From an optimization exercise on the open Yosys and OpenROAD flow, aimed at small area and a short achievable clock period; shortcuts taken in it are not production practice.
RTL that was checked went through simulation tests only; none was proved equivalent to the original.
Not every run is shown, and edits may drop behaviour that the tests do not exercise.
The RTL of runs 2, 3 and 9 was laid out without a check of its function.

**flow/run.sh**
```bash
#!/bin/bash
# synth_recipe.tcl (not shown) runs the flow's synth.tcl, then flattens the netlist and writes it again
# the make line also repeats each setting of config.mk as NAME=value (left out here)
make -C /OpenROAD-flow-scripts/flow DESIGN_CONFIG=/design/flow/config.mk WORK_HOME=/design/flow/orfs CLKGATE_MAP_FILE= SYNTH_SCRIPT=/design/flow/synth_recipe.tcl finish
```
**flow/config.mk**
```make
export PLATFORM = sky130hd
export DESIGN_NAME = datapath
export DESIGN_NICKNAME = datapath
export VERILOG_FILES = /design/flow/design.v
export SDC_FILE = /design/flow/constraint.sdc
export NUM_CORES = 4
export LEC_CHECK = 0
export CAP_MARGIN = 20
export CORE_MARGIN = 2
export CORE_UTILIZATION = 40
export SLEW_MARGIN = 20
```
**flow/constraint.sdc**
```tcl
create_clock -name core_clock -period 17.0 [get_ports {clk}]
set_input_delay 3.4000 -clock core_clock [delete_from_list [all_inputs] [get_ports {clk}]]
set_output_delay 3.4000 -clock core_clock [all_outputs]
set_load 0.01 [all_outputs]
```
**flow/design.v**
```verilog
`timescale 1ns / 1ps
module half_adder(A, B, Cout, Sum);
	input A, B;
	output Cout, Sum;
	assign Sum = A^B;
	assign Cout = A&B;
endmodule
`timescale 1ns / 1ps
module full_adder(A, B, Cin, Cout, Sum);
	input A, B, Cin;
	output Cout, Sum;
	wire S;
	wire [1:0] C;
	half_adder HA_1(.A(A), .B(B), .Cout(C[0]), .Sum(S));
	half_adder HA_2(.A(S), .B(Cin), .Cout(C[1]), .Sum(Sum));
	assign Cout = C[0] | C[1];
endmodule
`timescale 1ns / 1ps
module add_sub(A, B, cond, out, cout);
	parameter nBit = 16;
	input [nBit-1:0] A, B;
	input cond;
	output [nBit-1:0] out;
	output cout;
	reg [nBit-1:0] B_actual;
	wire [nBit-1:0] c;
	always@(*)
	begin
		if(cond)
			B_actual <= ~B + cond;
		else
			B_actual <= B;
	end
	genvar i;
	generate
		for(i=0; i <= nBit-1; i=i+1)
		begin: generate_add_sub
			if(i==0)
				half_adder HA(A[0], B_actual[0], c[0], out[0]);
			else
				full_adder FA(A[i], B_actual[i], c[i-1], c[i], out[i]);
		end
		assign cout = c[nBit-1];
	endgenerate
endmodule
`timescale 1ns / 1ps
module ALU_toplevel(FS, A, B, out, zero_flag);
	parameter nBit = 16;
	input [2:0] FS;
	input [nBit-1:0] A, B;
	output reg [nBit-1:0] out;
	output reg zero_flag;
	wire cout;
	wire [nBit-1:0] arith_out;
	wire op_sel;
	assign op_sel = FS[2] | FS[1];
	add_sub #(nBit) CE1(.A(A), .B(B), .cond(FS[0]), .out(arith_out), .cout(cout));
	always@(*)
	begin
		if(op_sel == 0)
			out <= arith_out;
		else
		begin
			case(FS[1:0])
				2'b10: out <= A & B;
				2'b11: out <= A | B;
				2'b00: out <= A ^ B;
				2'b01: out <= ~A;
			endcase
		end
	end
	always@(*)
	begin
		if(out != 0)
			zero_flag <= 1'b0;
		else
		begin
			if(op_sel == 0)
			begin
				if(FS[0] == 1 & cout == 1)
					zero_flag <= 1'b1;
				else if(FS[0] == 0 & cout == 0)
					zero_flag <= 1'b1;
				else
					zero_flag <= 1'b0;
			end
			else
				zero_flag <= 1'b1;
		end
	end
endmodule
`timescale 1ns / 1ps
module ShiftArray(In, sh_cond, out);
	parameter nBit = 16;
	input [nBit-1:0] In;
	input sh_cond;
	output [nBit-1:0] out;
	assign out = sh_cond ? {In[nBit-1], In[nBit-1:1]} : {In[nBit-2:0], 1'b0};
endmodule
`timescale 1ns / 1ps
module FunctionalUnit(FS, A, B, zero_flag, out);
	parameter nBit = 16;
	input [2:0] FS;
	input [nBit-1:0] A, B;
	output zero_flag;
	output reg [nBit-1:0] out;
	wire [nBit-1:0] ALU_out;
	wire [nBit-1:0] shift_out;
	ALU_toplevel #(nBit) CE2(.FS(FS), .A(A), .B(B), .out(ALU_out), .zero_flag(zero_flag));
	ShiftArray #(nBit) CE3(.In(A), .sh_cond(FS[0]), .out(shift_out));
	always@(*)
	begin
		if(FS[2] && FS[1])
			out <= shift_out;
		else
			out <= ALU_out;
	end
endmodule
`timescale 1ns / 1ps
module fileReg(
	input [15:0] D,
	input [3:0] DA, 
	input [3:0] AA,
	input [3:0] BA,  
	input RW,
	input clk,
	input clr,
	output reg [15:0] A, 
	output reg [15:0] B
    );
	 reg [15:0] register0,
	 register1, 
	 register2, 
	 register3,
	 register4,
	 register5,
	 register6,
	 register7,
	 register8,
	 register9,
	 register10,
	 register11,
	 register12,
	 register13,
	 register14,
	 register15;
	 always @(posedge clk) begin
		if(clr) begin
			register0 <= 1'b0;
			register1 <= 1'b0;
			register2 <= 1'b0;
			register3 <= 1'b0;
			register4 <= 1'b0;
			register5 <= 1'b0;
			register6 <= 1'b0;
			register7 <= 1'b0;
			register8 <= 1'b0;
			register9 <= 1'b0;
			register10 <= 1'b0;
			register11 <= 1'b0;
			register12 <= 1'b0;
			register13 <= 1'b0;
			register14 <= 1'b0;
			register15 <= 1'b0;
		end
		else if(RW) begin
			if(DA==0)
				register0 <= D;
			if(DA==1)
				register1 <= D;
			if(DA==2)
				register2 <= D;
			if(DA==3)
				register3 <= D;
			if(DA==4)
				register4 <= D;
			if(DA==5)
				register5 <= D;
			if(DA==6)
				register6 <= D;
			if(DA==7)
				register7 <= D;
			if(DA==8)
				register8 <= D;
			if(DA==9)
				register9 <= D;
			if(DA==10)
				register10 <= D;
			if(DA==11)
				register11 <= D;
			if(DA==12)
				register12 <= D;
			if(DA==13)
				register13 <= D;
			if(DA==14)
				register14 <= D;
			if(DA==15)
				register15 <= D;
		end
	end
	always @(AA, BA, register0, register1, register2, register3, register4, register5, register6, register7, register8,
				register9, register10, register11, register12, register13, register14, register15) begin
				case(AA)
					4'b0000 : A <= register0;
					4'b0001 : A <= register1;
					4'b0010 : A <= register2;
					4'b0011 : A <= register3;
					4'b0100 : A <= register4;
					4'b0101 : A <= register5;
					4'b0110 : A <= register6;
					4'b0111 : A <= register7;
					4'b1000 : A <= register8;
					4'b1001 : A <= register9;
					4'b1010 : A <= register10;
					4'b1011 : A <= register11;
					4'b1100 : A <= register12;
					4'b1101 : A <= register13;
					4'b1110 : A <= register14;
					4'b1111 : A <= register15;
				endcase
				case(BA)
					4'b0000 : B <= register0;
					4'b0001 : B <= register1;
					4'b0010 : B <= register2;
					4'b0011 : B <= register3;
					4'b0100 : B <= register4;
					4'b0101 : B <= register5;
					4'b0110 : B <= register6;
					4'b0111 : B <= register7;
					4'b1000 : B <= register8;
					4'b1001 : B <= register9;
					4'b1010 : B <= register10;
					4'b1011 : B <= register11;
					4'b1100 : B <= register12;
					4'b1101 : B <= register13;
					4'b1110 : B <= register14;
					4'b1111 : B <= register15;
				endcase
	end
endmodule
`timescale 1ns / 1ps
module datapath(
	input clk,
	input clr,
	input RW,
	input [3:0] DA,
	input [3:0] AA,
	input [3:0] BA,
	input MB,
	input [2:0] FS,
	input MD,
	input [15:0] const_in,
	input [15:0] data_in,
	output [15:0] addr_out,
	output [15:0] data_out,
	output [15:0] f_out,
	output zero_flag
	);
	wire [15:0] A_bus, B_reg, B_bus, F, D_bus;
	fileReg RF(.D(D_bus), .DA(DA), .AA(AA), .BA(BA), .RW(RW), .clk(clk), .clr(clr),
		.A(A_bus), .B(B_reg));
	assign B_bus = MB ? const_in : B_reg;
	FunctionalUnit #(16) FU(.FS(FS), .A(A_bus), .B(B_bus), .zero_flag(zero_flag), .out(F));
	assign D_bus = MD ? data_in : F;
	assign addr_out = A_bus;
	assign data_out = B_bus;
	assign f_out = F;
endmodule
```
==> run notes, run 1 <==
Placement:
- The final weighted congestion in routability-driven placement is 1.05.
- Once detailed placement completed, the half-perimeter wirelength came to between 60000 and 70000 µm.
- Input and output buffers added on the ports amount to 100.
- Timing analysis after detailed placement gives a worst setup slack of -342 ps.
- The placed instances occupy a cell area of 19200 µm².
- The number of cells after detailed placement is between 2000 and 3000.

Clock tree:
- The count of instances resized after the clock tree is built is 2.
- Buffers inserted to repair hold after CTS numbered 0.
- In this run the number of H-tree levels came out at 1.
- The buffer levels on the longest clock path is 3.
- The post-CTS setup repair buffer count is 0.
- The sink count of the clock tree is roughly 260.
- The tree is rooted in a clkbuf_16.
- TritonCTS built the clock tree.
- The total CTS buffers is 29.
- The clock slew seen by the registers of the worst setup and hold paths is roughly 60 ps.
- At the later pin of the worst-skew pair, clock insertion delay measures 590 ps.

Synthesis:
- After technology mapping, the gate count stands at around 2100.
- The net count after synthesis is around 2200.
- Among all flip-flop cells after synthesis, the most frequent one is dfxtp_1.
- The warning count from the yosys run is 4.
- The netlist uses 110 different library cells.
- The synthesized netlist devotes 4.14% of its cell area to adder and majority cells.
- The sequential share of the synthesized area is between 20% and 30%.
- After Yosys synthesis, XOR and XNOR cells account for less than 1% of the synthesized area.
- The synthesized netlist occupies a cell area of around 17000 µm².
- The per-instance average area after synthesis is around 8.2 µm².
- The fraction of synthesized area in multiplexers is about 6.6%.
- The largest family of logic cells by synthesized area is compound AO/OA/AOI/OAI gates.
- Of all flip-flops after synthesis, the portion carrying an async set or reset was 0%.
- The synthesized netlist devotes approximately 32% of its cell area to compound gates.
- The number of enable flip-flop cells after synthesis is 0.

GRT:
- The initial antenna violation count is 1.
- In the global route stage, overall resource usage came out at between 30% and 40%.
- Entering global routing, the biggest net connects between 90 and 100 pins.
- The via count of the first global-routing pass was approximately 17000.
- The first global-routing pass estimated about 120000 µm of wire.
- The total overflow left after global routing is 0.

Route:
- For this block, the initial DRC count from the detailed router was between 2000 and 2500.
- For this block, the via count after detailed routing is 18500.
- The length of routed met2 wiring is about 37000 µm.
- The routed wire length is 85600 µm.
- The highest routing layer actually used is met4.
- The average via count per standard cell is 6.68.
- After detailed routing, the wire length on met1 is about 35000 µm.
- Summed over all nets, wire length on met3 after detailed routing comes to ~8600 µm.
- In the final routed layout, each cell accounts on average for 30.9 µm.
- In the routed design, unresolved DRC markers number 0.
- The detail route stage leaves a number of antenna-violating nets equal to 0.
- The pre-antenna-repair detailed-routing pass consisted of 8 iterations.

Floorplan:
- The starting utilization of the core area is between 40% and 50%.
- The row count is 76.
- The full die area is roughly 45000 µm².
- The number of top-level pins is just over 100.

Critical path:
- Counting cells, the worst reg-to-reg path comes to 27.
- The slack of the worst reg-to-reg path is around 7700 ps.
- The critical path class is in -> out.
- The library cell contributing the largest single delay on the critical path is or4_1.
- For the worst setup path, the data arrival time is 13180 ps.
- At the worst endpoint, the required time is 13600 ps.
- The highest fanout seen on the critical path is 13.
- The critical path's most frequent cell is fa_1.
- The timing endpoint of the critical path is zero_flag.
- The endpoint of the most critical register-to-register path is RF.register12[15]$_SDFFE_PP0P_.
- The most critical setup path has its startpoint at AA[3].
- The kind of launch point of the worst setup path is an input port.
- The worst stage delay on the critical path is ~520 ps.
- The sort of element at the end of the critical path is a primary output.

Timing:
- The max-slew violation total from the final report was 0.
- The final worst hold slack is ~480 ps.
- The worst-margin pin slew is about 1200 ps.
- The number of setup violations in the final report is 0.
- The share of the clock period used by the worst path is between 90% and 100%.
- The number of hold violations in the final report is 0.
- The clock tree skew after final layout is 30.0 ps.
- Once routing completed, OpenROAD measured the worst setup slack at approximately 420 ps.
- After layout, the minimum clock period comes to 16580 ps.
- The final total negative setup slack is 0 ps.
- For this run, the top clock speed supported by timing is 0.0603 GHz.

Worst hold path:
- The class of the most critical hold timing path is reg -> reg.
- Along the worst hold path, the cell count comes to 2.
- The hold path endpoint is RF.register8[6]$_SDFFE_PP0P_.
- The startpoint identified for the worst hold timing path is RF.register8[6]$_SDFFE_PP0P_.

Status:
- The run finished with no timing, DRC or antenna violations.

Cells and area:
- The share of final-layout standard cells stronger than drive strength 1 is around 18%.
- The utilization of the core after routing is between 40 and 50%.
- Once layout is done, the placed cells without fillers occupy around 20000 µm².
- After the last flow step, the layout net total stands at ~2300.
- The finished layout holds 2772 standard cells, fillers aside.
- Compared with the post-synthesis result, the final layout area differs by 18.1%.

Run:
- The tool flagged a number of max-cap violations equal to 0.
-- run 1: synthesized netlist by cell type (32+ instances only) --
cell / count / area share [%]
a31oi_1: 37 / 1.3
nand2_1: 95 / 2.1
buf_2: 43 / 1.2
nor2b_1: 40 / 1.5
buf_4: 34 / 1.5
nand3_1: 130 / 3.8
inv_1: 53 / 1.2
o21ai_0: 262 / 7.6
a21oi_1: 162 / 4.7
buf_6: 32 / 2.1
ha_1: 33 / 2.4
a22oi_1: 37 / 1.6
nor2_1: 112 / 2.4
mux2i_1: 54 / 3.1
dfxtp_1: 256 / 30
clkbuf_1: 98 / 2.1
-- run 1: routing by layer --
layer	global-route usage [%]	up-vias
li1	-	8066
met1	49.7	8998
met2	58.0	1189
met3	6.79	277
met4	19.8	0
met5	0	-
-- run 1: cells in the final DEF (no fill, tap or decap), drive strengths merged, types with 18 or more instances in the layout --
master and n:
nand3 130, dfxtp 256, nand2 95, a31oi 39, nor2b 40, nor2 113
and3 29, clkdlybuf4s50 88, a21o 21, o31ai 24, a22oi 38, ha 33
a21oi 173, mux2 28, mux2i 60, nor3 23, buf 204, a22o 21
inv 60, nand2b 26, o21ai 276, nand3b 25, o22ai 18, clkbuf 42
a221oi 33
-- run 1: layout make-up --
class                      instances  area (µm²)
fill                            4212       22400
multi-input combinational       1560       10800
sequential                       256        5120
timing repair buffer             295        2460
clock buffer                      39         843
tap                              546         683
inverter                          60         230
clock inverter                    14         206
antenna                            2        5.00
-- run 1: worst max-delay path: cells and delay by family --
kind                       cells  cell delay [ps]
AOI/OAI and AO/OA              6             1310
xor gates and xnor gates       1              140
adders and majority gates     15             6000
buffers and inverters          4              680
and+or+nand+nor                5             1610
-- run 1: sequential cells by signal (all words and copies together), names as in the netlist --
register and count:
RF.register1 16, RF.register8 16, RF.register2 16, RF.register5 16, RF.register15 16, RF.register7 16
RF.register6 16, RF.register10 16, RF.register13 16, RF.register4 16, RF.register9 16, RF.register3 16
RF.register14 16, RF.register0 16, RF.register11 16, RF.register12 16
-- run 1: cells by family after synthesis --
group / count (synthesis)
flops: 256
simple gates: 583
compound gates: 818
fa+ha+maj: 48
buf+inv: 275
mux: 94
xor+xnor: 17
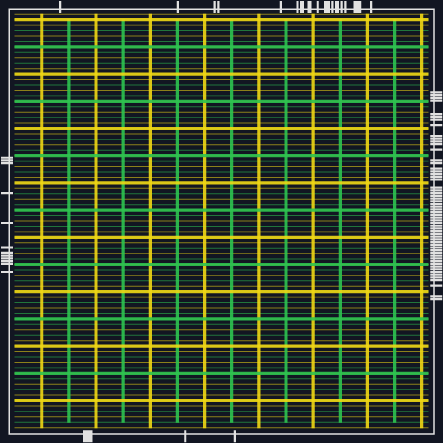
(run_1/floorplan.png)
Scale: 2 px per µm. Pins as bars on the die edge.
yellow -> VSS
green -> VDD
signal pins = 101
met5 straps = 15
met1 rails = 77
rows = 76
width of the chip: 212 µm
core area: 42800 µm²

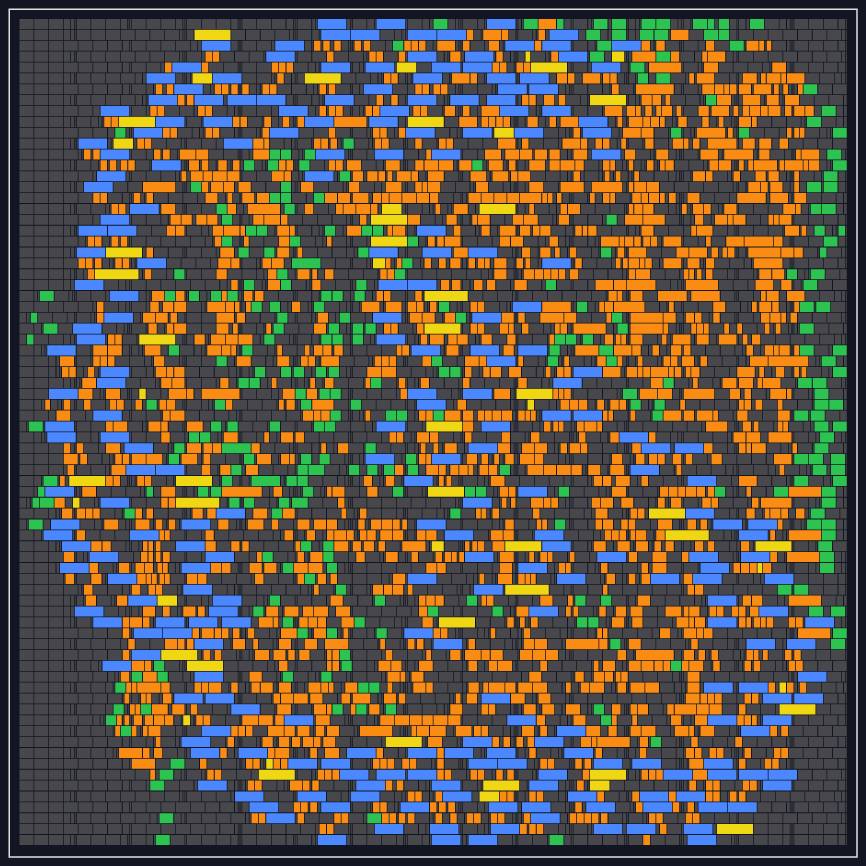
(run_1/class_map.png)
Scale: 4 px per µm. Fill, decap, tap and diode cells in grey.
yellow -> clock drivers and dummy loads  # cells 53, share of their area 5.3%
blue -> registers  # cells 256, share of their area 26%
orange -> remaining logic cells  # cells 1620, share of their area 56%
green -> remaining buffers and delay cells  # cells 295, share of their area 12%

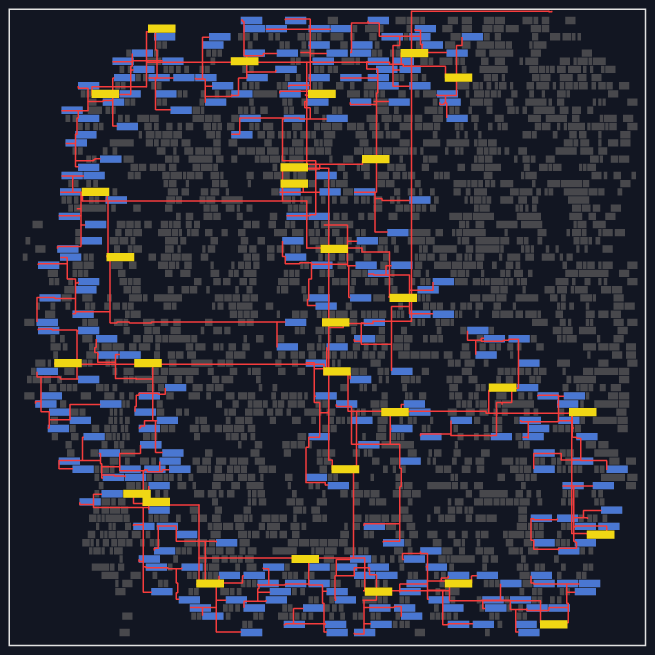
(run_1/clock_wires.png)
Scale: 3 px per µm.
yellow -> clock-net drivers  # count 29
blue -> flip-flops  # count 256
red -> clock wires  # length 3640 µm
routed clock nets = 30
flops lie = all over the die

==> run_1/routed.png <==
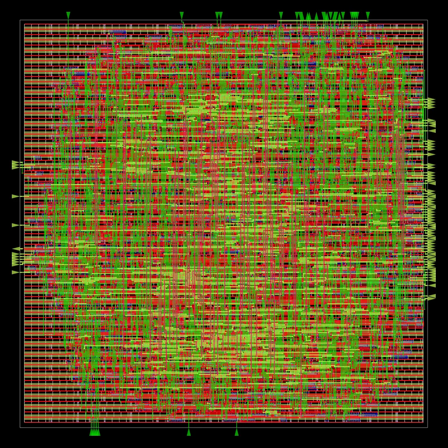

==> run 2, diff against run 1 <==
==> flow/design.v (replaced) <==
`timescale 1ns / 1ps
module datapath(
	input clk,
	input clr,
	input RW,
	input [3:0] DA,
	input [3:0] AA,
	input [3:0] BA,
	input MB,
	input [2:0] FS,
	input MD,
	input [15:0] const_in,
	input [15:0] data_in,
	output [15:0] addr_out,
	output [15:0] data_out,
	output [15:0] f_out,
	output zero_flag
	);
	wire [15:0] F;
	wire [15:0] Dw = clr ? 16'd0 : (MD ? data_in : F);
	wire [15:0] dec = 16'd1 << DA;
	wire [255:0] Rf;
	genvar i;
	generate
		for (i = 0; i < 16; i = i + 1) begin: regs
			reg [15:0] q;
			wire we = clr | (RW & dec[i]);
			always @(posedge clk)
				if (we) q <= Dw;
			assign Rf[16*i +: 16] = q;
		end
	endgenerate
	wire [15:0] A = Rf[16*AA +: 16];
	wire [15:0] B = MB ? const_in : Rf[16*BA +: 16];
	wire sub = FS[0];
	wire [15:0] sum = A + (B ^ {16{sub}}) + sub;
	reg [15:0] Fr;
	always @(*)
		case (FS)
			3'b000, 3'b001: Fr = sum;
			3'b010: Fr = A & B;
			3'b011: Fr = A | B;
			3'b100: Fr = A ^ B;
			3'b101: Fr = ~A;
			3'b110: Fr = {A[14:0], 1'b0};
			default: Fr = {A[15], A[15:1]};
		endcase
	assign F = Fr;
	wire z_or = ~|(A | B);
	wire z_and = ~|(A & B);
	wire z_xor = ~|(A ^ B);
	reg z;
	always @(*)
		case (FS)
			3'b000: z = z_or;
			3'b001: z = z_xor & (|B);
			3'b010, 3'b110: z = z_and;
			3'b011, 3'b111: z = z_or;
			3'b100: z = z_xor;
			default: z = &A;
		endcase
	assign addr_out = A;
	assign data_out = B;
	assign f_out = F;
	assign zero_flag = z;
endmodule
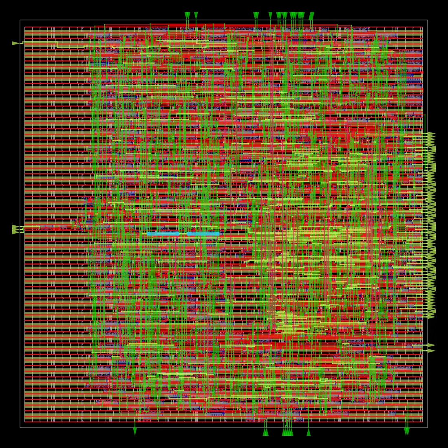
(run_2/routed.png)
wire length reported by the detailed router: 48200 µm
global-route usage over all layers: 25.2%
met1 WL: 20000 µm
highest layer used for signal routing: met5
routed wl met3: 4900 µm

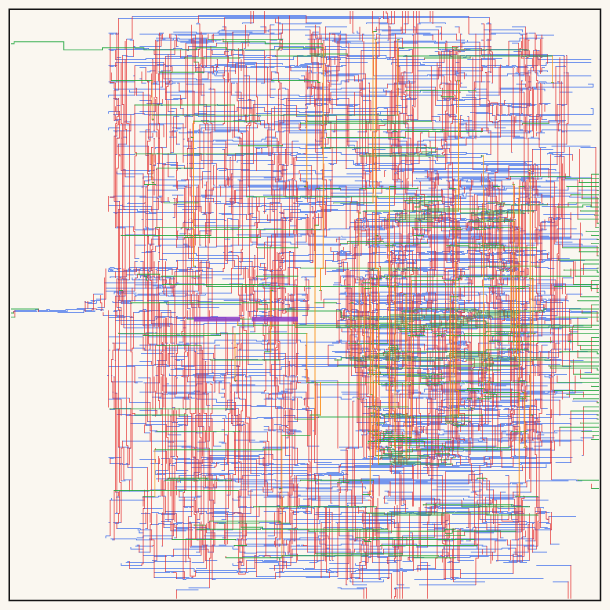
(run_2/layers.png)
Scale: 3 px per µm.
purple -> M5  # wire length 27.6 µm
red -> M2  # wire length 21.6 mm
blue -> M1  # wire length 20000 µm
orange -> M4  # wire length 1690 µm
green -> M3  # wire length 4900 µm

==> run 2 against run 1 <==
Still clean on timing, DRC and antenna; setup slack improved by 4300 ps; die area decreased by 14%; synthesized cell count is 54% lower; highest routed layer is now met5.
==> run notes, run 2 <==
Critical path:
- The kind of launch point of the worst setup path is an input port.
- The data arrival time of the critical path came to 8840 ps (-4340 ps).
- The required arrival time at the worst endpoint is 13600 ps (about the same).
- The critical path is of the in -> out type.
- The sort of element at the end of the critical path is a primary output.
- The critical path starts at BA[0].
- The count of cells along the worst register-to-register path was 12 (-56%).
- The highest fanout seen on the critical path is 40 (+27).

Cells and area:
- The count of inserted antenna diode cells came to 0 (-2).
- The library cells used most frequently in the layout, excluding fill and tap cells, are edfxtp_1 (256), mux4_2 (152), clkdlybuf4s50_1 (94).
- The register bank with the most flops is regs.q.
- The non-filler instance count after layout came to 1549 (-44%).
- The layout filler cell count came to 3159 (-25%).
- Leaving out fill and tap cells, the most frequent cell in the layout is edfxtp_1.
- The largest registers in the layout are regs.q x256.

Route:
- The count of antenna-violating nets left after detailed routing is 0 (unchanged).
- The average routed wire per standard cell came to 31.1 µm (+0.91%).
- The detailed-route DRC error count is 0 (unchanged).
- The average via count per standard cell is 6.50 (-2.8%).
- The first-pass iteration count of the detailed router came to 5 (-3).

GRT:
- The final global-route overflow total is 0 (unchanged).
- The global-route wire length before repair came to 69700 µm (-43%).
- The initial antenna violation count is 3 (+2).
- The pin count of the biggest net entering global routing was 61 (-34%).
- The via count of the first global-routing pass is 10100 (-42%).

Clock tree:
- The total CTS buffers is 27 (-6.9%).
- The buffer levels on the longest clock path is 3 (unchanged).
- The clock slew seen by the registers of the worst setup and hold paths was 60 ps (about the same).
- The count of H-tree levels built during CTS is 1 (unchanged).
- The sink count of the clock tree is 256 (unchanged).
- The clock tree root driver cell is clkbuf_16.
- The clock tree from TritonCTS is done.

Worst hold path:
- The hold path depth is 5 (+3).
- The class of the most critical hold timing path is reg -> reg.
- The startpoint of the tightest hold check path is regs[15].q[9]$_DFFE_PP_.

Synthesis:
- The most common cell in the synthesized netlist is edfxtp_1.
- By area the synthesized netlist is led by edfxtp_1 (52%), mux4_2 (23%), ha_1 (3.9%).
- The number of enable flip-flop cells after synthesis is 256 (+256).
- The per-instance average area after synthesis is 15.3 µm² (+85%).
- The sequential share of the synthesized area is 51.8% (+22 points).
- The prevailing post-synth register cell is edfxtp_1.
- The net count after synthesis is 1069 (-51%).
- The area of the mapped netlist came to 14800 µm² (-14%).
- The warning count from the yosys run is 1 (-3).
- The unique cell type count in the Yosys netlist is 69 (-37%).
- The synthesized design spends more area on one cell type than any other, namely edfxtp_1.
- The commonest cells after synthesis are edfxtp_1 (256), mux4_2 (152), a21oi_1 (51).
- The async set-or-reset flop fraction in the synthesized netlist came to 0% (unchanged).

Placement:
- The HPWL after detailed placement is 32600 µm (-48%).
- The number of port buffers was 100 (unchanged).

Floorplan:
- The full die area is 38600 µm² (-14%).
- The die width is 197 µm (-7.1%).
- The area inside the core boundary is 36500 µm² (-15%).
- The row count is 70 (-7.9%).

Timing:
- The highest clock rate was 0.0817 GHz (+36%).
- The final worst hold slack is 1690 ps (+1210 ps).
- The max-slew violation total from the final report is 0 (unchanged).
- The number of hold violations in the final report is 0 (unchanged).
- The worst-margin pin slew was 1070 ps (-120 ps).
- The number of setup violations in the final report was 0 (unchanged).
- The share of the clock period used by the worst path came to 72.0% (-26 points).

Status:
- The flow ran to the end and the layout has no timing, DRC or antenna violations.

Run:
- The number of max-cap violations is 0 (unchanged).
[run 2: cell types whose count changed after synthesis, moves of 57 or more]
cell	change
mux4_2	+146
edfxtp_1	+256
dfxtp_1	-256
o21ai_0	-242
nand2_1	-57
clkbuf_1	-65
a21oi_1	-111
nand3_1	-113
nor2_1	-75
[run 2: stage by stage]
stage	setup slack, ps	instance area (µm²)	util [%]
final	4760	17200	47.1
after detailed placement	4690	16400	45.0
after global placement	4760	16400	44.9
after CTS	4680	17200	47.1
after floorplan	6200	14800	-
after global routing	4350	17200	47.1
[run 2: final timing paths]
check	end	slack, ps
worst max-delay path	f_out[8]	4760
worst min register to register	regs[3].q[8]$_DFFE_PP_	1690
worst min-delay path	regs[3].q[8]$_DFFE_PP_	1690
worst max register to register	regs[4].q[13]$_DFFE_PP_	12210
[run 2: area by class of cell]
type | instances | area (µm²) | share of cell area [%]
sequential | 256 | 7690 | 44.6
multi-input combinational | 602 | 6770 | 39.3
timing repair buffer | 132 | 1220 | 7.06
clock buffer | 34 | 702 | 4.08
tap | 468 | 586 | 3.40
inverter | 46 | 173 | 1.00
clock inverter | 11 | 82.6 | 0.480
[run 2: cells by family (layout without fill, tap and decap cells)]
family | count (synthesis) | in the layout | synth area share, %
DFF | 256 | 256 | 51.8
and+or+nand+nor | 166 | 166 | 5.63
buffers and inverters | 112 | 223 | 3.37
muxes | 190 | 190 | 25.9
adders and majority gates | 47 | 47 | 4.02
xor gates and xnor gates | 19 | 19 | 1.12
AOI/OAI and AO/OA | 180 | 180 | 8.11
[run 2: routing by layer]
metal  track usage [%]  wire length, µm
met1              35.9            20000
met2              38.3            21600
met3              5.72             4900
met4              8.67             1690
met5                 0               27
[run 2: critical path: stages]
cell	delay (ps)
buf_4	390
buf_4	740
mux4_2	590
mux4_2	470
mux2i_1	400
xnor2_1	210
inv_1	80
fa_1	400
nor2b_1	120
o21ai_0	110
a21oi_1	330
o211ai_1	150
a211o_1	320
a31oi_1	210
nor2_1	70
a21oi_1	200
clkdlybuf4s50_1	580
==> run_2/clock_wires.png <==
Scale: 3 px per µm.
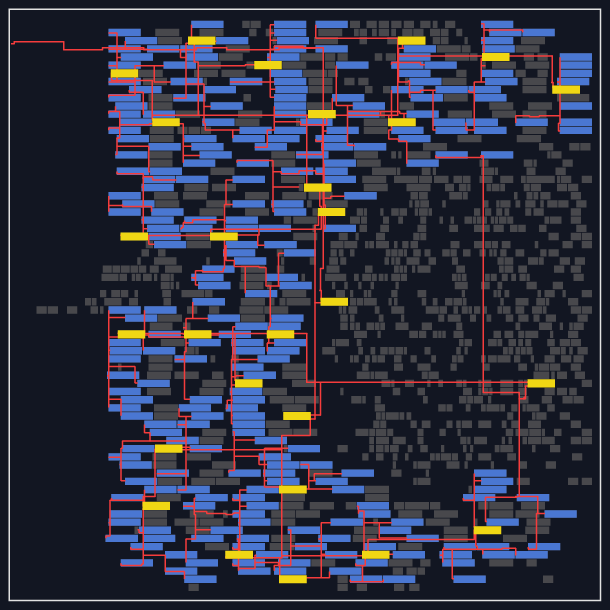

--- run 3 (changed files replaced; the others as in run 2) ---
==> flow/design.v <==
`timescale 1ns / 1ps
module FunctionalUnit(FS, A, B, zero_flag, out);
	input [2:0] FS;
	input [15:0] A, B;
	output zero_flag;
	output [15:0] out;
	wire inv = ~FS[2] & ~FS[1] & FS[0];
	wire [15:0] bx = B ^ {16{inv}};
	wire [15:0] g = A & bx;
	wire [15:0] p = A ^ bx;
	wire [15:0] c;
	prefix_carry PC(.g(g), .p(p), .cin(inv), .c(c));
	wire [15:0] sum = p ^ c;
	wire [15:0] o = g | p;
	reg [15:0] F;
	always @(*)
		case (FS)
			3'b000, 3'b001: F = sum;
			3'b010: F = g;
			3'b011: F = o;
			3'b100: F = p;
			3'b101: F = ~A;
			3'b110: F = {A[14:0], 1'b0};
			default: F = {A[15], A[15:1]};
		endcase
	reg z;
	always @(*)
		case (FS)
			3'b001: z = (&p) & (|B);
			3'b010, 3'b110: z = ~|g;
			3'b100: z = ~|p;
			3'b101: z = &A;
			default: z = ~|o;
		endcase
	assign out = F;
	assign zero_flag = z;
endmodule
module prefix_carry(input [15:0] g, input [15:0] p, input cin, output [15:0] c);
	wire [15:0] G0, P0, G1, P1, G2, P2, G3, P3;
	genvar i;
	generate
		for (i = 0; i < 16; i = i + 1) begin: lv
			if (i == 0) begin: b0
				assign G0[i] = g[0] | (p[0] & cin);
				assign P0[i] = 1'b0;
			end else begin: bn
				assign G0[i] = g[i];
				assign P0[i] = p[i];
			end
			if (i[0]) begin: l1
				assign G1[i] = G0[i] | (P0[i] & G0[i-1]);
				assign P1[i] = P0[i] & P0[i-1];
			end else begin: l1n
				assign G1[i] = G0[i];
				assign P1[i] = P0[i];
			end
			if (i[1]) begin: l2
				assign G2[i] = G1[i] | (P1[i] & G1[(i & ~1) - 1]);
				assign P2[i] = P1[i] & P1[(i & ~1) - 1];
			end else begin: l2n
				assign G2[i] = G1[i];
				assign P2[i] = P1[i];
			end
			if (i[2]) begin: l3
				assign G3[i] = G2[i] | (P2[i] & G2[(i & ~3) - 1]);
				assign P3[i] = P2[i] & P2[(i & ~3) - 1];
			end else begin: l3n
				assign G3[i] = G2[i];
				assign P3[i] = P2[i];
			end
		end
		assign c[0] = cin;
		for (i = 1; i < 16; i = i + 1) begin: co
			if (i - 1 >= 8)
				assign c[i] = G3[i-1] | (P3[i-1] & G3[7]);
			else
				assign c[i] = G3[i-1];
		end
	endgenerate
endmodule
`timescale 1ns / 1ps
module hold_mux(input we, input hold, input d, input q, output y);
	assign y = (we & d) | (hold & q);
endmodule
module aoi222(input a0, input a1, input b0, input b1, input c0, input c1, output y);
	assign y = ~((a0 & a1) | (b0 & b1) | (c0 & c1));
endmodule
module nand2g(input a, input b, output y);
	assign y = ~(a & b);
endmodule
module nand3g(input a, input b, input c, output y);
	assign y = ~(a & b & c);
endmodule
module or2g(input a, input b, output y);
	assign y = a | b;
endmodule
module rd_mux16(input [15:0] d, input [15:0] s, output y);
	wire [5:0] t;
	wire n0, n1;
	aoi222 g0(d[0], s[0], d[1], s[1], d[2], s[2], t[0]);
	aoi222 g1(d[3], s[3], d[4], s[4], d[5], s[5], t[1]);
	aoi222 g2(d[6], s[6], d[7], s[7], d[8], s[8], t[2]);
	aoi222 g3(d[9], s[9], d[10], s[10], d[11], s[11], t[3]);
	aoi222 g4(d[12], s[12], d[13], s[13], d[14], s[14], t[4]);
	nand2g g5(d[15], s[15], t[5]);
	nand3g c0(t[0], t[1], t[2], n0);
	nand3g c1(t[3], t[4], t[5], n1);
	or2g c2(n0, n1, y);
endmodule
`timescale 1ns / 1ps
module datapath(
	input clk,
	input clr,
	input RW,
	input [3:0] DA,
	input [3:0] AA,
	input [3:0] BA,
	input MB,
	input [2:0] FS,
	input MD,
	input [15:0] const_in,
	input [15:0] data_in,
	output [15:0] addr_out,
	output [15:0] data_out,
	output [15:0] f_out,
	output zero_flag
	);
	wire [15:0] F;
	wire [15:0] Dw = clr ? 16'd0 : (MD ? data_in : F);
	wire [15:0] dec = 16'd1 << DA;
	wire [15:0] selA = 16'd1 << AA;
	wire [15:0] selB = 16'd1 << BA;
	wire [15:0] A, Br;
	wire [15:0] rd [0:15];
	genvar i, j;
	generate
		for (i = 0; i < 16; i = i + 1) begin: regs
			reg [15:0] q;
			wire [15:0] nq;
			wire we = clr | (RW & dec[i]);
			wire hold = ~we;
			for (j = 0; j < 16; j = j + 1) begin: bits
				hold_mux m(.we(we), .hold(hold), .d(Dw[j]), .q(q[j]), .y(nq[j]));
				assign rd[j][i] = q[j];
			end
			always @(posedge clk)
				q <= nq;
		end
		for (j = 0; j < 16; j = j + 1) begin: rports
			rd_mux16 ma(.d(rd[j]), .s(selA), .y(A[j]));
			rd_mux16 mb(.d(rd[j]), .s(selB), .y(Br[j]));
		end
	endgenerate
	wire [15:0] B = MB ? const_in : Br;
	wire z;
	FunctionalUnit FU(.FS(FS), .A(A), .B(B), .zero_flag(z), .out(F));
	assign addr_out = A;
	assign data_out = B;
	assign f_out = F;
	assign zero_flag = z;
endmodule
==> flow/config.mk <==
export PLATFORM = sky130hd
export DESIGN_NAME = datapath
export DESIGN_NICKNAME = datapath
export VERILOG_FILES = /design/flow/design.v
export SDC_FILE = /design/flow/constraint.sdc
export NUM_CORES = 4
export LEC_CHECK = 0
export CAP_MARGIN = 20
export CORE_MARGIN = 2
export CORE_UTILIZATION = 40
export SLEW_MARGIN = 20
export SYNTH_HIERARCHICAL = 1
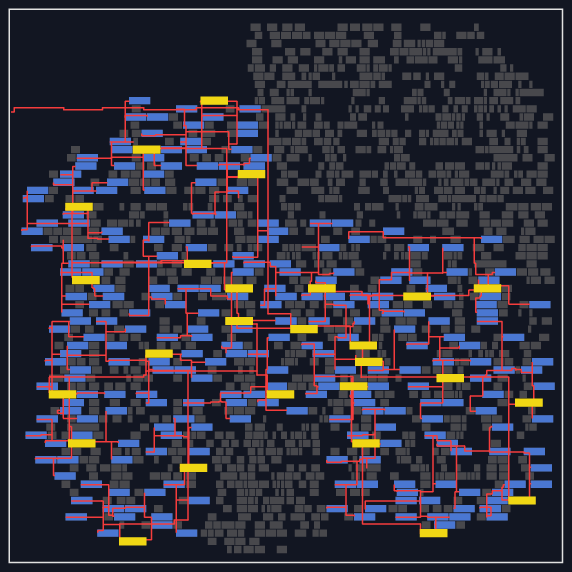
(run_3/clock_wires.png)
Scale: 3 px per µm.
red -> clock wires  # length 3110 µm
yellow -> clock-net drivers  # count 26
blue -> flip-flops  # count 256
routed clock nets = 27
clock latency on the worst-skew pair: 550 ps
Max Clock Skew: 41.0 ps

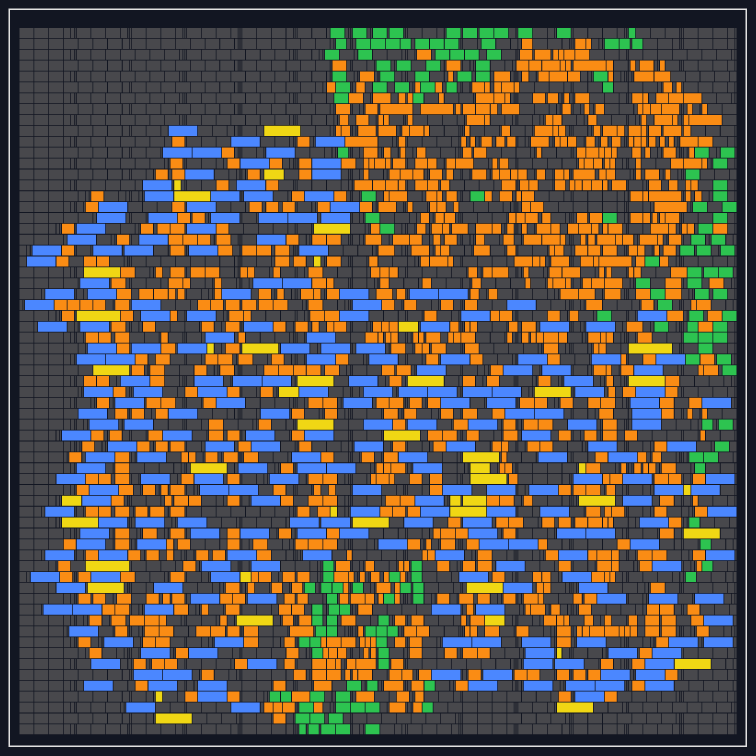
(run_3/class_map.png)
Scale: 4 px per µm. Fill, decap, tap and diode cells in grey.
orange -> remaining logic cells  # cells 983, share of their area 51%
yellow -> clock drivers and dummy loads  # cells 46, share of their area 5.9%
blue -> registers  # cells 256, share of their area 34%
green -> remaining buffers and delay cells  # cells 152, share of their area 9.1%
cell row count: 65
flip-flop and latch share of the layout cell area: 32.8%

==> run 3 against run 2 <==
Synthesized cell count up 31%; sequential share of layout area down 12 points; routed wire length is 11% higher; critical endpoint is now f_out[10]; largest cell class is now multi-input gates.
==> run notes, run 3 <==
Cells and area:
- The summed area of non-filler cells in the final layout is 15600 µm² (-9.2%).
- In the final layout, the registers with the most flip-flops are regs.q x256.
- The utilization of the core after routing is 49.3% (+2.1 points).
- The register bank with the most flops is regs.q.
- The count of inserted antenna diode cells is 0 (unchanged).
- The library cells used most frequently in the layout, excluding fill and tap cells, are a22o_1 (256), dfxtp_1 (256), a222oi_1 (160).
- The non-filler instance count after layout is 1839 (+19%).
- In the final design database the tool counted around 1500 nets.
- From synthesis to final layout, the design area changed by 20.8%.
- In the final layout, the share of cells above drive strength 1 is between 10% and 20%.
- The register with the most flip-flops in the layout has about 260 of them.

Timing:
- The slack of the critical path is 4720 ps (-40.2 ps).
- The final worst hold slack is 497 ps (-1200 ps).
- The share of the clock period used by the worst path is 72.2% (+0.24 points).
- The worst-margin pin slew is 1130 ps (+65.7 ps).
- The max-slew violation total from the final report is 0 (unchanged).
- The highest clock rate was 0.0815 GHz (-0.33%).
- The number of hold violations in the final report is 0 (unchanged).
- The shortest clock period the worst path allows after layout is 12280 ps.
- The worst pin sits at a relative slew slack of roughly a quarter.
- Summed over all failing endpoints, the final setup total negative slack is 0 ps.
- The number of setup violations in the final report is 0 (unchanged).
- Setup repair after global routing left no endpoint under its margin.

Route:
- The routed wire length was 53600 µm (+11%).
- The count of antenna-violating nets left after detailed routing is 0 (unchanged).
- The average routed wire per standard cell was 29.2 µm (-6.3%).
- The average via count per standard cell was 7.17 (+10%).
- The detailed-route DRC error count is 0 (unchanged).
- The first-pass iteration count of the detailed router is 12 (+7).
- The count of vias placed by the detailed router is between 10000 and 15000.
- The detailed router finished its first iteration with roughly 2700 violations.

Synthesis:
- The async set-or-reset flop fraction in the synthesized netlist is 0% (unchanged).
- The area of the mapped netlist is 12900 µm² (-13%).
- The unique cell type count in the Yosys netlist was 59 (-14%).
- The sequential share of the synthesized area came to 39.6% (-12 points).
- After synthesis the netlist holds a flip-flop and latch count of 256.
- The net count after synthesis came to 1356 (+27%).
- Yosys attributes the largest share of cell area to dfxtp_1 (40%), a22o_1 (17%), a222oi_1 (12%).
- The number of enable flip-flop cells after synthesis came to 0 (-100%).
- The proportion of netlist area held by the largest area contributor is between 30% and 40%.
- The warning count from the yosys run was 8 (+7).
- Of all cell types, the one taking the most synthesized area is dfxtp_1.
- The prevailing post-synth register cell is dfxtp_1.
- The per-instance average area after synthesis is 10.2 µm² (-33%).
- The commonest cells after synthesis are a22o_1 (256), dfxtp_1 (256), a222oi_1 (160).
- After technology mapping, the gate count stands at approximately 1300.

GRT:
- The global router's overall resource usage is 30.5% (+5.3 points).
- The final global-route overflow total is 0 (unchanged).
- The via count of the first global-routing pass was 12200 (+22%).
- The initial antenna violation count was 1 (-2).
- The global-route wire length before repair is 78300 µm (+12%).
- The pin count of the biggest net entering global routing is 53 (-13%).

Critical path:
- The data arrival time of the critical path came to 8880 ps (+40 ps).
- The worst setup path is of the in -> out kind.
- The worst setup path is launched from an input port.
- The required arrival time at the worst endpoint is 13600 ps (about the same).
- The worst setup path is captured at a primary output.
- The highest fanout seen on the critical path is 16 (-60%).

Floorplan:
- The full die area was 33800 µm² (-12%).
- Once the floorplan was initialized, standard cells occupied ~40% of the core.
- In this run the count of I/O pins placed on the die edge is 101.
- The area inside the core boundary is 31700 µm² (-13%).
- The floorplan step set the die height to around 180 µm.
- The die width is 184 µm (-6.4%).

Clock tree:
- The post-CTS setup repair buffer count is 0.
- The sink count of the clock tree is 256 (unchanged).
- In this run the clock root is driven by a clkbuf_16.
- The clock slew seen by the registers of the worst setup and hold paths came to 60 ps (about the same).
- Gates resized during post-CTS repair numbered 0.
- The count of H-tree levels built during CTS is 1 (unchanged).
- The clock tree from TritonCTS is done.
- The count of hold buffers inserted by post-cts repair is 0.
- The buffer levels on the longest clock path came to 3 (unchanged).
- The total CTS buffers is 26 (-3.7%).

Placement:
- The number of port buffers is 100 (unchanged).
- The HPWL after detailed placement is 34900 µm (+7.0%).
- The minimum setup slack after placement was 4850 ps (+156 ps).
- Once placement completed, the tool counted placed cells totaling about 1800.
- The congestion estimate from routability-driven global placement came to roughly 0.94.
- The placed standard-cell area came to 14700 µm² (-10%).

Status:
- The flow ran to the end and the layout has no timing, DRC or antenna violations.

Run:
- The number of max-cap violations came to 0 (unchanged).

Worst hold path:
- The class of the most critical hold timing path is reg -> reg.
-- run 3: layout make-up --
type / instances / area (µm²)
multi-input combinational: 935 / 7550
timing repair buffer: 152 / 1380
tap: 402 / 503
clock inverter: 13 / 156
clock buffer: 33 / 737
fill: 2974 / 16100
sequential: 256 / 5120
inverter: 48 / 180
-- run 3: worst paths after layout --
kind	start	endpoint	slack [ps]	cells after the start
max	BA[0]	f_out[10]	4720	19
min	regs[15].q[0]$_DFF_P_	regs[15].q[0]$_DFF_P_	500	1
max reg2reg	regs[6].q[2]$_DFF_P_	regs[14].q[7]$_DFF_P_	12000	18
min reg2reg	regs[15].q[0]$_DFF_P_	regs[15].q[0]$_DFF_P_	500	1
-- run 3: cell families (layout without fill, tap and decap cells) --
family / Yosys count / count (layout) / share of synthesized area, %
AO/OA/AOI/OAI: 528 / 528 / 35.4
AND/OR/NAND/NOR: 292 / 292 / 11.6
flip-flops: 256 / 256 / 39.6
buffers and inverters: 81 / 246 / 3.16
multiplexers: 54 / 54 / 5.12
adder cells (fa/ha/maj): 32 / 32 / 3.09
XOR/XNOR: 29 / 29 / 1.96
-- run 3: worst max-delay path: stages --
cell             delay (ps)
clkdlybuf4s50_1         650
nand2b_1                260
nor2_1                   80
buf_4                   210
a222oi_1                450
nand3_1                 190
or2_1                   240
mux2_2                  320
xor2_1                  210
inv_1                    70
ha_1                    430
a21oi_1                 110
o21ai_0                 330
nor2_1                   80
a21oi_1                 260
a21o_1                  170
xnor2_1                  60
o311ai_0                680
clkdlybuf4s50_1         680
-- run 3: metal layers --
| layer | vias to the layer above | wire length [µm] | global-route usage, % |
|---|---|---|---|
| li1 | 5654 | - | - |
| met2 | 914 | 23500 | 47.4 |
| met1 | 6455 | 21800 | 40.7 |
| met4 | 2 | 2480 | 13.9 |
| met3 | 157 | 5720 | 6.20 |
| met5 | - | 113 | 2.52 |
-- run 3: modules after synthesis (local to each module, per instance), a selection --
| module | times used | flip-flops and latches |
|---|---|---|
| datapath | 1 | 256 |
| FunctionalUnit | 1 | 0 |
| prefix_carry | 1 | 0 |
| aoi222 | 160 | 0 |
| hold_mux | 256 | 0 |
| or2g | 32 | 0 |
| nand3g | 64 | 0 |
| nand2g | 32 | 0 |
==> run_3/layers.png <==
Scale: 3 px per µm.
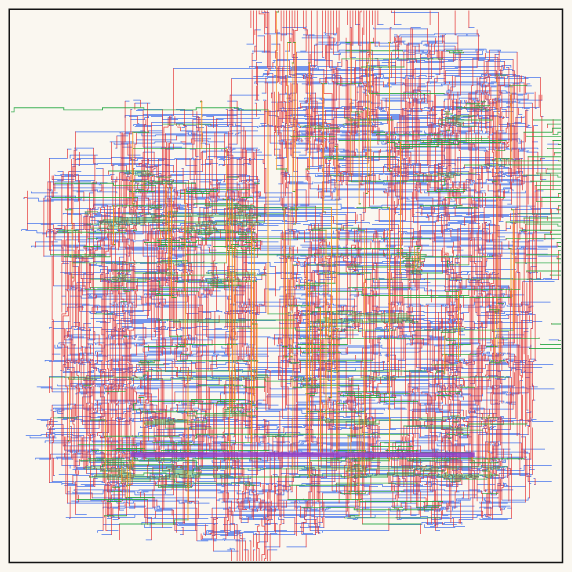

==> run 4, diff against run 3 <==
--- a/flow/design.v
+++ b/flow/design.v
@@ -5,35 +5,33 @@
 	output zero_flag;
 	output [15:0] out;
 	wire inv = ~FS[2] & ~FS[1] & FS[0];
-	wire [15:0] bx = B ^ {16{inv}};
-	wire [15:0] g = A & bx;
-	wire [15:0] p = A ^ bx;
-	wire [15:0] c;
+	reg ksum, kl, kr, kL, kg, kp, kna;
+	always @(*) begin
+		{ksum, kl, kr, kL, kg, kp, kna} = 7'b0;
+		case (FS)
+			3'b000: {ksum, kg, kp} = 3'b111;
+			3'b001: ksum = 1'b1;
+			3'b010: {kL, kg} = 2'b11;
+			3'b011: {kL, kg, kp} = 3'b111;
+			3'b100: {kL, kp} = 2'b11;
+			3'b101: {kL, kna} = 2'b11;
+			3'b110: {kl, kg} = 2'b11;
+			default: {kr, kg, kp} = 3'b111;
+		endcase
+	end
+	wire [15:0] g, p, L, c;
+	wire [17:0] Ae = {A[15], A, 1'b0};
+	genvar i;
+	generate
+		for (i = 0; i < 16; i = i + 1) begin: sl
+			alu_gp gp(.a(A[i]), .b(B[i]), .inv(inv), .g(g[i]), .p(p[i]));
+			alu_out fo(.ksum(ksum), .kL(kL), .kl(kl), .kr(kr), .kg(kg), .kp(kp), .kna(kna),
+				.a(A[i]), .g(g[i]), .p(p[i]), .c(c[i]),
+				.al(Ae[i]), .ar(Ae[i+2]), .L(L[i]), .f(out[i]));
+		end
+	endgenerate
 	prefix_carry PC(.g(g), .p(p), .cin(inv), .c(c));
-	wire [15:0] sum = p ^ c;
-	wire [15:0] o = g | p;
-	reg [15:0] F;
-	always @(*)
-		case (FS)
-			3'b000, 3'b001: F = sum;
-			3'b010: F = g;
-			3'b011: F = o;
-			3'b100: F = p;
-			3'b101: F = ~A;
-			3'b110: F = {A[14:0], 1'b0};
-			default: F = {A[15], A[15:1]};
-		endcase
-	reg z;
-	always @(*)
-		case (FS)
-			3'b001: z = (&p) & (|B);
-			3'b010, 3'b110: z = ~|g;
-			3'b100: z = ~|p;
-			3'b101: z = &A;
-			default: z = ~|o;
-		endcase
-	assign out = F;
-	assign zero_flag = z;
+	assign zero_flag = inv ? ((&p) & (|B)) : ~|L;
 endmodule
 module prefix_carry(input [15:0] g, input [15:0] p, input cin, output [15:0] c);
 	wire [15:0] G0, P0, G1, P1, G2, P2, G3, P3;
@@ -77,6 +75,16 @@
 				assign c[i] = G3[i-1];
 		end
 	endgenerate
+endmodule
+module alu_gp(input a, input b, input inv, output g, output p);
+	wire bx = b ^ inv;
+	assign g = a & bx;
+	assign p = a ^ bx;
+endmodule
+module alu_out(input ksum, input kL, input kl, input kr, input kg, input kp, input kna,
+	input a, input g, input p, input c, input al, input ar, output L, output f);
+	assign L = (g & kg) | (p & kp) | (~a & kna);
+	assign f = ((p ^ c) & ksum) | (L & kL) | (al & kl) | (ar & kr);
 endmodule
 `timescale 1ns / 1ps
 module hold_mux(input we, input hold, input d, input q, output y);
@@ -126,7 +134,7 @@
 	output zero_flag
 	);
 	wire [15:0] F;
-	wire [15:0] Dw = clr ? 16'd0 : (MD ? data_in : F);
+	wire [15:0] Dw = MD ? data_in : F;
 	wire [15:0] dec = 16'd1 << DA;
 	wire [15:0] selA = 16'd1 << AA;
 	wire [15:0] selB = 16'd1 << BA;
@@ -137,8 +145,8 @@
 		for (i = 0; i < 16; i = i + 1) begin: regs
 			reg [15:0] q;
 			wire [15:0] nq;
-			wire we = clr | (RW & dec[i]);
-			wire hold = ~we;
+			wire we = ~clr & RW & dec[i];
+			wire hold = ~clr & ~(RW & dec[i]);
 			for (j = 0; j < 16; j = j + 1) begin: bits
 				hold_mux m(.we(we), .hold(hold), .d(Dw[j]), .q(q[j]), .y(nq[j]));
 				assign rd[j][i] = q[j];
==> flow/flow/run.sh (new file) <==
#!/bin/bash
# Standard layout, with plain buffers (not delay cells) on the ports.
set -euo pipefail
export BUFFER_PORTS_ARGS="-buffer_cell sky130_fd_sc_hd__buf_2"
bash standard.sh > standard_flow.log 2>&1
==> flow/standard.sh (new file) <==
#!/bin/bash
# synth_recipe.tcl (not shown) runs the flow's synth.tcl, then flattens the netlist and writes it again
# the make line also repeats each setting of config.mk as NAME=value (left out here)
make -C /OpenROAD-flow-scripts/flow DESIGN_CONFIG=/design/flow/config.mk WORK_HOME=/design/flow/orfs CLKGATE_MAP_FILE= SYNTH_SCRIPT=/design/flow/synth_recipe.tcl "${@:-finish}"
removed: flow/run.sh
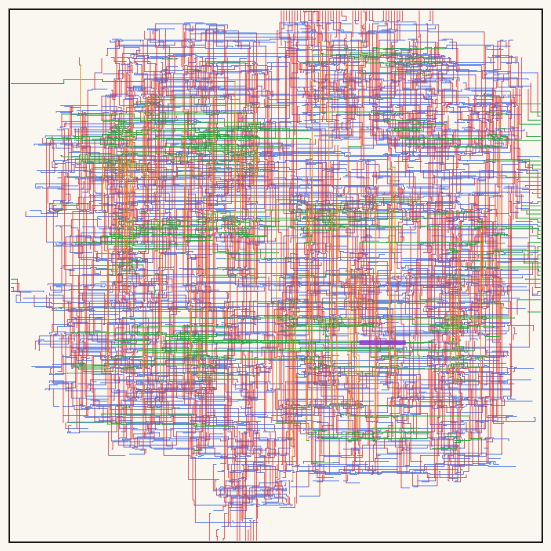
(run_4/layers.png)
Scale: 3 px per µm.
orange -> M4  # wire length 2290 µm
green -> M3  # wire length 5440 µm
blue -> M1  # wire length 20.3 mm
purple -> M5  # wire length 13.8 µm
red -> M2  # wire length 21.9 mm
wire length reported by the detailed router: 49900 µm
vias after detailed routing: 12300

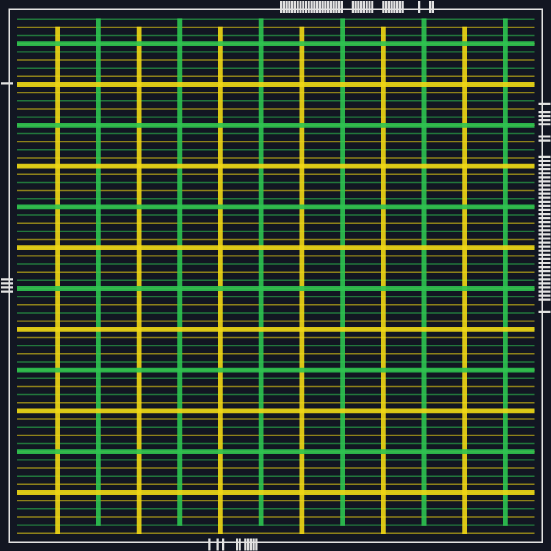
(run_4/floorplan.png)
Scale: 3 px per µm. Pins as bars on the die edge.
green -> VDD
yellow -> VSS
met4 straps = 12
met1 rails = 64
met5 straps = 12
die span in y: 177 µm
width of the chip: 177 µm
core area: 29600 µm²

==> run 4 against run 3 <==
Critical path type unchanged; still clean; clock skew shrank 14 ps; count of clock-buffer cells in the layout up 2; sequential share of layout area increased by 2.8 points; critical path depth decreased by 2; via count fell by 6.9%.
==> run notes, run 4 <==
Clock tree:
- The root buffer cell chosen for the clock tree is clkbuf_16.
- The buffer levels on the longest clock path was 3 (unchanged).
- The count of hold buffers inserted by post-cts repair is 0 (unchanged).
- The sink count of the clock tree came to 256 (unchanged).
- The post-CTS setup repair buffer count is 0 (unchanged).
- The clock slew seen by the registers of the worst setup and hold paths came to 60 ps (about the same).
- TritonCTS built the clock tree.
- The count of H-tree levels built during CTS came to 1 (unchanged).
- The total CTS buffers is 27 (+3.8%).
- The clock latency of the later-clocked register in the worst-skew pair came to 550 ps (about the same).

Critical path:
- The count of cells along the worst register-to-register path is 15 (-3).
- The endpoint of the most critical register-to-register path is regs[11].q[15]$_DFF_P_.
- The reg-to-reg startpoint is regs[3].q[2]$_DFF_P_.
- The library cell contributing the largest single delay on the critical path is a222oi_1.
- The data arrival time of the critical path came to 7550 ps (-1330 ps).

Floorplan:
- The row count is 63 (-3.1%).
- The starting utilization of the core area is 40.6% (-0.25 points).

Timing:
- The final worst hold slack came to 499 ps (+2.16 ps).
- The tightest slew margin relative to the limit is 25.9% (+1.6 points).
- The final total negative setup slack is 0 ps (unchanged).
- The slack of the critical path is 6050 ps (+1330 ps).
- The worst-margin pin slew is 1110 ps (-24.5 ps).
- The shortest clock period the worst path allows after layout was 10950 ps (-1330 ps).
- The number of hold violations in the final report is 0 (unchanged).
- The share of the clock period used by the worst path was 64.4% (-7.8 points).

Synthesis:
- The gate count of the mapped netlist is 1116 (-12%).
- The number of storage elements in the synthesis netlist is 256 (unchanged).
- The sequential share of the synthesized area is 42.7% (+3.1 points).
- The proportion of netlist area held by the largest area contributor is 42.7% (+3.1 points).
- The warning count from the yosys run is 8 (unchanged).
- The area of the mapped netlist came to 12000 µm² (-7.4%).
- The number of enable flip-flop cells after synthesis is 0 (unchanged).
- By area the synthesized netlist is led by dfxtp_1 (43%), a22o_1 (20%), a222oi_1 (13%).

GRT:
- The met1 track utilization from global routing came to 40.9% (+0.21 points).
- The final global-route overflow total is 0 (unchanged).
- The layer flagged by global routing as most heavily used is met2.
- The pin count of the biggest net entering global routing came to 21 (-60%).
- The via count of the first global-routing pass is 11200 (-8.3%).
- The global-route wire length before repair came to 72200 µm (-7.7%).

Placement:
- The HPWL after detailed placement came to 32700 µm (-6.4%).
- The placed standard-cell area is 13500 µm² (-8.5%).
- The number of port buffers is 100 (unchanged).
- The minimum setup slack after placement is 6120 ps (+1270 ps).
- The number of cells after detailed placement was 1653 (-7.8%).
- The final weighted congestion in routability-driven placement is 0.944 (+0.61%).

Status:
- The run finished with no timing, DRC or antenna violations.

Cells and area:
- The count of inserted antenna diode cells is 0 (unchanged).
- The flip-flop count of the largest register, all copies and words added is 256 (unchanged).
- The utilization of the core after routing is 48.8% (-0.52 points).
- The summed area of non-filler cells in the final layout is 14400 µm² (-7.8%).
- The layout net count is 1361 (-9.4%).
- Compared with the post-synthesis result, the final layout area differs by 20.2%.
- The layout filler cell count is 2787 (-6.3%).
- The non-filler instance count after layout is 1701 (-7.5%).
- The register area is 5120 µm² (unchanged).

Worst hold path:
- The hold path endpoint is regs[15].q[6]$_DFF_P_.
- The startpoint of the tightest hold check path is regs[15].q[6]$_DFF_P_.
- The hold path depth is 1 (unchanged).
- The class of the most critical hold timing path is reg -> reg.

Route:
- The first-pass iteration count of the detailed router is 14 (+2).
- The count of antenna-violating nets left after detailed routing came to 0 (unchanged).
- The average routed wire per standard cell is 29.3 µm (+0.54%).
- The average via count per standard cell is 7.21 (+0.65%).
-- run 4: changes by cell type after synthesis, moves of 10 or more --
cell     change
nand2_1     -15
nor2_1      -17
a221o_1     +31
a22o_1      +16
xor2_1      +10
a21oi_1     -10
mux2i_1     -28
a21o_1      -10
mux2_2      +14
inv_1       -44
o21ai_0     -17
ha_1        -16
nor2b_1     +15
-- run 4: how the worst max path moves through the flow --
| stage | to | cells past startpoint |
|---|---|---|
| global route | f_out[13] | 17 |
| finish | f_out[15] | 17 |
| floorplan | f_out[7] | 14 |
| global placement | f_out[13] | 16 |
| detailed placement | f_out[7] | 17 |
| CTS | f_out[7] | 17 |
-- run 4: routing by layer --
layer	vias to the layer above	share of wire (%)	wire, µm
met3	158	11	5440
met5	-	0.026	13
li1	5261	-	-
met1	5923	41	20300
met4	2	4.6	2290
met2	928	44	21900
-- run 4: cell families after synthesis --
logic type / Yosys count / synth area share (%)
adders and majority gates: 16 / 1.67
DFF: 256 / 42.7
xor gates and xnor gates: 34 / 2.48
AOI/OAI and AO/OA: 508 / 38.3
buffers and inverters: 16 / 0.709
muxes: 32 / 3.00
and+or+nand+nor: 253 / 11.1
other: 1 / 0.0313
-- run 4: worst reg2reg max path: cells and delay by family (launching register included) --
family          cells  cell delay (ps)
flops               1              340
simple gates        2              560
fa+ha+maj           1              370
compound gates      8             2010
xor+xnor            2              340
mux                 2              790
-- run 4: modules after synthesis, one instance, submodules excluded, excerpt --
| module | times used | flip-flops and latches |
|---|---|---|
| nand2g | 32 | 0 |
| aoi222 | 160 | 0 |
| or2g | 32 | 0 |
| datapath | 1 | 256 |
| FunctionalUnit | 1 | 0 |
| prefix_carry | 1 | 0 |
| alu_out | 16 | 0 |
| alu_gp | 16 | 0 |
| hold_mux | 256 | 0 |
| nand3g | 64 | 0 |
-- run 4: layout make-up --
type                    count  share of cell area (%)
clock inverters            12                    1.08
inverters                   4                   0.104
multi-input cells         844                    47.9
clock buffers              35                    5.31
repair buffers            160                    6.62
well taps                 390                    3.38
flip-flops and latches    256                    35.5
==> run_4/routed.png <==
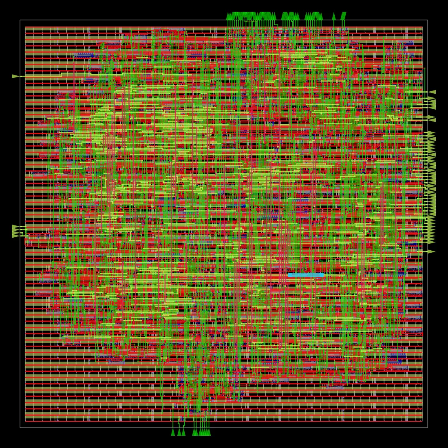

==> run 5, diff against run 4 <==
==> flow/flow/run.sh (replaced) <==
#!/bin/bash
# Standard layout, with plain buffers (not delay cells) on the ports and a
# clock tree of small buffers without dummy loads.
set -euo pipefail
export BUFFER_PORTS_ARGS="-buffer_cell sky130_fd_sc_hd__buf_2"
export CTS_ARGS="-sink_clustering_enable -repair_clock_nets -dont_use_dummy_load -buf_list {sky130_fd_sc_hd__clkbuf_4 sky130_fd_sc_hd__clkbuf_8}"
bash standard.sh > standard_flow.log 2>&1
--- a/flow/config.mk
+++ b/flow/config.mk
@@ -7,6 +7,6 @@
 export LEC_CHECK = 0
 export CAP_MARGIN = 20
 export CORE_MARGIN = 2
-export CORE_UTILIZATION = 40
+export CORE_UTILIZATION = 60
 export SLEW_MARGIN = 20
 export SYNTH_HIERARCHICAL = 1
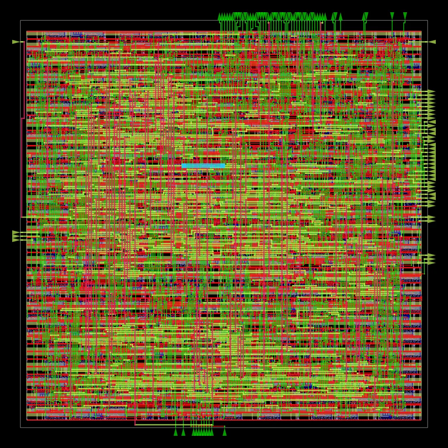
(run_5/routed.png)
wire length reported by the detailed router: 47400 µm
vias after detailed routing: 12500
met2 wire length: 19500 µm
global-route usage over all layers: 42.6%

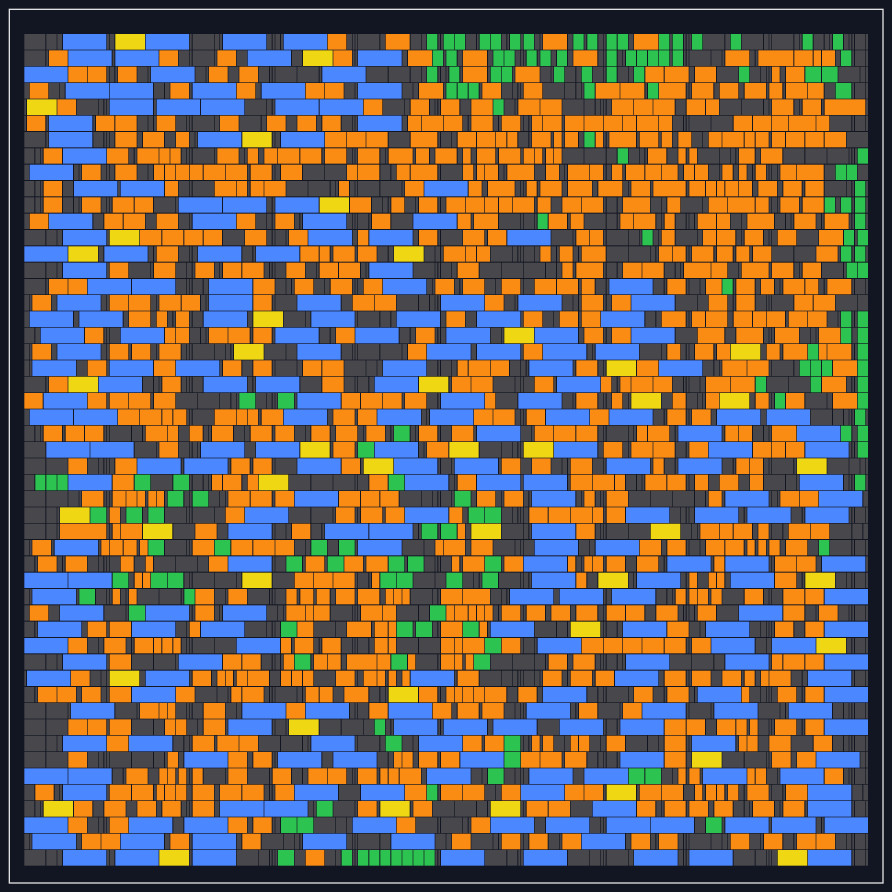
(run_5/class_map.png)
Scale: 6 px per µm. Fill, decap, tap and diode cells in grey.
green -> remaining buffers and delay cells  # cells 158, share of their area 6.9%
blue -> registers  # cells 256, share of their area 38%
yellow -> clock-net drivers  # cells 42, share of their area 4.3%
orange -> remaining logic cells  # cells 848, share of their area 51%

==> run 5 against run 4 <==
Fmax increased by 0.14%; cell count shrank 7.8%; sequential cell count did not move; count of clock-buffer cells in the layout grew 7.
==> run notes, run 5 <==
Status:
- The flow ran to the end and the layout has no timing, DRC or antenna violations.

Synthesis:
- The warning count from the yosys run is 8 (unchanged).
- The gate count of the mapped netlist is 1116 (unchanged).
- The sequential share of the synthesized area is 42.7% (unchanged).
- The proportion of netlist area held by the largest area contributor is 42.7% (unchanged).
- The most common cell in the synthesized netlist is a22o_1.
- The number of enable flip-flop cells after synthesis was 0 (unchanged).

Route:
- The count of antenna-violating nets left after detailed routing came to 0 (unchanged).
- For this run, design rule violations remaining after detail routing come to 0.
- The first-pass iteration count of the detailed router came to 22 (+8).
- The average routed wire per standard cell is 30.2 µm (+3.1%).

Floorplan:
- The die width is 145 µm (-18%).
- The area inside the core boundary is 19500 µm² (-34%).
- The vertical die dimension is 145 µm (-18%).
- The starting utilization of the core area is 61.4% (+21 points).

Critical path:
- The data arrival time of the critical path is 7530 ps (-20 ps).
- The most critical setup path has its endpoint at f_out[13].
- The largest individual stage delay along the critical path comes from the cell a222oi_1.
- The worst register-to-register path begins at regs[6].q[6]$_DFF_P_.
- In this run the critical register-to-register path is captured at regs[13].q[14]$_DFF_P_.
- The count of cells along the worst register-to-register path came to 14 (-1).

Cells and area:
- The summed area of non-filler cells in the final layout is 13900 µm² (-3.6%).
- The non-filler instance count after layout is 1569 (-7.8%).
- The flip-flop count of the largest register, all copies and words added is 256 (unchanged).
- The count of inserted antenna diode cells is 0 (unchanged).
- The growth of design area from synthesis to finish is 15.9%.
- The utilization of the core after routing came to 71.2% (+22 points).
- The layout net count is 1374 (+0.96%).

Clock tree:
- The clock latency of the later-clocked register in the worst-skew pair is 570 ps (+20 ps).
- The sink count of the clock tree is 256 (unchanged).
- The clock slew seen by the registers of the worst setup and hold paths was 60 ps (about the same).
- TritonCTS built the clock tree.
- The total CTS buffers came to 42 (+56%).
- The count of H-tree levels built during CTS is 2 (+1).
- The count of hold buffers inserted by post-cts repair was 0 (unchanged).
- The buffer levels on the longest clock path came to 3 (unchanged).

Placement:
- The placed standard-cell area was 13300 µm² (-1.2%).
- The minimum setup slack after placement is 6220 ps (+98.2 ps).
- The final weighted congestion in routability-driven placement was 0.983 (+4.1%).
- The number of cells after detailed placement is 1527 (-7.6%).

Timing:
- The final worst hold slack came to 496 ps (-3.41 ps).
- The shortest clock period the worst path allows after layout was 10930 ps (-15.2 ps).
- The worst-margin pin slew was 1170 ps (+57.1 ps).
- The share of the clock period used by the worst path is 64.3% (-0.089 points).
- The slack of the critical path came to 6070 ps (+15.2 ps).
- The tightest slew margin relative to the limit was 22.2% (-3.7 points).
- The final total negative setup slack is 0 ps (unchanged).

GRT:
- The final global-route overflow total came to 0 (unchanged).
- The pin count of the biggest net entering global routing came to 21 (unchanged).
- The global-route wire length before repair is 70600 µm (-2.3%).

Worst hold path:
- The class of the most critical hold timing path is reg -> reg.
## run 5: final cells by class
type	instances	area, µm²
Tap cell	265	332
Timing Repair Buffer	158	936
Multi-Input combinational cell	844	6910
Inverter	4	15.0
Clock buffer	42	578
Sequential cell	256	5120
Fill cell	1533	5630
## run 5: per-layer routing
layer | vias to the layer above | track usage (%) | wire length, µm
met5 | - | 0.455 | 13
met4 | 2 | 24.9 | 3290
met3 | 220 | 13.1 | 7050
met2 | 1129 | 60.3 | 19500
met1 | 5918 | 57.4 | 17600
li1 | 5269 | - | -
## run 5: kinds of logic (layout without fill, tap and decap cells)
group,count (synthesis),after routing,synth area share [%]
other cells,1,1,0.0313
fa+ha+maj,16,16,1.67
simple gates,253,253,11.1
mux,32,32,3.00
xor+xnor,34,34,2.48
flops,256,256,42.7
buf+inv,16,204,0.709
compound gates,508,508,38.3
## run 5: critical path: cells and delay by family
| kind | cells | cell delay, ps |
|---|---|---|
| compound gates | 5 | 1810 |
| fa+ha+maj | 1 | 430 |
| simple gates | 5 | 790 |
| mux | 1 | 320 |
| xor+xnor | 2 | 260 |
| buf+inv | 3 | 530 |
## run 5: worst min-delay path by stage
stage,start,endpoint,depth (start not counted)
2_1_floorplan,regs[0].q[0]$_DFF_P_,regs[0].q[0]$_DFF_P_,1
3_3_place_gp,regs[15].q[13]$_DFF_P_,regs[15].q[13]$_DFF_P_,1
3_5_place_dp,regs[15].q[11]$_DFF_P_,regs[15].q[11]$_DFF_P_,1
4_1_cts,regs[15].q[11]$_DFF_P_,regs[15].q[11]$_DFF_P_,1
5_1_grt,regs[10].q[11]$_DFF_P_,regs[10].q[11]$_DFF_P_,1
6_report,regs[15].q[11]$_DFF_P_,regs[15].q[11]$_DFF_P_,1
## run 5: modules after synthesis, one instance, submodules excluded, excerpt
module	flip-flops and latches	cells	area, µm²	copies in the design
FunctionalUnit	0	28	189	1
alu_gp	0	2	21.3	16
alu_out	0	5	43.8	16
aoi222	0	1	10.0	160
datapath	256	388	6010	1
hold_mux	0	1	8.76	256
nand3g	0	1	5.00	64
or2g	0	1	6.26	32
prefix_carry	0	44	272	1
==> run_5/clock_wires.png <==
Scale: 4 px per µm.
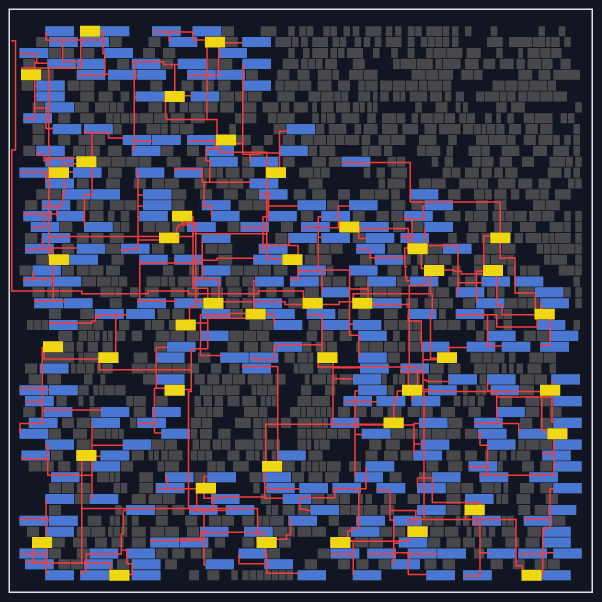

==> run 6, diff against run 5 <==
--- a/flow/flow/run.sh
+++ b/flow/flow/run.sh
@@ -4,4 +4,5 @@
 set -euo pipefail
 export BUFFER_PORTS_ARGS="-buffer_cell sky130_fd_sc_hd__buf_2"
 export CTS_ARGS="-sink_clustering_enable -repair_clock_nets -dont_use_dummy_load -buf_list {sky130_fd_sc_hd__clkbuf_4 sky130_fd_sc_hd__clkbuf_8}"
+export SETUP_SLACK_MARGIN=7.5
 bash standard.sh > standard_flow.log 2>&1
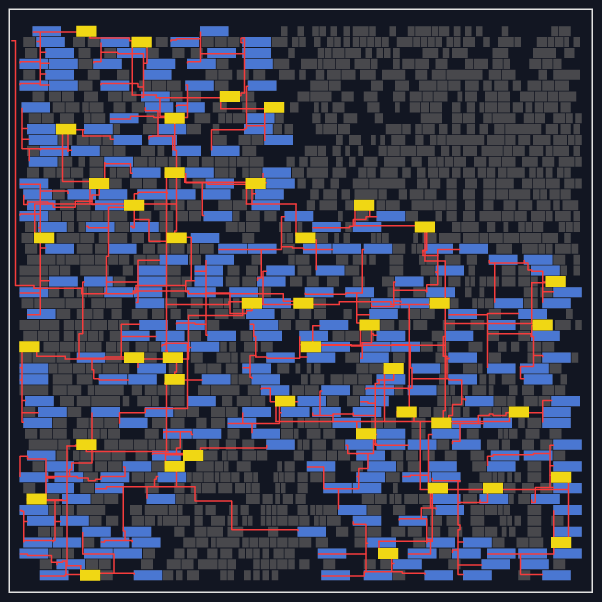
(run_6/clock_wires.png)
Scale: 4 px per µm.
blue -> flip-flops  # count 256
red -> clock wires  # length 3020 µm
yellow -> clock-net drivers  # count 42
flops lie = all over the die

==> run 6 against run 5 <==
Fmax grew 2.6%; critical path type unchanged; sequential share of layout area shrank 2.2 points; die area is the same; sequential cell count is the same; setup slack gained 280 ps; count of clock-buffer cells in the layout is the same; critical endpoint unchanged; routed wire length grew 4.9%; non-clock buffer count grew 51; first-iteration DRC count shrank 1.6%.
==> run notes, run 6 <==
GRT:
- The pin count of the biggest net entering global routing came to 21 (unchanged).
- The global router's overall resource usage came to 44.5% (+2.0 points).
- The met2 routing resource usage after global routing is 68.2% (+7.9 points).
- The met1 track utilization from global routing is 55.2% (-2.2 points).
- The highest-utilization routing layer at the global route stage is met2.
- The global-route track usage on met3 is 15.2% (+2.1 points).
- The global-route wire length before repair is 73800 µm (+4.5%).
- The final global-route overflow total was 0 (unchanged).

Timing:
- The shortest clock period the worst path allows after layout is 10660 ps (-277 ps).
- The final total negative setup slack is 0 ps (unchanged).
- The tightest slew margin relative to the limit came to 20.9% (-1.3 points).
- The share of the clock period used by the worst path is 62.7% (-1.6 points).
- The worst-margin pin slew is 1190 ps (+19.7 ps).

Status:
- The flow ran to the end and the layout has no timing, DRC or antenna violations.

Route:
- The count of vias placed by the detailed router was 13100 (+4.7%).
- The routed wire length is 49800 µm (+4.9%).
- The first-pass iteration count of the detailed router was 11 (-50%).
- The average routed wire per standard cell is 30.6 µm (+1.4%).
- The count of antenna-violating nets left after detailed routing came to 0 (unchanged).
- The detailed-route DRC error count is 0 (unchanged).

Floorplan:
- The area inside the core boundary was 19500 µm² (unchanged).
- The starting utilization of the core area is 61.4% (unchanged).
- The vertical die dimension came to 145 µm (unchanged).

Synthesis:
- The gate count of the mapped netlist is 1116 (unchanged).
- The sequential share of the synthesized area is 42.7% (unchanged).
- The warning count from the yosys run came to 8 (unchanged).
- The number of enable flip-flop cells after synthesis was 0 (unchanged).
- The proportion of netlist area held by the largest area contributor is 42.7% (unchanged).
- The area of the mapped netlist is ~12000 µm².
- The most common cell in the synthesized netlist is a22o_1.

Placement:
- The final weighted congestion in routability-driven placement is 0.954 (-3.0%).

Clock tree:
- The count of hold buffers inserted by post-cts repair came to 0 (unchanged).
- The total CTS buffers is 42 (unchanged).
- The sink count of the clock tree is 256 (unchanged).
- The clock latency of the later-clocked register in the worst-skew pair was 570 ps (about the same).
- The count of H-tree levels built during CTS came to 2 (unchanged).
- The clock slew seen by the registers of the worst setup and hold paths is 50 ps (about the same).

Critical path:
- On the critical path, the stage with the largest delay is an instance of a222oi_1.
- The kind of cell with the highest combined delay along the critical path is compound AO/OA/AOI/OAI gates.
- The data arrival time of the critical path is 7260 ps (-270 ps).
- The number of buffer and inverter instances along the worst setup path is 3 (unchanged).
- The worst stage delay on the critical path is 520 ps.

Cells and area:
- The layout net count was 1427 (+3.9%).
- The flip-flop count of the largest register, all copies and words added was 256 (unchanged).

Worst hold path:
- The tightest min-delay check is of the reg -> reg type.
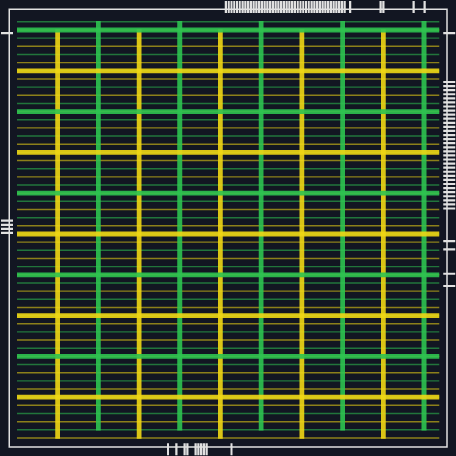
(run_6/floorplan.png)
Scale: 3 px per µm. Pins as bars on the die edge.
green -> VDD
yellow -> VSS
met1 rails = 52
signal pins = 101
met4 straps = 10
rows = 51

-- run 6: layout make-up --
type / count / area [µm²]
Sequential cell: 256 / 5120
Clock buffer: 42 / 578
Antenna cell: 2 / 5.00
Multi-Input combinational cell: 846 / 7240
Inverter: 4 / 15.0
Tap cell: 265 / 332
Fill cell: 1393 / 4740
Timing Repair Buffer: 209 / 1490
-- run 6: through the flow --
step	setup slack (ps)	cell area, µm²	util, %	hold slack (ps)	std cells
after floorplan	7180	12200	-	461	1116
after global placement	6290	13400	68.4	475	1518
after detailed placement	6220	13400	68.4	479	1518
after CTS	6600	14600	74.7	496	1610
after global routing	6290	14800	75.7	508	1624
final	6340	14800	75.7	494	1624
-- run 6: routing by layer --
layer  vias up  share of wire [%]
li1       5381                  -
met1      6264                 36
met2      1213                 44
met3       263                 14
met4         2                6.0
met5         -              0.016
-- run 6: worst paths after layout --
kind | to | from | cells after the start
worst max register to register | regs[15].q[6]$_DFF_P_ | regs[0].q[1]$_DFF_P_ | 16
worst max-delay path | f_out[13] | BA[3] | 17
worst min register to register | regs[15].q[14]$_DFF_P_ | regs[15].q[14]$_DFF_P_ | 1
worst min-delay path | regs[15].q[14]$_DFF_P_ | regs[15].q[14]$_DFF_P_ | 1
-- run 6: Yosys stat by module (local to each module, per instance), excerpt --
module,flops+latches,cells,area [µm²]
hold_mux,0,1,8.76
FunctionalUnit,0,28,189
alu_out,0,5,43.8
aoi222,0,1,10.0
nand2g,0,1,3.75
or2g,0,1,6.26
alu_gp,0,2,21.3
datapath,256,388,6010
prefix_carry,0,44,272
nand3g,0,1,5.00
-- run 6: cell families (layout without fill, tap and decap cells) --
family,count (synthesis),in the layout,share of synthesized area (%)
compound gates,508,508,38.3
flops,256,256,42.7
simple gates,253,255,11.1
xor+xnor,34,34,2.48
mux,32,32,3.00
fa+ha+maj,16,16,1.67
buf+inv,16,255,0.709
other cells,1,3,0.0313
-- run 6: repair_timing --
action / in CTS / in global routing
gates cloned: 3 / 0
gates resized for setup: 49 / 20
pin swaps: 56 / 58
setup buffers: 47 / 12
setup endpoints to repair: 17 / 17
==> run_6/routed.png <==
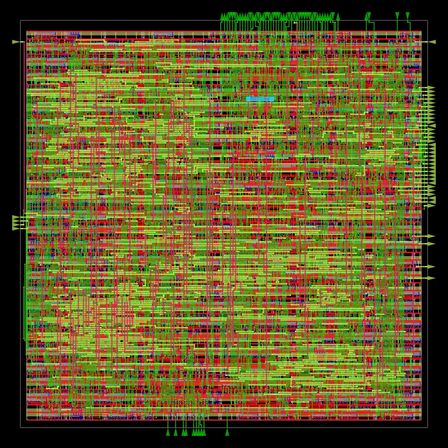

==> run 7, diff against run 6 <==
==> flow/flow/run.sh (replaced) <==
#!/bin/bash
# Standard layout, with plain buffers (not delay cells) on the ports and a
# smaller clock tree without dummy loads.
set -euo pipefail
export BUFFER_PORTS_ARGS="-buffer_cell sky130_fd_sc_hd__buf_2"
export CTS_ARGS="-sink_clustering_enable -repair_clock_nets -dont_use_dummy_load -buf_list {sky130_fd_sc_hd__clkbuf_8} -sink_clustering_size 18 -sink_clustering_max_diameter 80"
bash standard.sh > standard_flow.log 2>&1
--- a/flow/config.mk
+++ b/flow/config.mk
@@ -7,6 +7,6 @@
 export LEC_CHECK = 0
 export CAP_MARGIN = 20
 export CORE_MARGIN = 2
-export CORE_UTILIZATION = 60
+export CORE_UTILIZATION = 55
 export SLEW_MARGIN = 20
 export SYNTH_HIERARCHICAL = 1
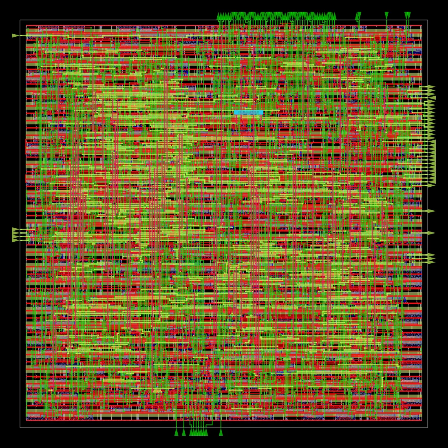
(run_7/routed.png)
met1 WL: 18800 µm
routed wl met3: 6170 µm
wire length reported by the detailed router: 48700 µm

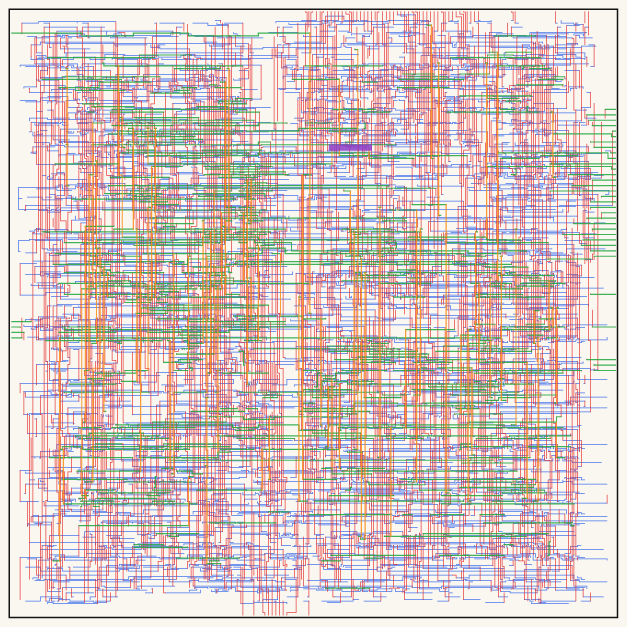
(run_7/layers.png)
Scale: 4 px per µm.
purple -> M5  # wire length 9.20 µm
green -> M3  # wire length 6170 µm
orange -> M4  # wire length 2810 µm
blue -> M1  # wire length 18800 µm
red -> M2  # wire length 20.8 mm

==> run 7 against run 6 <==
Clock skew down 43 ps; sequential share of layout area up 3.1 points; first-iteration DRC count down 17%; fmax down 4.3%; critical path type unchanged; cell count down 4.2%; via count down 6.8%.
==> run notes, run 7 <==
Status:
- The run finished with no timing, DRC or antenna violations.

Cells and area:
- The flip-flop count of the largest register, all copies and words added was 256 (unchanged).
- The register area is 5120 µm² (unchanged).
- The utilization of the core after routing is 62.7% (-13 points).

Synthesis:
- The gate count of the mapped netlist is 1116 (unchanged).
- The warning count from the yosys run is 8 (unchanged).
- The sequential share of the synthesized area is 42.7% (unchanged).
- The proportion of netlist area held by the largest area contributor is 42.7% (unchanged).
- By instance count, the leading cell after synthesis is a22o_1.

Worst hold path:
- The startpoint of the tightest hold check path is regs[15].q[15]$_DFF_P_.
- The worst hold path belongs to the class reg -> reg.
- The worst hold path terminates at regs[15].q[15]$_DFF_P_.
- The hold path depth is 1 (unchanged).

Timing:
- The worst-margin pin slew is 1210 ps (+24.1 ps).
- The shortest clock period the worst path allows after layout came to 11140 ps (+478 ps).
- The share of the clock period used by the worst path is 65.5% (+2.8 points).
- The tightest slew margin relative to the limit is 19.3% (-1.6 points).
- The final worst hold slack is 513 ps (+19.4 ps).
- The final total negative setup slack was 0 ps (unchanged).

Floorplan:
- The area inside the core boundary is 21600 µm² (+11%).
- The vertical die dimension is 152 µm (+4.3%).

GRT:
- The global-route wire length before repair is 69800 µm (-5.4%).
- The global router's overall resource usage is 40.4% (-4.1 points).
- The pin count of the biggest net entering global routing is 21 (unchanged).
- The final global-route overflow total is 0 (unchanged).

Clock tree:
- The sink count of the clock tree was 256 (unchanged).
- The count of H-tree levels built during CTS is 1 (-1).
- The post-CTS setup repair buffer count came to 0 (-100%).
- The clock slew seen by the registers of the worst setup and hold paths came to 100 ps (+50 ps).
- The clock latency of the later-clocked register in the worst-skew pair is 560 ps (about the same).
- The count of instances resized after the clock tree is built was 0 (-100%).
- The count of hold buffers inserted by post-cts repair came to 0 (unchanged).

Route:
- The average routed wire per standard cell was 31.3 µm (+2.1%).
- The count of antenna-violating nets left after detailed routing came to 0 (unchanged).
- The detailed-route DRC error count was 0 (unchanged).
- The count of vias placed by the detailed router is 12200 (-6.8%).
- The first-pass iteration count of the detailed router was 14 (+3).

Critical path:
- The count of cells along the worst register-to-register path is 14 (-2).
- The reg-to-reg startpoint is regs[0].q[6]$_DFF_P_.
- The data arrival time of the critical path is 7740 ps (+480 ps).
- The endpoint of the most critical register-to-register path is regs[4].q[12]$_DFF_P_.
- The slowest stage of the critical path belongs to the cell a222oi_1.
- The worst stage delay on the critical path is 570 ps (+50 ps).

Placement:
- The final weighted congestion in routability-driven placement came to 0.992 (+4.0%).
[run 7: worst max path at each step]
stage,to,slack (ps),from,depth (start not counted)
2_1_floorplan,f_out[7],6500,BA[2],14
3_3_place_gp,f_out[13],5970,BA[0],17
3_5_place_dp,f_out[13],6070,BA[3],18
4_1_cts,f_out[13],6050,BA[3],17
5_1_grt,f_out[13],5660,BA[3],17
6_report,f_out[13],5860,BA[3],17
[run 7: worst max-delay path: cells and delay by family]
kind | cells | cell delay [ps]
AND/OR/NAND/NOR | 5 | 1060
AO/OA/AOI/OAI | 5 | 1740
buffers and inverters | 3 | 530
multiplexers | 1 | 300
adder cells (fa/ha/maj) | 1 | 440
XOR/XNOR | 2 | 270
[run 7: metal layers]
metal  GRT usage, %  up-vias  wire [µm]
met1           54.0     5873      18800
met4           20.0        2       2810
met5              0        -          9
li1               -     5212          -
met3           10.6      183       6170
met2           60.4      960      20800
[run 7: layout make-up]
type | instances | area share [%]
antenna | 3 | 0.0554
clock buffer | 18 | 1.83
inverter | 4 | 0.111
multi-input combinational | 844 | 51.1
sequential | 256 | 37.8
tap | 280 | 2.58
timing repair buffer | 151 | 6.51
[run 7: Yosys stat by module (local to each module, per instance), excerpt]
module          flops+latches  cell area, µm²
FunctionalUnit              0             189
datapath                  256            6010
nand2g                      0            3.75
or2g                        0            6.26
aoi222                      0            10.0
nand3g                      0            5.00
[run 7: kinds of logic after synthesis]
logic type      share of synthesized area (%)
fa+ha+maj                                1.67
other cells                            0.0313
mux                                      3.00
buf+inv                                 0.709
simple gates                             11.1
xor+xnor                                 2.48
flops                                    42.7
compound gates                           38.3
[run 7: stage by stage]
step	cell area (µm²)	instances	setup WS (ps)
after floorplan	12000	1116	6500
after global placement	13300	1535	5970
after detailed placement	13300	1535	6070
after CTS	13500	1553	6050
after global routing	13600	1553	5660
final	13600	1556	5860
==> run_7/class_map.png <==
Scale: 4 px per µm. Fill, decap, tap and diode cells in grey.
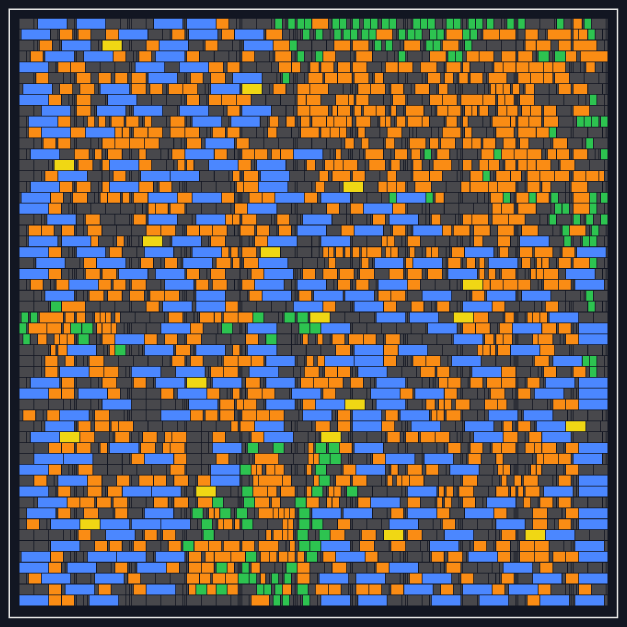

==> run 8, diff against run 7 <==
==> flow/flow/run.sh (replaced) <==
#!/bin/bash
# Standard layout, with plain buffers (not delay cells) on the ports and a
# smaller clock tree without dummy loads.
set -euo pipefail
export BUFFER_PORTS_ARGS="-buffer_cell sky130_fd_sc_hd__buf_2"
export CTS_ARGS="-sink_clustering_enable -repair_clock_nets -dont_use_dummy_load -buf_list {sky130_fd_sc_hd__clkbuf_8} -sink_clustering_size 14 -sink_clustering_max_diameter 80"
bash standard.sh > standard_flow.log 2>&1
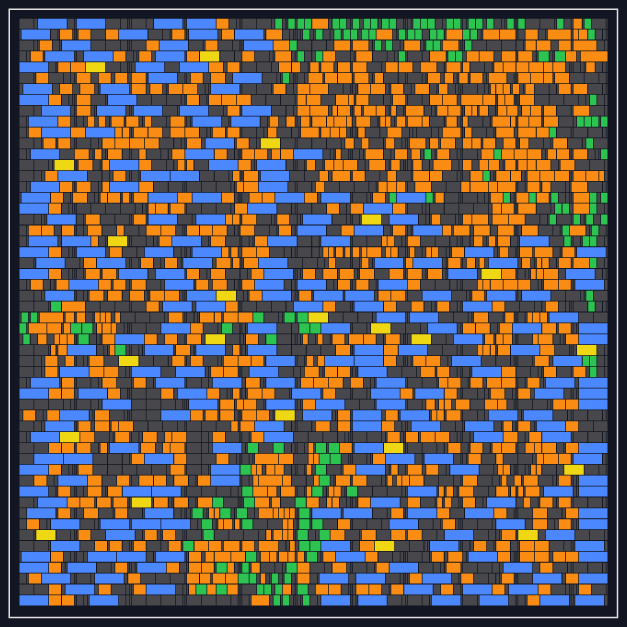
(run_8/class_map.png)
Scale: 4 px per µm. Fill, decap, tap and diode cells in grey.
orange -> remaining logic cells  # cells 848, share of their area 52%
blue -> registers  # cells 256, share of their area 39%
green -> remaining buffers and delay cells  # cells 151, share of their area 6.7%
yellow -> clock-net drivers  # cells 22, share of their area 2.3%

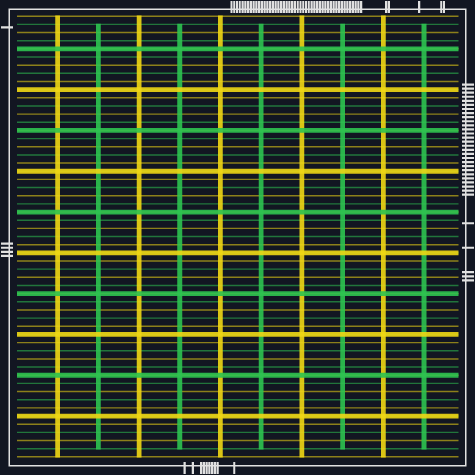
(run_8/floorplan.png)
Scale: 3 px per µm. Pins as bars on the die edge.
green -> VDD
yellow -> VSS
rows = 54
met1 rails = 55
met5 straps = 10
met4 straps = 10

==> run 8 against run 7 <==
Setup slack worse by 73 ps; cell count increased by 0.19%; still clean; die area did not move; register-to-register slack lost 60 ps; worst hold slack got worse by 4.9 ps; highest routed layer unchanged; routed wire length decreased by 0.33%; sequential share of layout area decreased by 0.15 points; critical path depth did not move; final area rose by 0.39%.
==> run notes, run 8 <==
Route:
- The first-pass iteration count of the detailed router is 15 (+1).
- The average routed wire per standard cell is 31.1 µm (-0.52%).
- The count of vias placed by the detailed router came to 12300 (+0.46%).
- The routed wire length is 48500 µm (-0.33%).
- The detailed-route DRC error count came to 0 (unchanged).
- The count of antenna-violating nets left after detailed routing is 0 (unchanged).

Synthesis:
- The proportion of netlist area held by the largest area contributor is 42.7% (unchanged).
- The net count after synthesis is about 1200.
- The gate count of the mapped netlist is 1116 (unchanged).
- The async set-or-reset flop fraction in the synthesized netlist is 0%.
- The sequential share of the synthesized area is 42.7% (unchanged).
- The warning count from the yosys run is 8 (unchanged).
- The area of the mapped netlist is between 10000 and 15000 µm².

Clock tree:
- The sink count of the clock tree is 256 (unchanged).
- The count of H-tree levels built during CTS was 1 (unchanged).
- The post-CTS setup repair buffer count was 0 (unchanged).
- The clock latency of the later-clocked register in the worst-skew pair is 560 ps (about the same).
- The count of hold buffers inserted by post-cts repair was 0 (unchanged).
- The count of instances resized after the clock tree is built is 0 (unchanged).
- The clock slew seen by the registers of the worst setup and hold paths came to 90 ps (about the same).
- Buffers inserted during clock tree synthesis total 22.

Floorplan:
- The area inside the core boundary is 21600 µm² (unchanged).
- The row count is 54.
- The vertical die dimension is 152 µm (unchanged).

GRT:
- The pin count of the biggest net entering global routing is 21 (unchanged).
- The global router's overall resource usage is 40.3% (-0.095 points).
- The global-route track usage on met3 is 9.94% (-0.69 points).
- The met2 routing resource usage after global routing is 60.7% (+0.34 points).
- The final global-route overflow total is 0 (unchanged).
- The met1 track utilization from global routing came to 53.9% (-0.11 points).
- The global-route wire length before repair was 69600 µm (-0.18%).

Critical path:
- The worst stage delay on the critical path is 630 ps (+60 ps).
- The library cell contributing the largest single delay on the critical path is a222oi_1.
- The data arrival time of the critical path is 7810 ps (+70 ps).

Timing:
- The final worst hold slack is 508 ps (-4.86 ps).
- The share of the clock period used by the worst path is 65.9% (+0.43 points).
- The tightest slew margin relative to the limit came to 20.0% (+0.71 points).
- The final total negative setup slack came to 0 ps (unchanged).
- The shortest clock period the worst path allows after layout was 11210 ps (+73.5 ps).

Cells and area:
- The non-filler instance count after layout came to 1559 (+0.19%).
- The flip-flop count of the largest register, all copies and words added is 256 (unchanged).

Placement:
- The number of cells after detailed placement is 1535 (unchanged).
- The final weighted congestion in routability-driven placement came to 0.992 (unchanged).
- The minimum setup slack after placement is 6070 ps (unchanged).

Worst hold path:
- The path class of the tightest hold or removal check is reg -> reg.

Status:
- The run finished with no timing, DRC or antenna violations.
[run 8: path summary, 6_finish.rpt]
kind,startpoint,end,slack [ps],cells past startpoint
min reg2reg,regs[12].q[5]$_DFF_P_,regs[12].q[5]$_DFF_P_,510,1
min,regs[12].q[5]$_DFF_P_,regs[12].q[5]$_DFF_P_,510,1
max reg2reg,regs[0].q[6]$_DFF_P_,regs[10].q[13]$_DFF_P_,12220,14
max,BA[3],f_out[13],5790,17
[run 8: layout make-up]
| class | count | area (µm²) |
|---|---|---|
| inverters | 4 | 15.0 |
| fillers | 1856 | 8010 |
| flip-flops and latches | 256 | 5120 |
| clock buffers | 22 | 303 |
| well taps | 280 | 350 |
| diodes | 2 | 5.00 |
| repair buffers | 151 | 883 |
| multi-input cells | 844 | 6930 |
[run 8: worst max-delay path: cells and delay by family]
kind | cells | cell delay (ps)
muxes | 1 | 300
adders and majority gates | 1 | 430
AOI/OAI and AO/OA | 5 | 1800
buffers and inverters | 3 | 540
xor gates and xnor gates | 2 | 270
and+or+nand+nor | 5 | 1060
[run 8: kinds of logic (layout without fill, tap and decap cells)]
logic type,Yosys count,after routing,synth area share [%]
AOI/OAI and AO/OA,508,508,38.3
DFF,256,256,42.7
and+or+nand+nor,253,253,11.1
xor gates and xnor gates,34,34,2.48
muxes,32,32,3.00
adders and majority gates,16,16,1.67
buffers and inverters,16,177,0.709
other,1,3,0.0313
[run 8: through the flow]
stage               util, %  instance area, µm²
finish                 63.0               13600
global route           63.0               13600
CTS                    62.8               13600
detailed placement     61.4               13300
global placement       61.3               13300
floorplan                 -               12000
[run 8: Yosys stat by module, one instance, submodules excluded, excerpt]
module / times used / cells / flip-flops and latches / cell area [µm²]
nand2g: 32 / 1 / 0 / 3.75
FunctionalUnit: 1 / 28 / 0 / 189
aoi222: 160 / 1 / 0 / 10.0
alu_out: 16 / 5 / 0 / 43.8
or2g: 32 / 1 / 0 / 6.26
alu_gp: 16 / 2 / 0 / 21.3
datapath: 1 / 388 / 256 / 6010
hold_mux: 256 / 1 / 0 / 8.76
nand3g: 64 / 1 / 0 / 5.00
[run 8: layer usage]
metal | wire length [µm] | up-vias
met5 | 8 | -
met4 | 2830 | 2
met3 | 6220 | 183
met2 | 20800 | 959
met1 | 18600 | 5933
li1 | - | 5209
==> run_8/routed.png <==
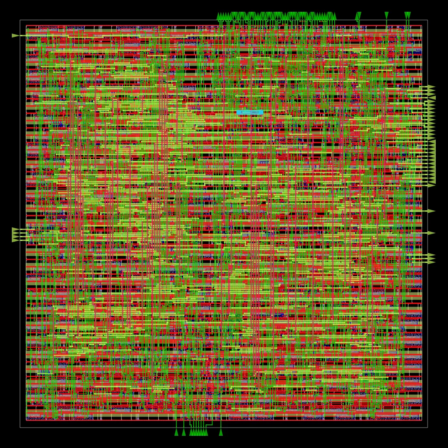

==> run 9, diff against run 8 <==
--- a/flow/design.v
+++ b/flow/design.v
@@ -1,7 +1,8 @@
 `timescale 1ns / 1ps
-module FunctionalUnit(FS, A, B, zero_flag, out);
+module FunctionalUnit(FS, A, An, B, nbx, zero_flag, out);
 	input [2:0] FS;
-	input [15:0] A, B;
+	input [15:0] A, An, B;	 
+	input [15:0] nbx;	 
 	output zero_flag;
 	output [15:0] out;
 	wire inv = ~FS[2] & ~FS[1] & FS[0];
@@ -24,7 +25,8 @@
 	genvar i;
 	generate
 		for (i = 0; i < 16; i = i + 1) begin: sl
-			alu_gp gp(.a(A[i]), .b(B[i]), .inv(inv), .g(g[i]), .p(p[i]));
+			nor2g gg(.a(An[i]), .b(nbx[i]), .y(g[i]));
+			gen_p gp(.a(A[i]), .nb(nbx[i]), .p(p[i]));
 			alu_out fo(.ksum(ksum), .kL(kL), .kl(kl), .kr(kr), .kg(kg), .kp(kp), .kna(kna),
 				.a(A[i]), .g(g[i]), .p(p[i]), .c(c[i]),
 				.al(Ae[i]), .ar(Ae[i+2]), .L(L[i]), .f(out[i]));
@@ -76,10 +78,8 @@
 		end
 	endgenerate
 endmodule
-module alu_gp(input a, input b, input inv, output g, output p);
-	wire bx = b ^ inv;
-	assign g = a & bx;
-	assign p = a ^ bx;
+module gen_p(input a, input nb, output p);
+	assign p = ~(a ^ nb);
 endmodule
 module alu_out(input ksum, input kL, input kl, input kr, input kg, input kp, input kna,
 	input a, input g, input p, input c, input al, input ar, output L, output f);
@@ -99,10 +99,16 @@
 module nand3g(input a, input b, input c, output y);
 	assign y = ~(a & b & c);
 endmodule
+module nand4g(input a, input b, input c, input d, output y);
+	assign y = ~(a & b & c & d);
+endmodule
 module or2g(input a, input b, output y);
 	assign y = a | b;
 endmodule
-module rd_mux16(input [15:0] d, input [15:0] s, output y);
+module nor2g(input a, input b, output y);
+	assign y = ~(a | b);
+endmodule
+module rd_mux16(input [15:0] d, input [15:0] s, output y, output yn);
 	wire [5:0] t;
 	wire n0, n1;
 	aoi222 g0(d[0], s[0], d[1], s[1], d[2], s[2], t[0]);
@@ -113,6 +119,21 @@
 	nand2g g5(d[15], s[15], t[5]);
 	nand3g c0(t[0], t[1], t[2], n0);
 	nand3g c1(t[3], t[4], t[5], n1);
+	or2g c2(n0, n1, y);
+	nor2g c3(n0, n1, yn);
+endmodule
+module rd_mux17(input [16:0] d, input [16:0] s, output y);
+	wire [6:0] t;
+	wire n0, n1;
+	aoi222 g0(d[0], s[0], d[1], s[1], d[2], s[2], t[0]);
+	aoi222 g1(d[3], s[3], d[4], s[4], d[5], s[5], t[1]);
+	aoi222 g2(d[6], s[6], d[7], s[7], d[8], s[8], t[2]);
+	aoi222 g3(d[9], s[9], d[10], s[10], d[11], s[11], t[3]);
+	aoi222 g4(d[12], s[12], d[13], s[13], d[14], s[14], t[4]);
+	nand2g g5(d[15], s[15], t[5]);
+	nand2g g6(d[16], s[16], t[6]);
+	nand3g c0(t[0], t[1], t[2], n0);
+	nand4g c1(t[3], t[4], t[5], t[6], n1);
 	or2g c2(n0, n1, y);
 endmodule
 `timescale 1ns / 1ps
@@ -138,7 +159,8 @@
 	wire [15:0] dec = 16'd1 << DA;
 	wire [15:0] selA = 16'd1 << AA;
 	wire [15:0] selB = 16'd1 << BA;
-	wire [15:0] A, Br;
+	wire [15:0] A, An, B;
+	wire [16:0] selBc = {MB, selB & {16{~MB}}};
 	wire [15:0] rd [0:15];
 	genvar i, j;
 	generate
@@ -155,13 +177,19 @@
 				q <= nq;
 		end
 		for (j = 0; j < 16; j = j + 1) begin: rports
-			rd_mux16 ma(.d(rd[j]), .s(selA), .y(A[j]));
-			rd_mux16 mb(.d(rd[j]), .s(selB), .y(Br[j]));
+			rd_mux16 ma(.d(rd[j]), .s(selA), .y(A[j]), .yn(An[j]));
+			rd_mux17 mb(.d({const_in[j], rd[j]}), .s(selBc), .y(B[j]));
 		end
 	endgenerate
-	wire [15:0] B = MB ? const_in : Br;
+	wire inv = ~FS[2] & ~FS[1] & FS[0];
+	wire [15:0] nbx;
+	generate
+		for (j = 0; j < 16; j = j + 1) begin: opb
+			gen_p g(.a(B[j]), .nb(inv), .p(nbx[j]));
+		end
+	endgenerate
 	wire z;
-	FunctionalUnit FU(.FS(FS), .A(A), .B(B), .zero_flag(z), .out(F));
+	FunctionalUnit FU(.FS(FS), .A(A), .An(An), .B(B), .nbx(nbx), .zero_flag(z), .out(F));
 	assign addr_out = A;
 	assign data_out = B;
 	assign f_out = F;
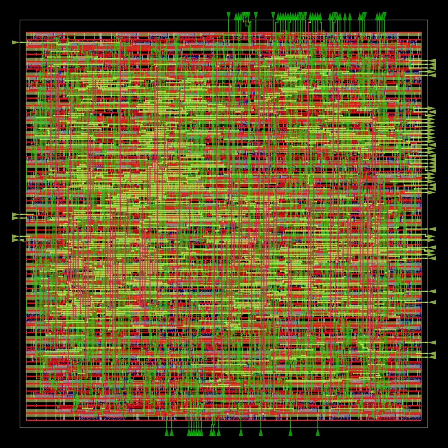
(run_9/routed.png)
met2 wire length: 21000 µm
met1 WL: 17800 µm
highest layer used for signal routing: met4

==> run 9 against run 8 <==
Cell count is 3.0% higher; register-to-register slack gained 320 ps; area after synthesis shrank 0.27%; first-iteration DRC count grew 20%; die area fell by 0.26%; utilization rose by 1.5 points; highest routed layer is now met4.
==> run notes, run 9 <==
Timing:
- Setup repair after global routing left no endpoint under its margin.
- The tightest slew margin relative to the limit is 49.2% (+29 points).
- At the pin with the least slew margin, the transition time is roughly 760 ps.
- The final total negative setup slack was 0 ps (unchanged).
- The share of the clock period used by the worst path is 65.3% (-0.63 points).
- The highest clock rate is around 0.09 GHz.
- The number of setup violations in the final report is 0.
- The shortest clock period the worst path allows after layout is 11100 ps (-107 ps).
- The slack of the critical path is a little under 6000 ps.
- The max-slew violation total from the final report came to 0.
- The clock tree skew after final layout is 106 ps.
- The final worst hold slack is 509 ps (+1.06 ps).
- The number of hold violations in the final report is 0.

Critical path:
- The highest fanout seen on the critical path is 20.
- The count of cells along the worst register-to-register path is 13 (-1).
- For this design, the slowest cell found on the critical path is a222oi_1.
- The slack of the worst reg-to-reg path was 12540 ps (+320 ps).
- STA classifies the critical path startpoint as an input port.
- The number of buffer and inverter instances along the worst setup path is 3 (unchanged).
- In this run the critical register-to-register path is captured at regs[12].q[13]$_DFF_P_.
- The critical path class is in -> out.
- The required arrival time at the worst endpoint is about 14000 ps.
- The reg-to-reg startpoint is regs[6].q[6]$_DFF_P_.
- The worst stage delay on the critical path is 550 ps (-80 ps).
- Walking the worst path, the cells encountered are buf_2 > or3b_2 > nor2_1 > buf_4 > a222oi_1 > nand4_1 > or2_1 > xnor2_1 > xnor2_1 > a21oi_1 > o21ai_0 > o2111ai_2 > a32oi_1 > xor2_1 > a221o_1 > buf_2.
- On the critical path the largest part of the delay comes from compound AO/OA/AOI/OAI gates.
- The sort of element at the end of the critical path is a primary output.
- The data arrival time of the critical path was 7700 ps (-110 ps).

Worst hold path:
- The startpoint of the tightest hold check path is regs[11].q[11]$_DFF_P_.
- The hold path endpoint is regs[11].q[11]$_DFF_P_.
- The class of the most critical hold timing path is reg -> reg.
- The hold path depth came to 1 (unchanged).

Floorplan:
- Once the floorplan was initialized, standard cells occupied 56.5% of the core.
- The full die area is between 20000 and 25000 µm².
- During I/O placement, the number of pins put on the boundary was 101.
- The row count is 53 (-1.9%).

Synthesis:
- The proportion of netlist area held by the largest area contributor is 42.8% (+0.12 points).
- The area of the mapped netlist is 12000 µm² (-0.27%).
- By count the netlist is led by a22o_1 (272), dfxtp_1 (256), a222oi_1 (160).
- After synthesis, the cell types taking the most area are dfxtp_1 (43%), a22o_1 (20%), a222oi_1 (13%).
- The prevailing post-synth register cell is dfxtp_1.
- The unique cell type count in the Yosys netlist is 47.
- The net count after synthesis is 1200 (+1.4%).
- The async set-or-reset flop fraction in the synthesized netlist came to 0% (unchanged).
- The number of enable flip-flop cells after synthesis is 0.
- The gate count of the mapped netlist came to 1148 (+2.9%).
- The largest area contributor in the netlist is dfxtp_1.
- The warning count from the yosys run is 8 (unchanged).
- The per-instance average area after synthesis is 10.4 µm².
- The number of storage elements in the synthesis netlist is between 200 and 300.
- In the post-synthesis netlist, the cell with the most instances is a22o_1.
- The sequential share of the synthesized area is 42.8% (+0.12 points).

Cells and area:
- The summed area of non-filler cells in the final layout is 13600 µm² (+0.17%).
- The growth of design area from synthesis to finish is 14.0%.
- The largest registers in the layout are regs.q x256.
- In the layout the commonest cells are a22o_1 (272), dfxtp_1 (256), a222oi_1 (160).
- The most frequent standard cell in the layout excluding fill and tap cells is a22o_1.
- The layout net count is between 1000 and 1500.
- The share of final-layout standard cells stronger than drive strength 1 is between 10% and 20%.
- The flip-flop count of the largest register, all copies and words added is 256 (unchanged).
- More flip-flops sit in one register than any other, and that register is regs.q.
- The non-filler instance count after layout is 1605 (+3.0%).

Run:
- The number of max-cap violations is 0.

Placement:
- The minimum setup slack after placement is 6080 ps (+16.6 ps).
- The HPWL after detailed placement is about 32000 µm.
- The number of port buffers is 100.
- The number of cells after detailed placement is 1581 (+3.0%).
- The placed standard-cell area is 13300 µm² (+0.33%).
- The final weighted congestion in routability-driven placement came to 1.01 (+1.7%).

Clock tree:
- The post-CTS setup repair buffer count was 0 (unchanged).
- The sink count of the clock tree is 256 (unchanged).
- The count of hold buffers inserted by post-cts repair was 0 (unchanged).
- The clock latency of the later-clocked register in the worst-skew pair is 590 ps (+30 ps).
- The total CTS buffers is 22 (unchanged).
- The root buffer cell chosen for the clock tree is clkbuf_8.
- The clock slew seen by the registers of the worst setup and hold paths is 90 ps (about the same).
- TritonCTS built the clock tree.
- The count of H-tree levels built during CTS was 1 (unchanged).
- The count of instances resized after the clock tree is built is 0 (unchanged).
- The buffer levels on the longest clock path is 3.

Route:
- The first-pass iteration count of the detailed router is 14 (-1).
- The number of DRC violations after detailed-routing iteration 0 is 2796.
- Using the TritonRoute via totals, the vias-per-cell ratio works out to 7.91.
- The count of antenna-violating nets left after detailed routing came to 0 (unchanged).
- The average routed wire per standard cell was 30.8 µm (-1.0%).
- The routed wire length is 49400 µm (+1.9%).
- The detailed-route DRC error count is 0 (unchanged).
- The count of vias placed by the detailed router is 12700 (+3.3%).

GRT:
- The final global-route overflow total is 0 (unchanged).
- The via count of the first global-routing pass is 11400.
- The pin count of the biggest net entering global routing is 21 (unchanged).
- The initial antenna violation count is 3.
- The global router's overall resource usage is 41.3% (+0.99 points).
- The global-route wire length before repair is 70800 µm (+1.7%).

Status:
- The run finished with no timing, DRC or antenna violations.
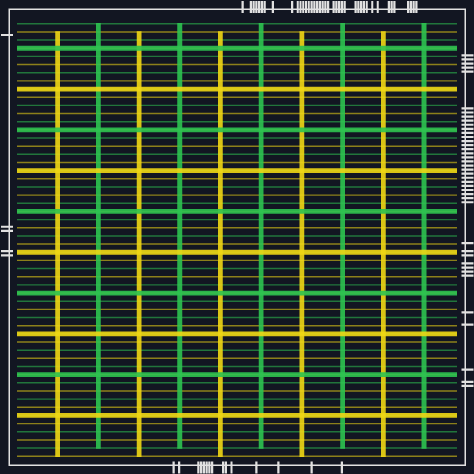
(run_9/floorplan.png)
Scale: 3 px per µm. Pins as bars on the die edge.
green -> VDD
yellow -> VSS
met5 straps = 10
met4 straps = 10
rows = 53
met1 rails = 54
width of the chip: 151 µm
core area: 21200 µm²

## run 9: cell types whose count changed after synthesis, moves of 2 or more
cell,previous run,this run
ha_1,16,0
or3b_2,0,2
nand2b_1,11,9
buf_2,5,3
nand4_1,9,25
mux2_2,32,16
nand2_1,41,56
nand3_1,67,51
xnor2_1,1,33
xor2_1,33,17
nor2_1,37,72
nor3_1,15,13
## run 9: cell type report
| cell class | instances | area [µm²] |
|---|---|---|
| fillers | 1818 | 7510 |
| multi-input cells | 878 | 6840 |
| flip-flops and latches | 256 | 5120 |
| repair buffers | 168 | 1010 |
| well taps | 275 | 344 |
| clock buffers | 22 | 303 |
| inverters | 4 | 15.0 |
| diodes | 2 | 5.00 |
## run 9: worst max path at each step
stage,startpoint,endpoint,slack [ps],cells after the start
2_1_floorplan,FS[1],f_out[13],6450,9
3_3_place_gp,MB,f_out[13],6200,16
3_5_place_dp,MB,f_out[13],6080,16
4_1_cts,MB,f_out[13],6080,16
5_1_grt,MB,f_out[13],5710,16
6_report,MB,f_out[13],5900,16
## run 9: logic make-up (layout without fill, tap and decap cells)
| logic type | Yosys count | count (layout) | share of synthesized area, % |
|---|---|---|---|
| and+or+nand+nor | 303 | 303 | 13.0 |
| buffers and inverters | 14 | 194 | 0.628 |
| DFF | 256 | 256 | 42.8 |
| xor gates and xnor gates | 50 | 50 | 3.66 |
| other | 1 | 3 | 0.0314 |
| muxes | 16 | 16 | 1.51 |
| AOI/OAI and AO/OA | 508 | 508 | 38.4 |
## run 9: routing by layer
metal  global-route usage [%]  part of all wire, %  up-vias
met5                        0                    0        -
met4                     23.5                  7.2        0
met3                     11.6                   14      252
met2                     62.6                   43     1141
met1                     52.8                   36     5975
li1                         -                    -     5328
## run 9: metrics by stage
step                      utilization [%]
after detailed placement             63.0
after global placement               63.0
after global routing                 64.5
final                                64.5
after floorplan                         -
after CTS                            64.4
## run 9: worst reg2reg max path: stages (launching register included)
cell	delay, ps
dfxtp_1	340
a222oi_1	370
nand3_1	220
or2_1	360
xnor2_1	190
xnor2_1	530
nand2_1	100
o21ai_0	420
o2111ai_2	290
a32oi_1	320
xor2_1	100
a221o_1	340
mux2_2	450
a22o_1	270
==> run_9/class_map.png <==
Scale: 4 px per µm. Fill, decap, tap and diode cells in grey.
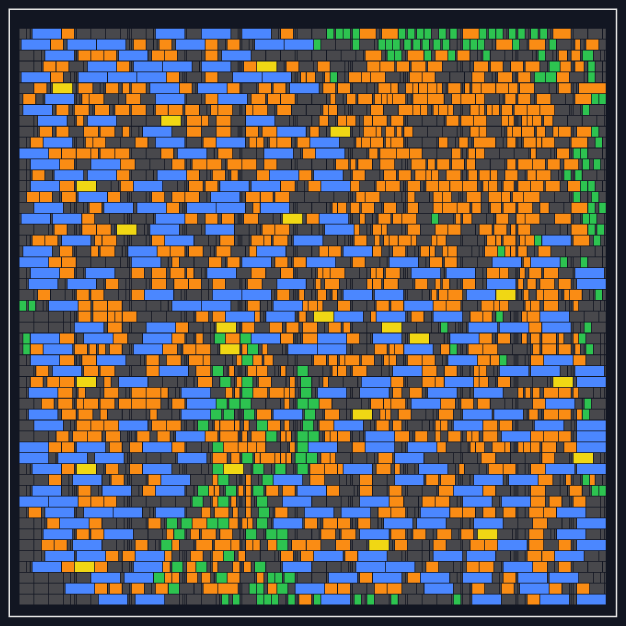

==> run 10, diff against run 9 <==
--- a/flow/design.v
+++ b/flow/design.v
@@ -20,19 +20,20 @@
 			default: {kr, kg, kp} = 3'b111;
 		endcase
 	end
-	wire [15:0] g, p, L, c;
+	wire [15:0] g, p, t, L, c;
 	wire [17:0] Ae = {A[15], A, 1'b0};
 	genvar i;
 	generate
 		for (i = 0; i < 16; i = i + 1) begin: sl
 			nor2g gg(.a(An[i]), .b(nbx[i]), .y(g[i]));
 			gen_p gp(.a(A[i]), .nb(nbx[i]), .p(p[i]));
+			nand2g gt(.a(An[i]), .b(nbx[i]), .y(t[i]));
 			alu_out fo(.ksum(ksum), .kL(kL), .kl(kl), .kr(kr), .kg(kg), .kp(kp), .kna(kna),
 				.a(A[i]), .g(g[i]), .p(p[i]), .c(c[i]),
 				.al(Ae[i]), .ar(Ae[i+2]), .L(L[i]), .f(out[i]));
 		end
 	endgenerate
-	prefix_carry PC(.g(g), .p(p), .cin(inv), .c(c));
+	prefix_carry PC(.g(g), .p(t), .cin(inv), .c(c));
 	assign zero_flag = inv ? ((&p) & (|B)) : ~|L;
 endmodule
 module prefix_carry(input [15:0] g, input [15:0] p, input cin, output [15:0] c);
@@ -135,6 +136,52 @@
 	nand3g c0(t[0], t[1], t[2], n0);
 	nand4g c1(t[3], t[4], t[5], t[6], n1);
 	or2g c2(n0, n1, y);
+endmodule
+module nand2bg(input an, input b, output y);
+	assign y = ~(~an & b);
+endmodule
+module or3g(input a, input b, input c, output y);
+	assign y = a | b | c;
+endmodule
+module or3bg(input a, input b, input cn, output y);
+	assign y = a | b | ~cn;
+endmodule
+module nand3bg(input an, input b, input c, output y);
+	assign y = ~(~an & b & c);
+endmodule
+module predec2(input [1:0] a, output [3:0] yn);
+	or2g p0(a[1], a[0], yn[0]);
+	nand2bg p1(a[1], a[0], yn[1]);
+	nand2bg p2(a[0], a[1], yn[2]);
+	nand2g p3(a[1], a[0], yn[3]);
+endmodule
+module predec2off(input [1:0] a, input off, output [3:0] yn);
+	or3g p0(a[1], a[0], off, yn[0]);
+	or3bg p1(a[1], off, a[0], yn[1]);
+	or3bg p2(a[0], off, a[1], yn[2]);
+	nand3bg p3(off, a[1], a[0], yn[3]);
+endmodule
+module dec4(input [3:0] a, output [15:0] y);
+	wire [3:0] lo, hi;
+	predec2 pl(a[1:0], lo);
+	predec2 ph(a[3:2], hi);
+	genvar k;
+	generate
+		for (k = 0; k < 16; k = k + 1) begin: o
+			nor2g g(lo[k % 4], hi[k / 4], y[k]);
+		end
+	endgenerate
+endmodule
+module dec4off(input [3:0] a, input off, output [15:0] y);
+	wire [3:0] lo, hi;
+	predec2 pl(a[1:0], lo);
+	predec2off ph(a[3:2], off, hi);
+	genvar k;
+	generate
+		for (k = 0; k < 16; k = k + 1) begin: o
+			nor2g g(lo[k % 4], hi[k / 4], y[k]);
+		end
+	endgenerate
 endmodule
 `timescale 1ns / 1ps
 module datapath(
@@ -157,10 +204,12 @@
 	wire [15:0] F;
 	wire [15:0] Dw = MD ? data_in : F;
 	wire [15:0] dec = 16'd1 << DA;
-	wire [15:0] selA = 16'd1 << AA;
-	wire [15:0] selB = 16'd1 << BA;
+	wire [15:0] selA0, selA1, selB0, selB1;
+	dec4 da0(.a(AA), .y(selA0));
+	dec4 da1(.a(AA), .y(selA1));
+	dec4off db0(.a(BA), .off(MB), .y(selB0));
+	dec4off db1(.a(BA), .off(MB), .y(selB1));
 	wire [15:0] A, An, B;
-	wire [16:0] selBc = {MB, selB & {16{~MB}}};
 	wire [15:0] rd [0:15];
 	genvar i, j;
 	generate
@@ -177,8 +226,8 @@
 				q <= nq;
 		end
 		for (j = 0; j < 16; j = j + 1) begin: rports
-			rd_mux16 ma(.d(rd[j]), .s(selA), .y(A[j]), .yn(An[j]));
-			rd_mux17 mb(.d({const_in[j], rd[j]}), .s(selBc), .y(B[j]));
+			rd_mux16 ma(.d(rd[j]), .s(j < 8 ? selA0 : selA1), .y(A[j]), .yn(An[j]));
+			rd_mux17 mb(.d({const_in[j], rd[j]}), .s({MB, j < 8 ? selB0 : selB1}), .y(B[j]));
 		end
 	endgenerate
 	wire inv = ~FS[2] & ~FS[1] & FS[0];
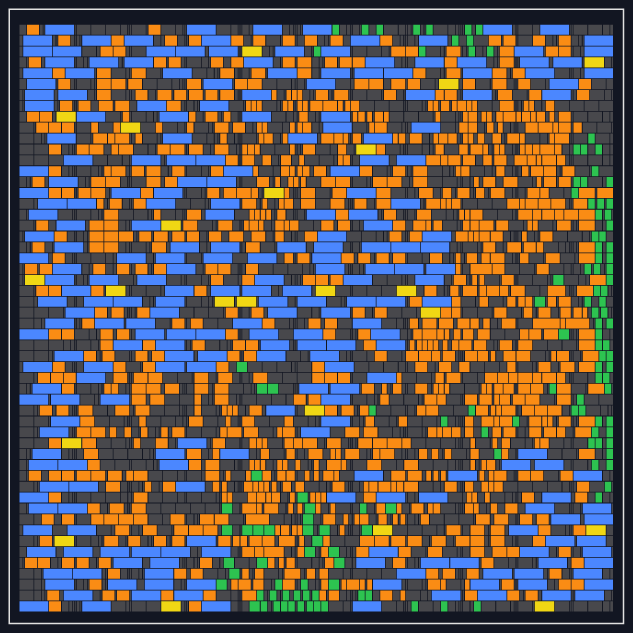
(run_10/class_map.png)
Scale: 4 px per µm. Fill, decap, tap and diode cells in grey.
yellow -> clock-net drivers  # cells 22, share of their area 2.3%
orange -> remaining logic cells  # cells 948, share of their area 54%
green -> remaining buffers and delay cells  # cells 129, share of their area 5.4%
blue -> registers  # cells 256, share of their area 39%

==> run 10 against run 9 <==
Critical endpoint unchanged; utilization fell by 2.1 points; still clean; critical path depth fell by 1; largest cell class unchanged; sequential cell count did not move; via count rose by 1.2%; cell count rose by 1.9%; critical path type unchanged; worst hold slack got worse by 1.3 ps.
==> run notes, run 10 <==
Status:
- The flow ran to the end and the layout has no timing, DRC or antenna violations.

Timing:
- The tightest slew margin relative to the limit is 26.2% (-23 points).
- The number of setup violations in the final report came to 0 (unchanged).
- The max-slew violation total from the final report is 0 (unchanged).
- The final total negative setup slack is 0 ps (unchanged).

Route:
- The first-pass iteration count of the detailed router is 17 (+3).
- The detailed-route DRC error count was 0 (unchanged).

Clock tree:
- The buffer levels on the longest clock path is 3 (unchanged).
- The count of instances resized after the clock tree is built was 0 (unchanged).
- The post-CTS setup repair buffer count is 0 (unchanged).

Cells and area:
- The utilization of the core after routing is 62.3% (-2.1 points).

Critical path:
- In this run the critical register-to-register path is launched from regs[3].q[7]$_DFF_P_.
- The worst setup path is of the in -> out kind.
- The slack of the worst reg-to-reg path is 12770 ps (+230 ps).
- The endpoint identified for the worst register-to-register timing path is regs[13].q[12]$_DFF_P_.
- The worst setup path is launched from an input port.
- The required arrival time at the worst endpoint is 13600 ps (about the same).

Synthesis:
- The area of the mapped netlist is 12200 µm² (+2.3%).

GRT:
- The global router's overall resource usage is 38.4% (-2.9 points).
- The pin count of the biggest net entering global routing is 25 (+19%).

Floorplan:
- The area inside the core boundary came to 21800 µm² (+3.2%).

Run:
- The number of max-cap violations is 0 (unchanged).

Placement:
- The number of port buffers was 100 (unchanged).
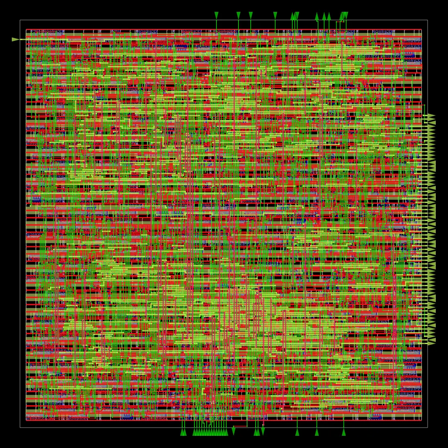
(run_10/routed.png)
wire length reported by the detailed router: 47700 µm
met2 wire length: 20400 µm

## run 10: critical path, stage by stage
cell and delay [ps]:
buf_2 270, or3b_1 500, nor2_1 600, a222oi_1 230
nand3_1 240, or2_1 230, xnor2_1 200, nand2_1 150
a21oi_1 190, o21ai_0 200, o2111ai_2 370, a32oi_1 180
xor2_1 190, a221o_1 320, buf_2 150
## run 10: cell type report
class | instances | area, µm²
clock buffer | 22 | 303
fill | 1919 | 8220
inverter | 4 | 15.0
multi-input combinational | 944 | 7090
sequential | 256 | 5120
tap | 280 | 350
timing repair buffer | 129 | 718
## run 10: metal layers
layer	vias to the layer above	wire length [µm]	global-route usage, %
met3	168	6650	10.7
met4	0	2100	13.4
li1	5454	-	-
met5	-	0	0
met2	1069	20400	58.7
met1	6153	18600	52.2
## run 10: through the flow
stage	hold slack [ps]	instances	worst slack, ps	cell area, µm²
floorplan	461	1214	6690	12200
global placement	477	1613	6420	13300
detailed placement	481	1613	6400	13300
CTS	507	1635	6390	13600
global route	522	1635	6030	13600
finish	508	1635	6160	13600
## run 10: how the worst min path moves through the flow
stage | startpoint | to | slack (ps) | cells after the start
final | regs[13].q[8]$_DFF_P_ | regs[13].q[8]$_DFF_P_ | 510 | 1
after global routing | regs[15].q[15]$_DFF_P_ | regs[15].q[15]$_DFF_P_ | 520 | 1
after CTS | regs[13].q[12]$_DFF_P_ | regs[13].q[12]$_DFF_P_ | 510 | 1
after detailed placement | regs[15].q[4]$_DFF_P_ | regs[15].q[4]$_DFF_P_ | 480 | 1
after global placement | regs[12].q[14]$_DFF_P_ | regs[12].q[14]$_DFF_P_ | 480 | 1
after floorplan | regs[0].q[0]$_DFF_P_ | regs[0].q[0]$_DFF_P_ | 460 | 1

## Gallery

Cells coloured by class.
Plate I
Scale: 4 px per µm. Fill, decap, tap and diode cells in grey.
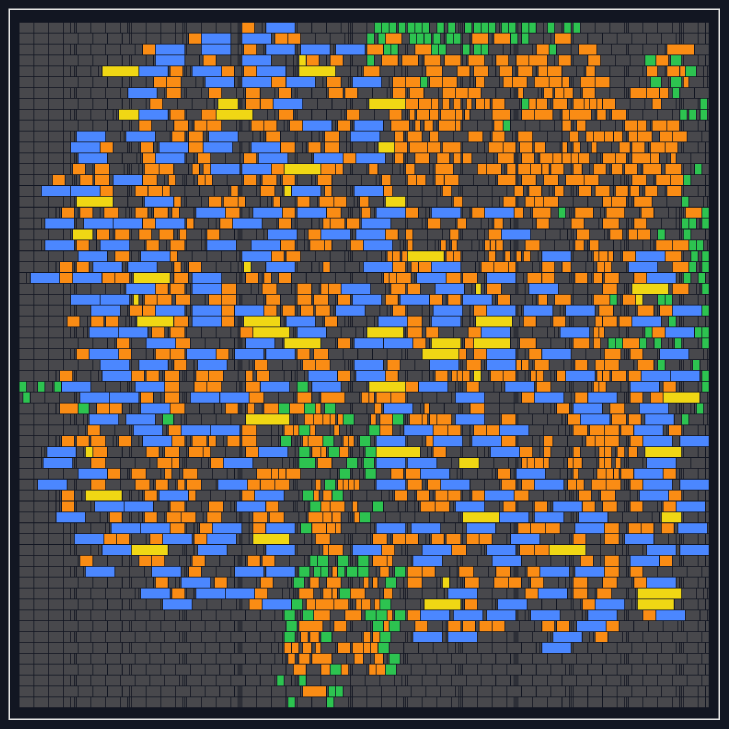
Plate II
Scale: 6 px per µm. Fill, decap, tap and diode cells in grey.
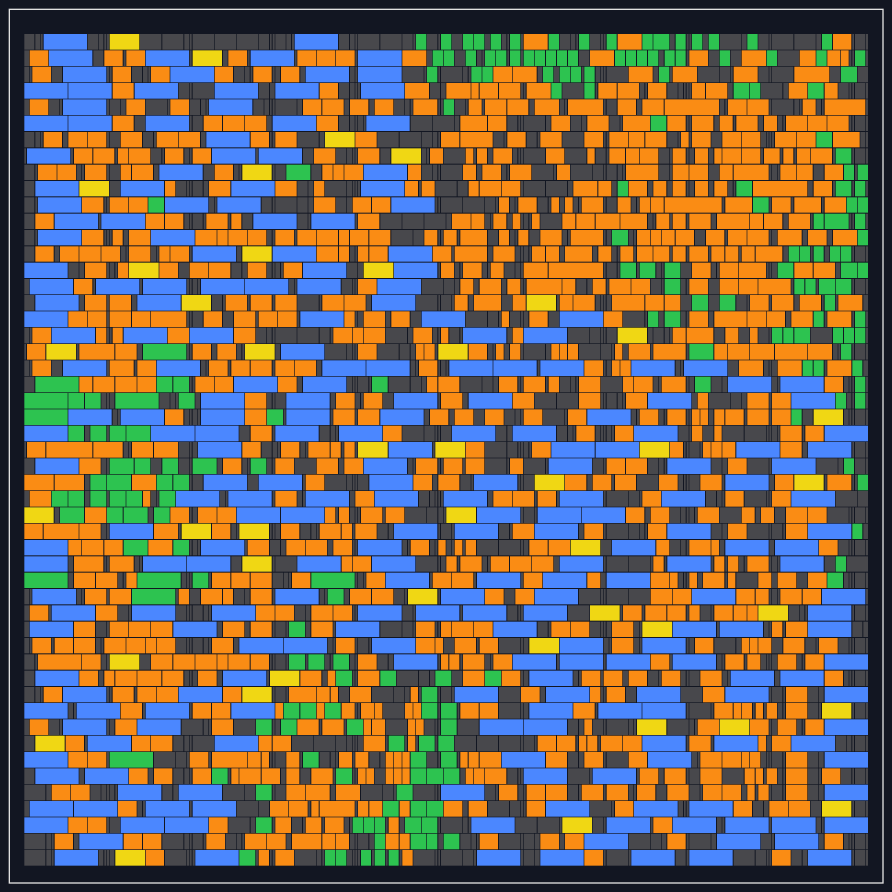
Plate III
Scale: 4 px per µm. Fill, decap, tap and diode cells in grey.
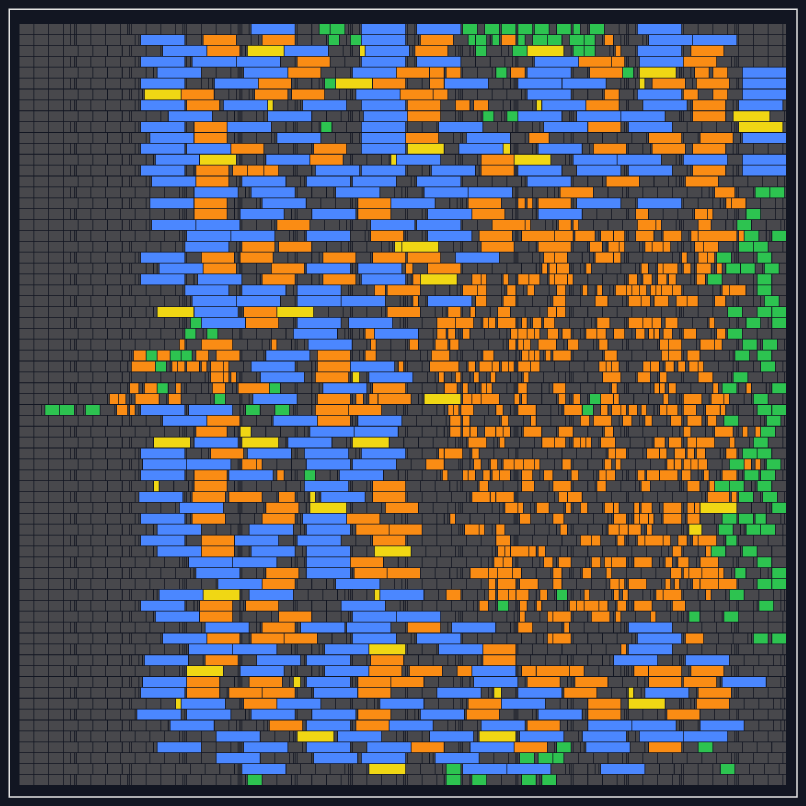
| from | picture |
|---|---|
| run 2 | Plate III |
| run 4 | Plate I |
| run 6 | Plate II |
The one with the largest die is Plate III.

Key to Plate II:
orange -> remaining logic cells  # cells 850, share of their area 50%
blue -> registers  # cells 256, share of their area 35%
yellow -> clock-net drivers  # cells 42, share of their area 4.0%
green -> remaining buffers and delay cells  # cells 209, share of their area 10%


## Gallery

Floorplan with the power grid.
image #1
Scale: 2 px per µm. Pins as bars on the die edge.
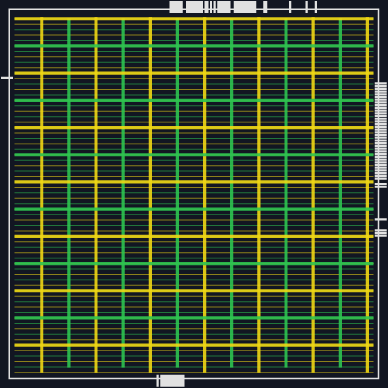
image #2
Scale: 3 px per µm. Pins as bars on the die edge.
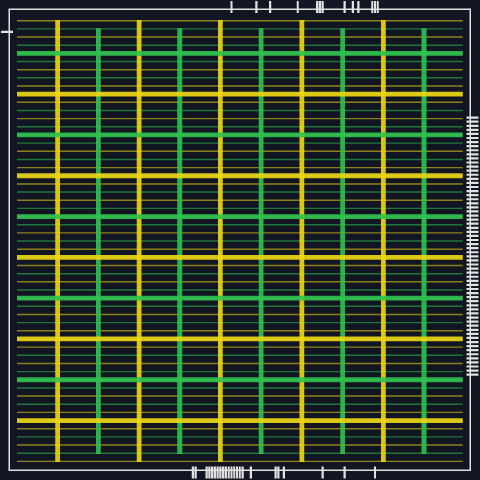
image #3
Scale: 2 px per µm. Pins as bars on the die edge.
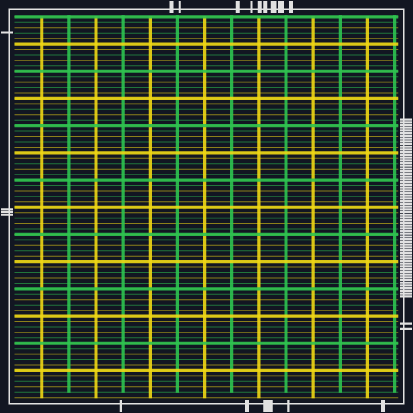
Run 3 is image #1.
Run 2 is image #3.
Run 10 is image #2.
- smallest die: image #2

Key to image #2:
green -> VDD
yellow -> VSS
met4 straps = 10
rows = 54
met5 straps = 10
signal pins = 101

-- afterwards: timing with drivers on the ports --
No port has a modelled driver above. Below, the same layouts with a new extraction and two added sets of constraints. Step 1, drivers: a clkbuf_16 drives clk and a buf_2 each remaining input, both assumed. Step 2 moves the port delays by t, midway between the first and last clock arrival at a register: inputs arrive t later, outputs are due t later. That takes back most of the time a late clock gives input paths. a / b / c = no drivers / after step 1 / after step 2; a / b = the first two.
run | t (ns) | slack for setup (ns) | latest minus earliest clock arrival (ns) | worst data-port slew with drivers (ns)
run 1 | 0.626 | 0.418 / 0.376 / 0.376 | 0.030 / 0.030 | 0.06
run 2 | 0.599 | 4.764 / 4.738 / 4.738 | 0.032 / 0.032 | 0.17
run 3 | 0.583 | 4.723 / 4.697 / 4.697 | 0.041 / 0.041 | 0.05
run 4 | 0.587 | 6.050 / 6.004 / 6.004 | 0.027 / 0.027 | 0.05
run 5 | 0.568 | 6.066 / 6.045 / 6.045 | 0.091 / 0.091 | 0.08
run 6 | 0.569 | 6.342 / 6.266 / 6.266 | 0.082 / 0.082 | 0.08
run 7 | 0.593 | 5.864 / 5.841 / 5.841 | 0.040 / 0.039 | 0.07
run 8 | 0.590 | 5.790 / 5.767 / 5.767 | 0.042 / 0.042 | 0.07
run 9 | 0.583 | 5.898 / 5.875 / 5.875 | 0.106 / 0.106 | 0.03
run 10 | 0.578 | 6.164 / 6.143 / 6.143 | 0.097 / 0.098 | 0.03
After both steps every run listed still meets setup and hold. For run 6, which loses most, drivers alone change the setup slack by -0.076 ns; drivers and shift together by -0.076 ns.
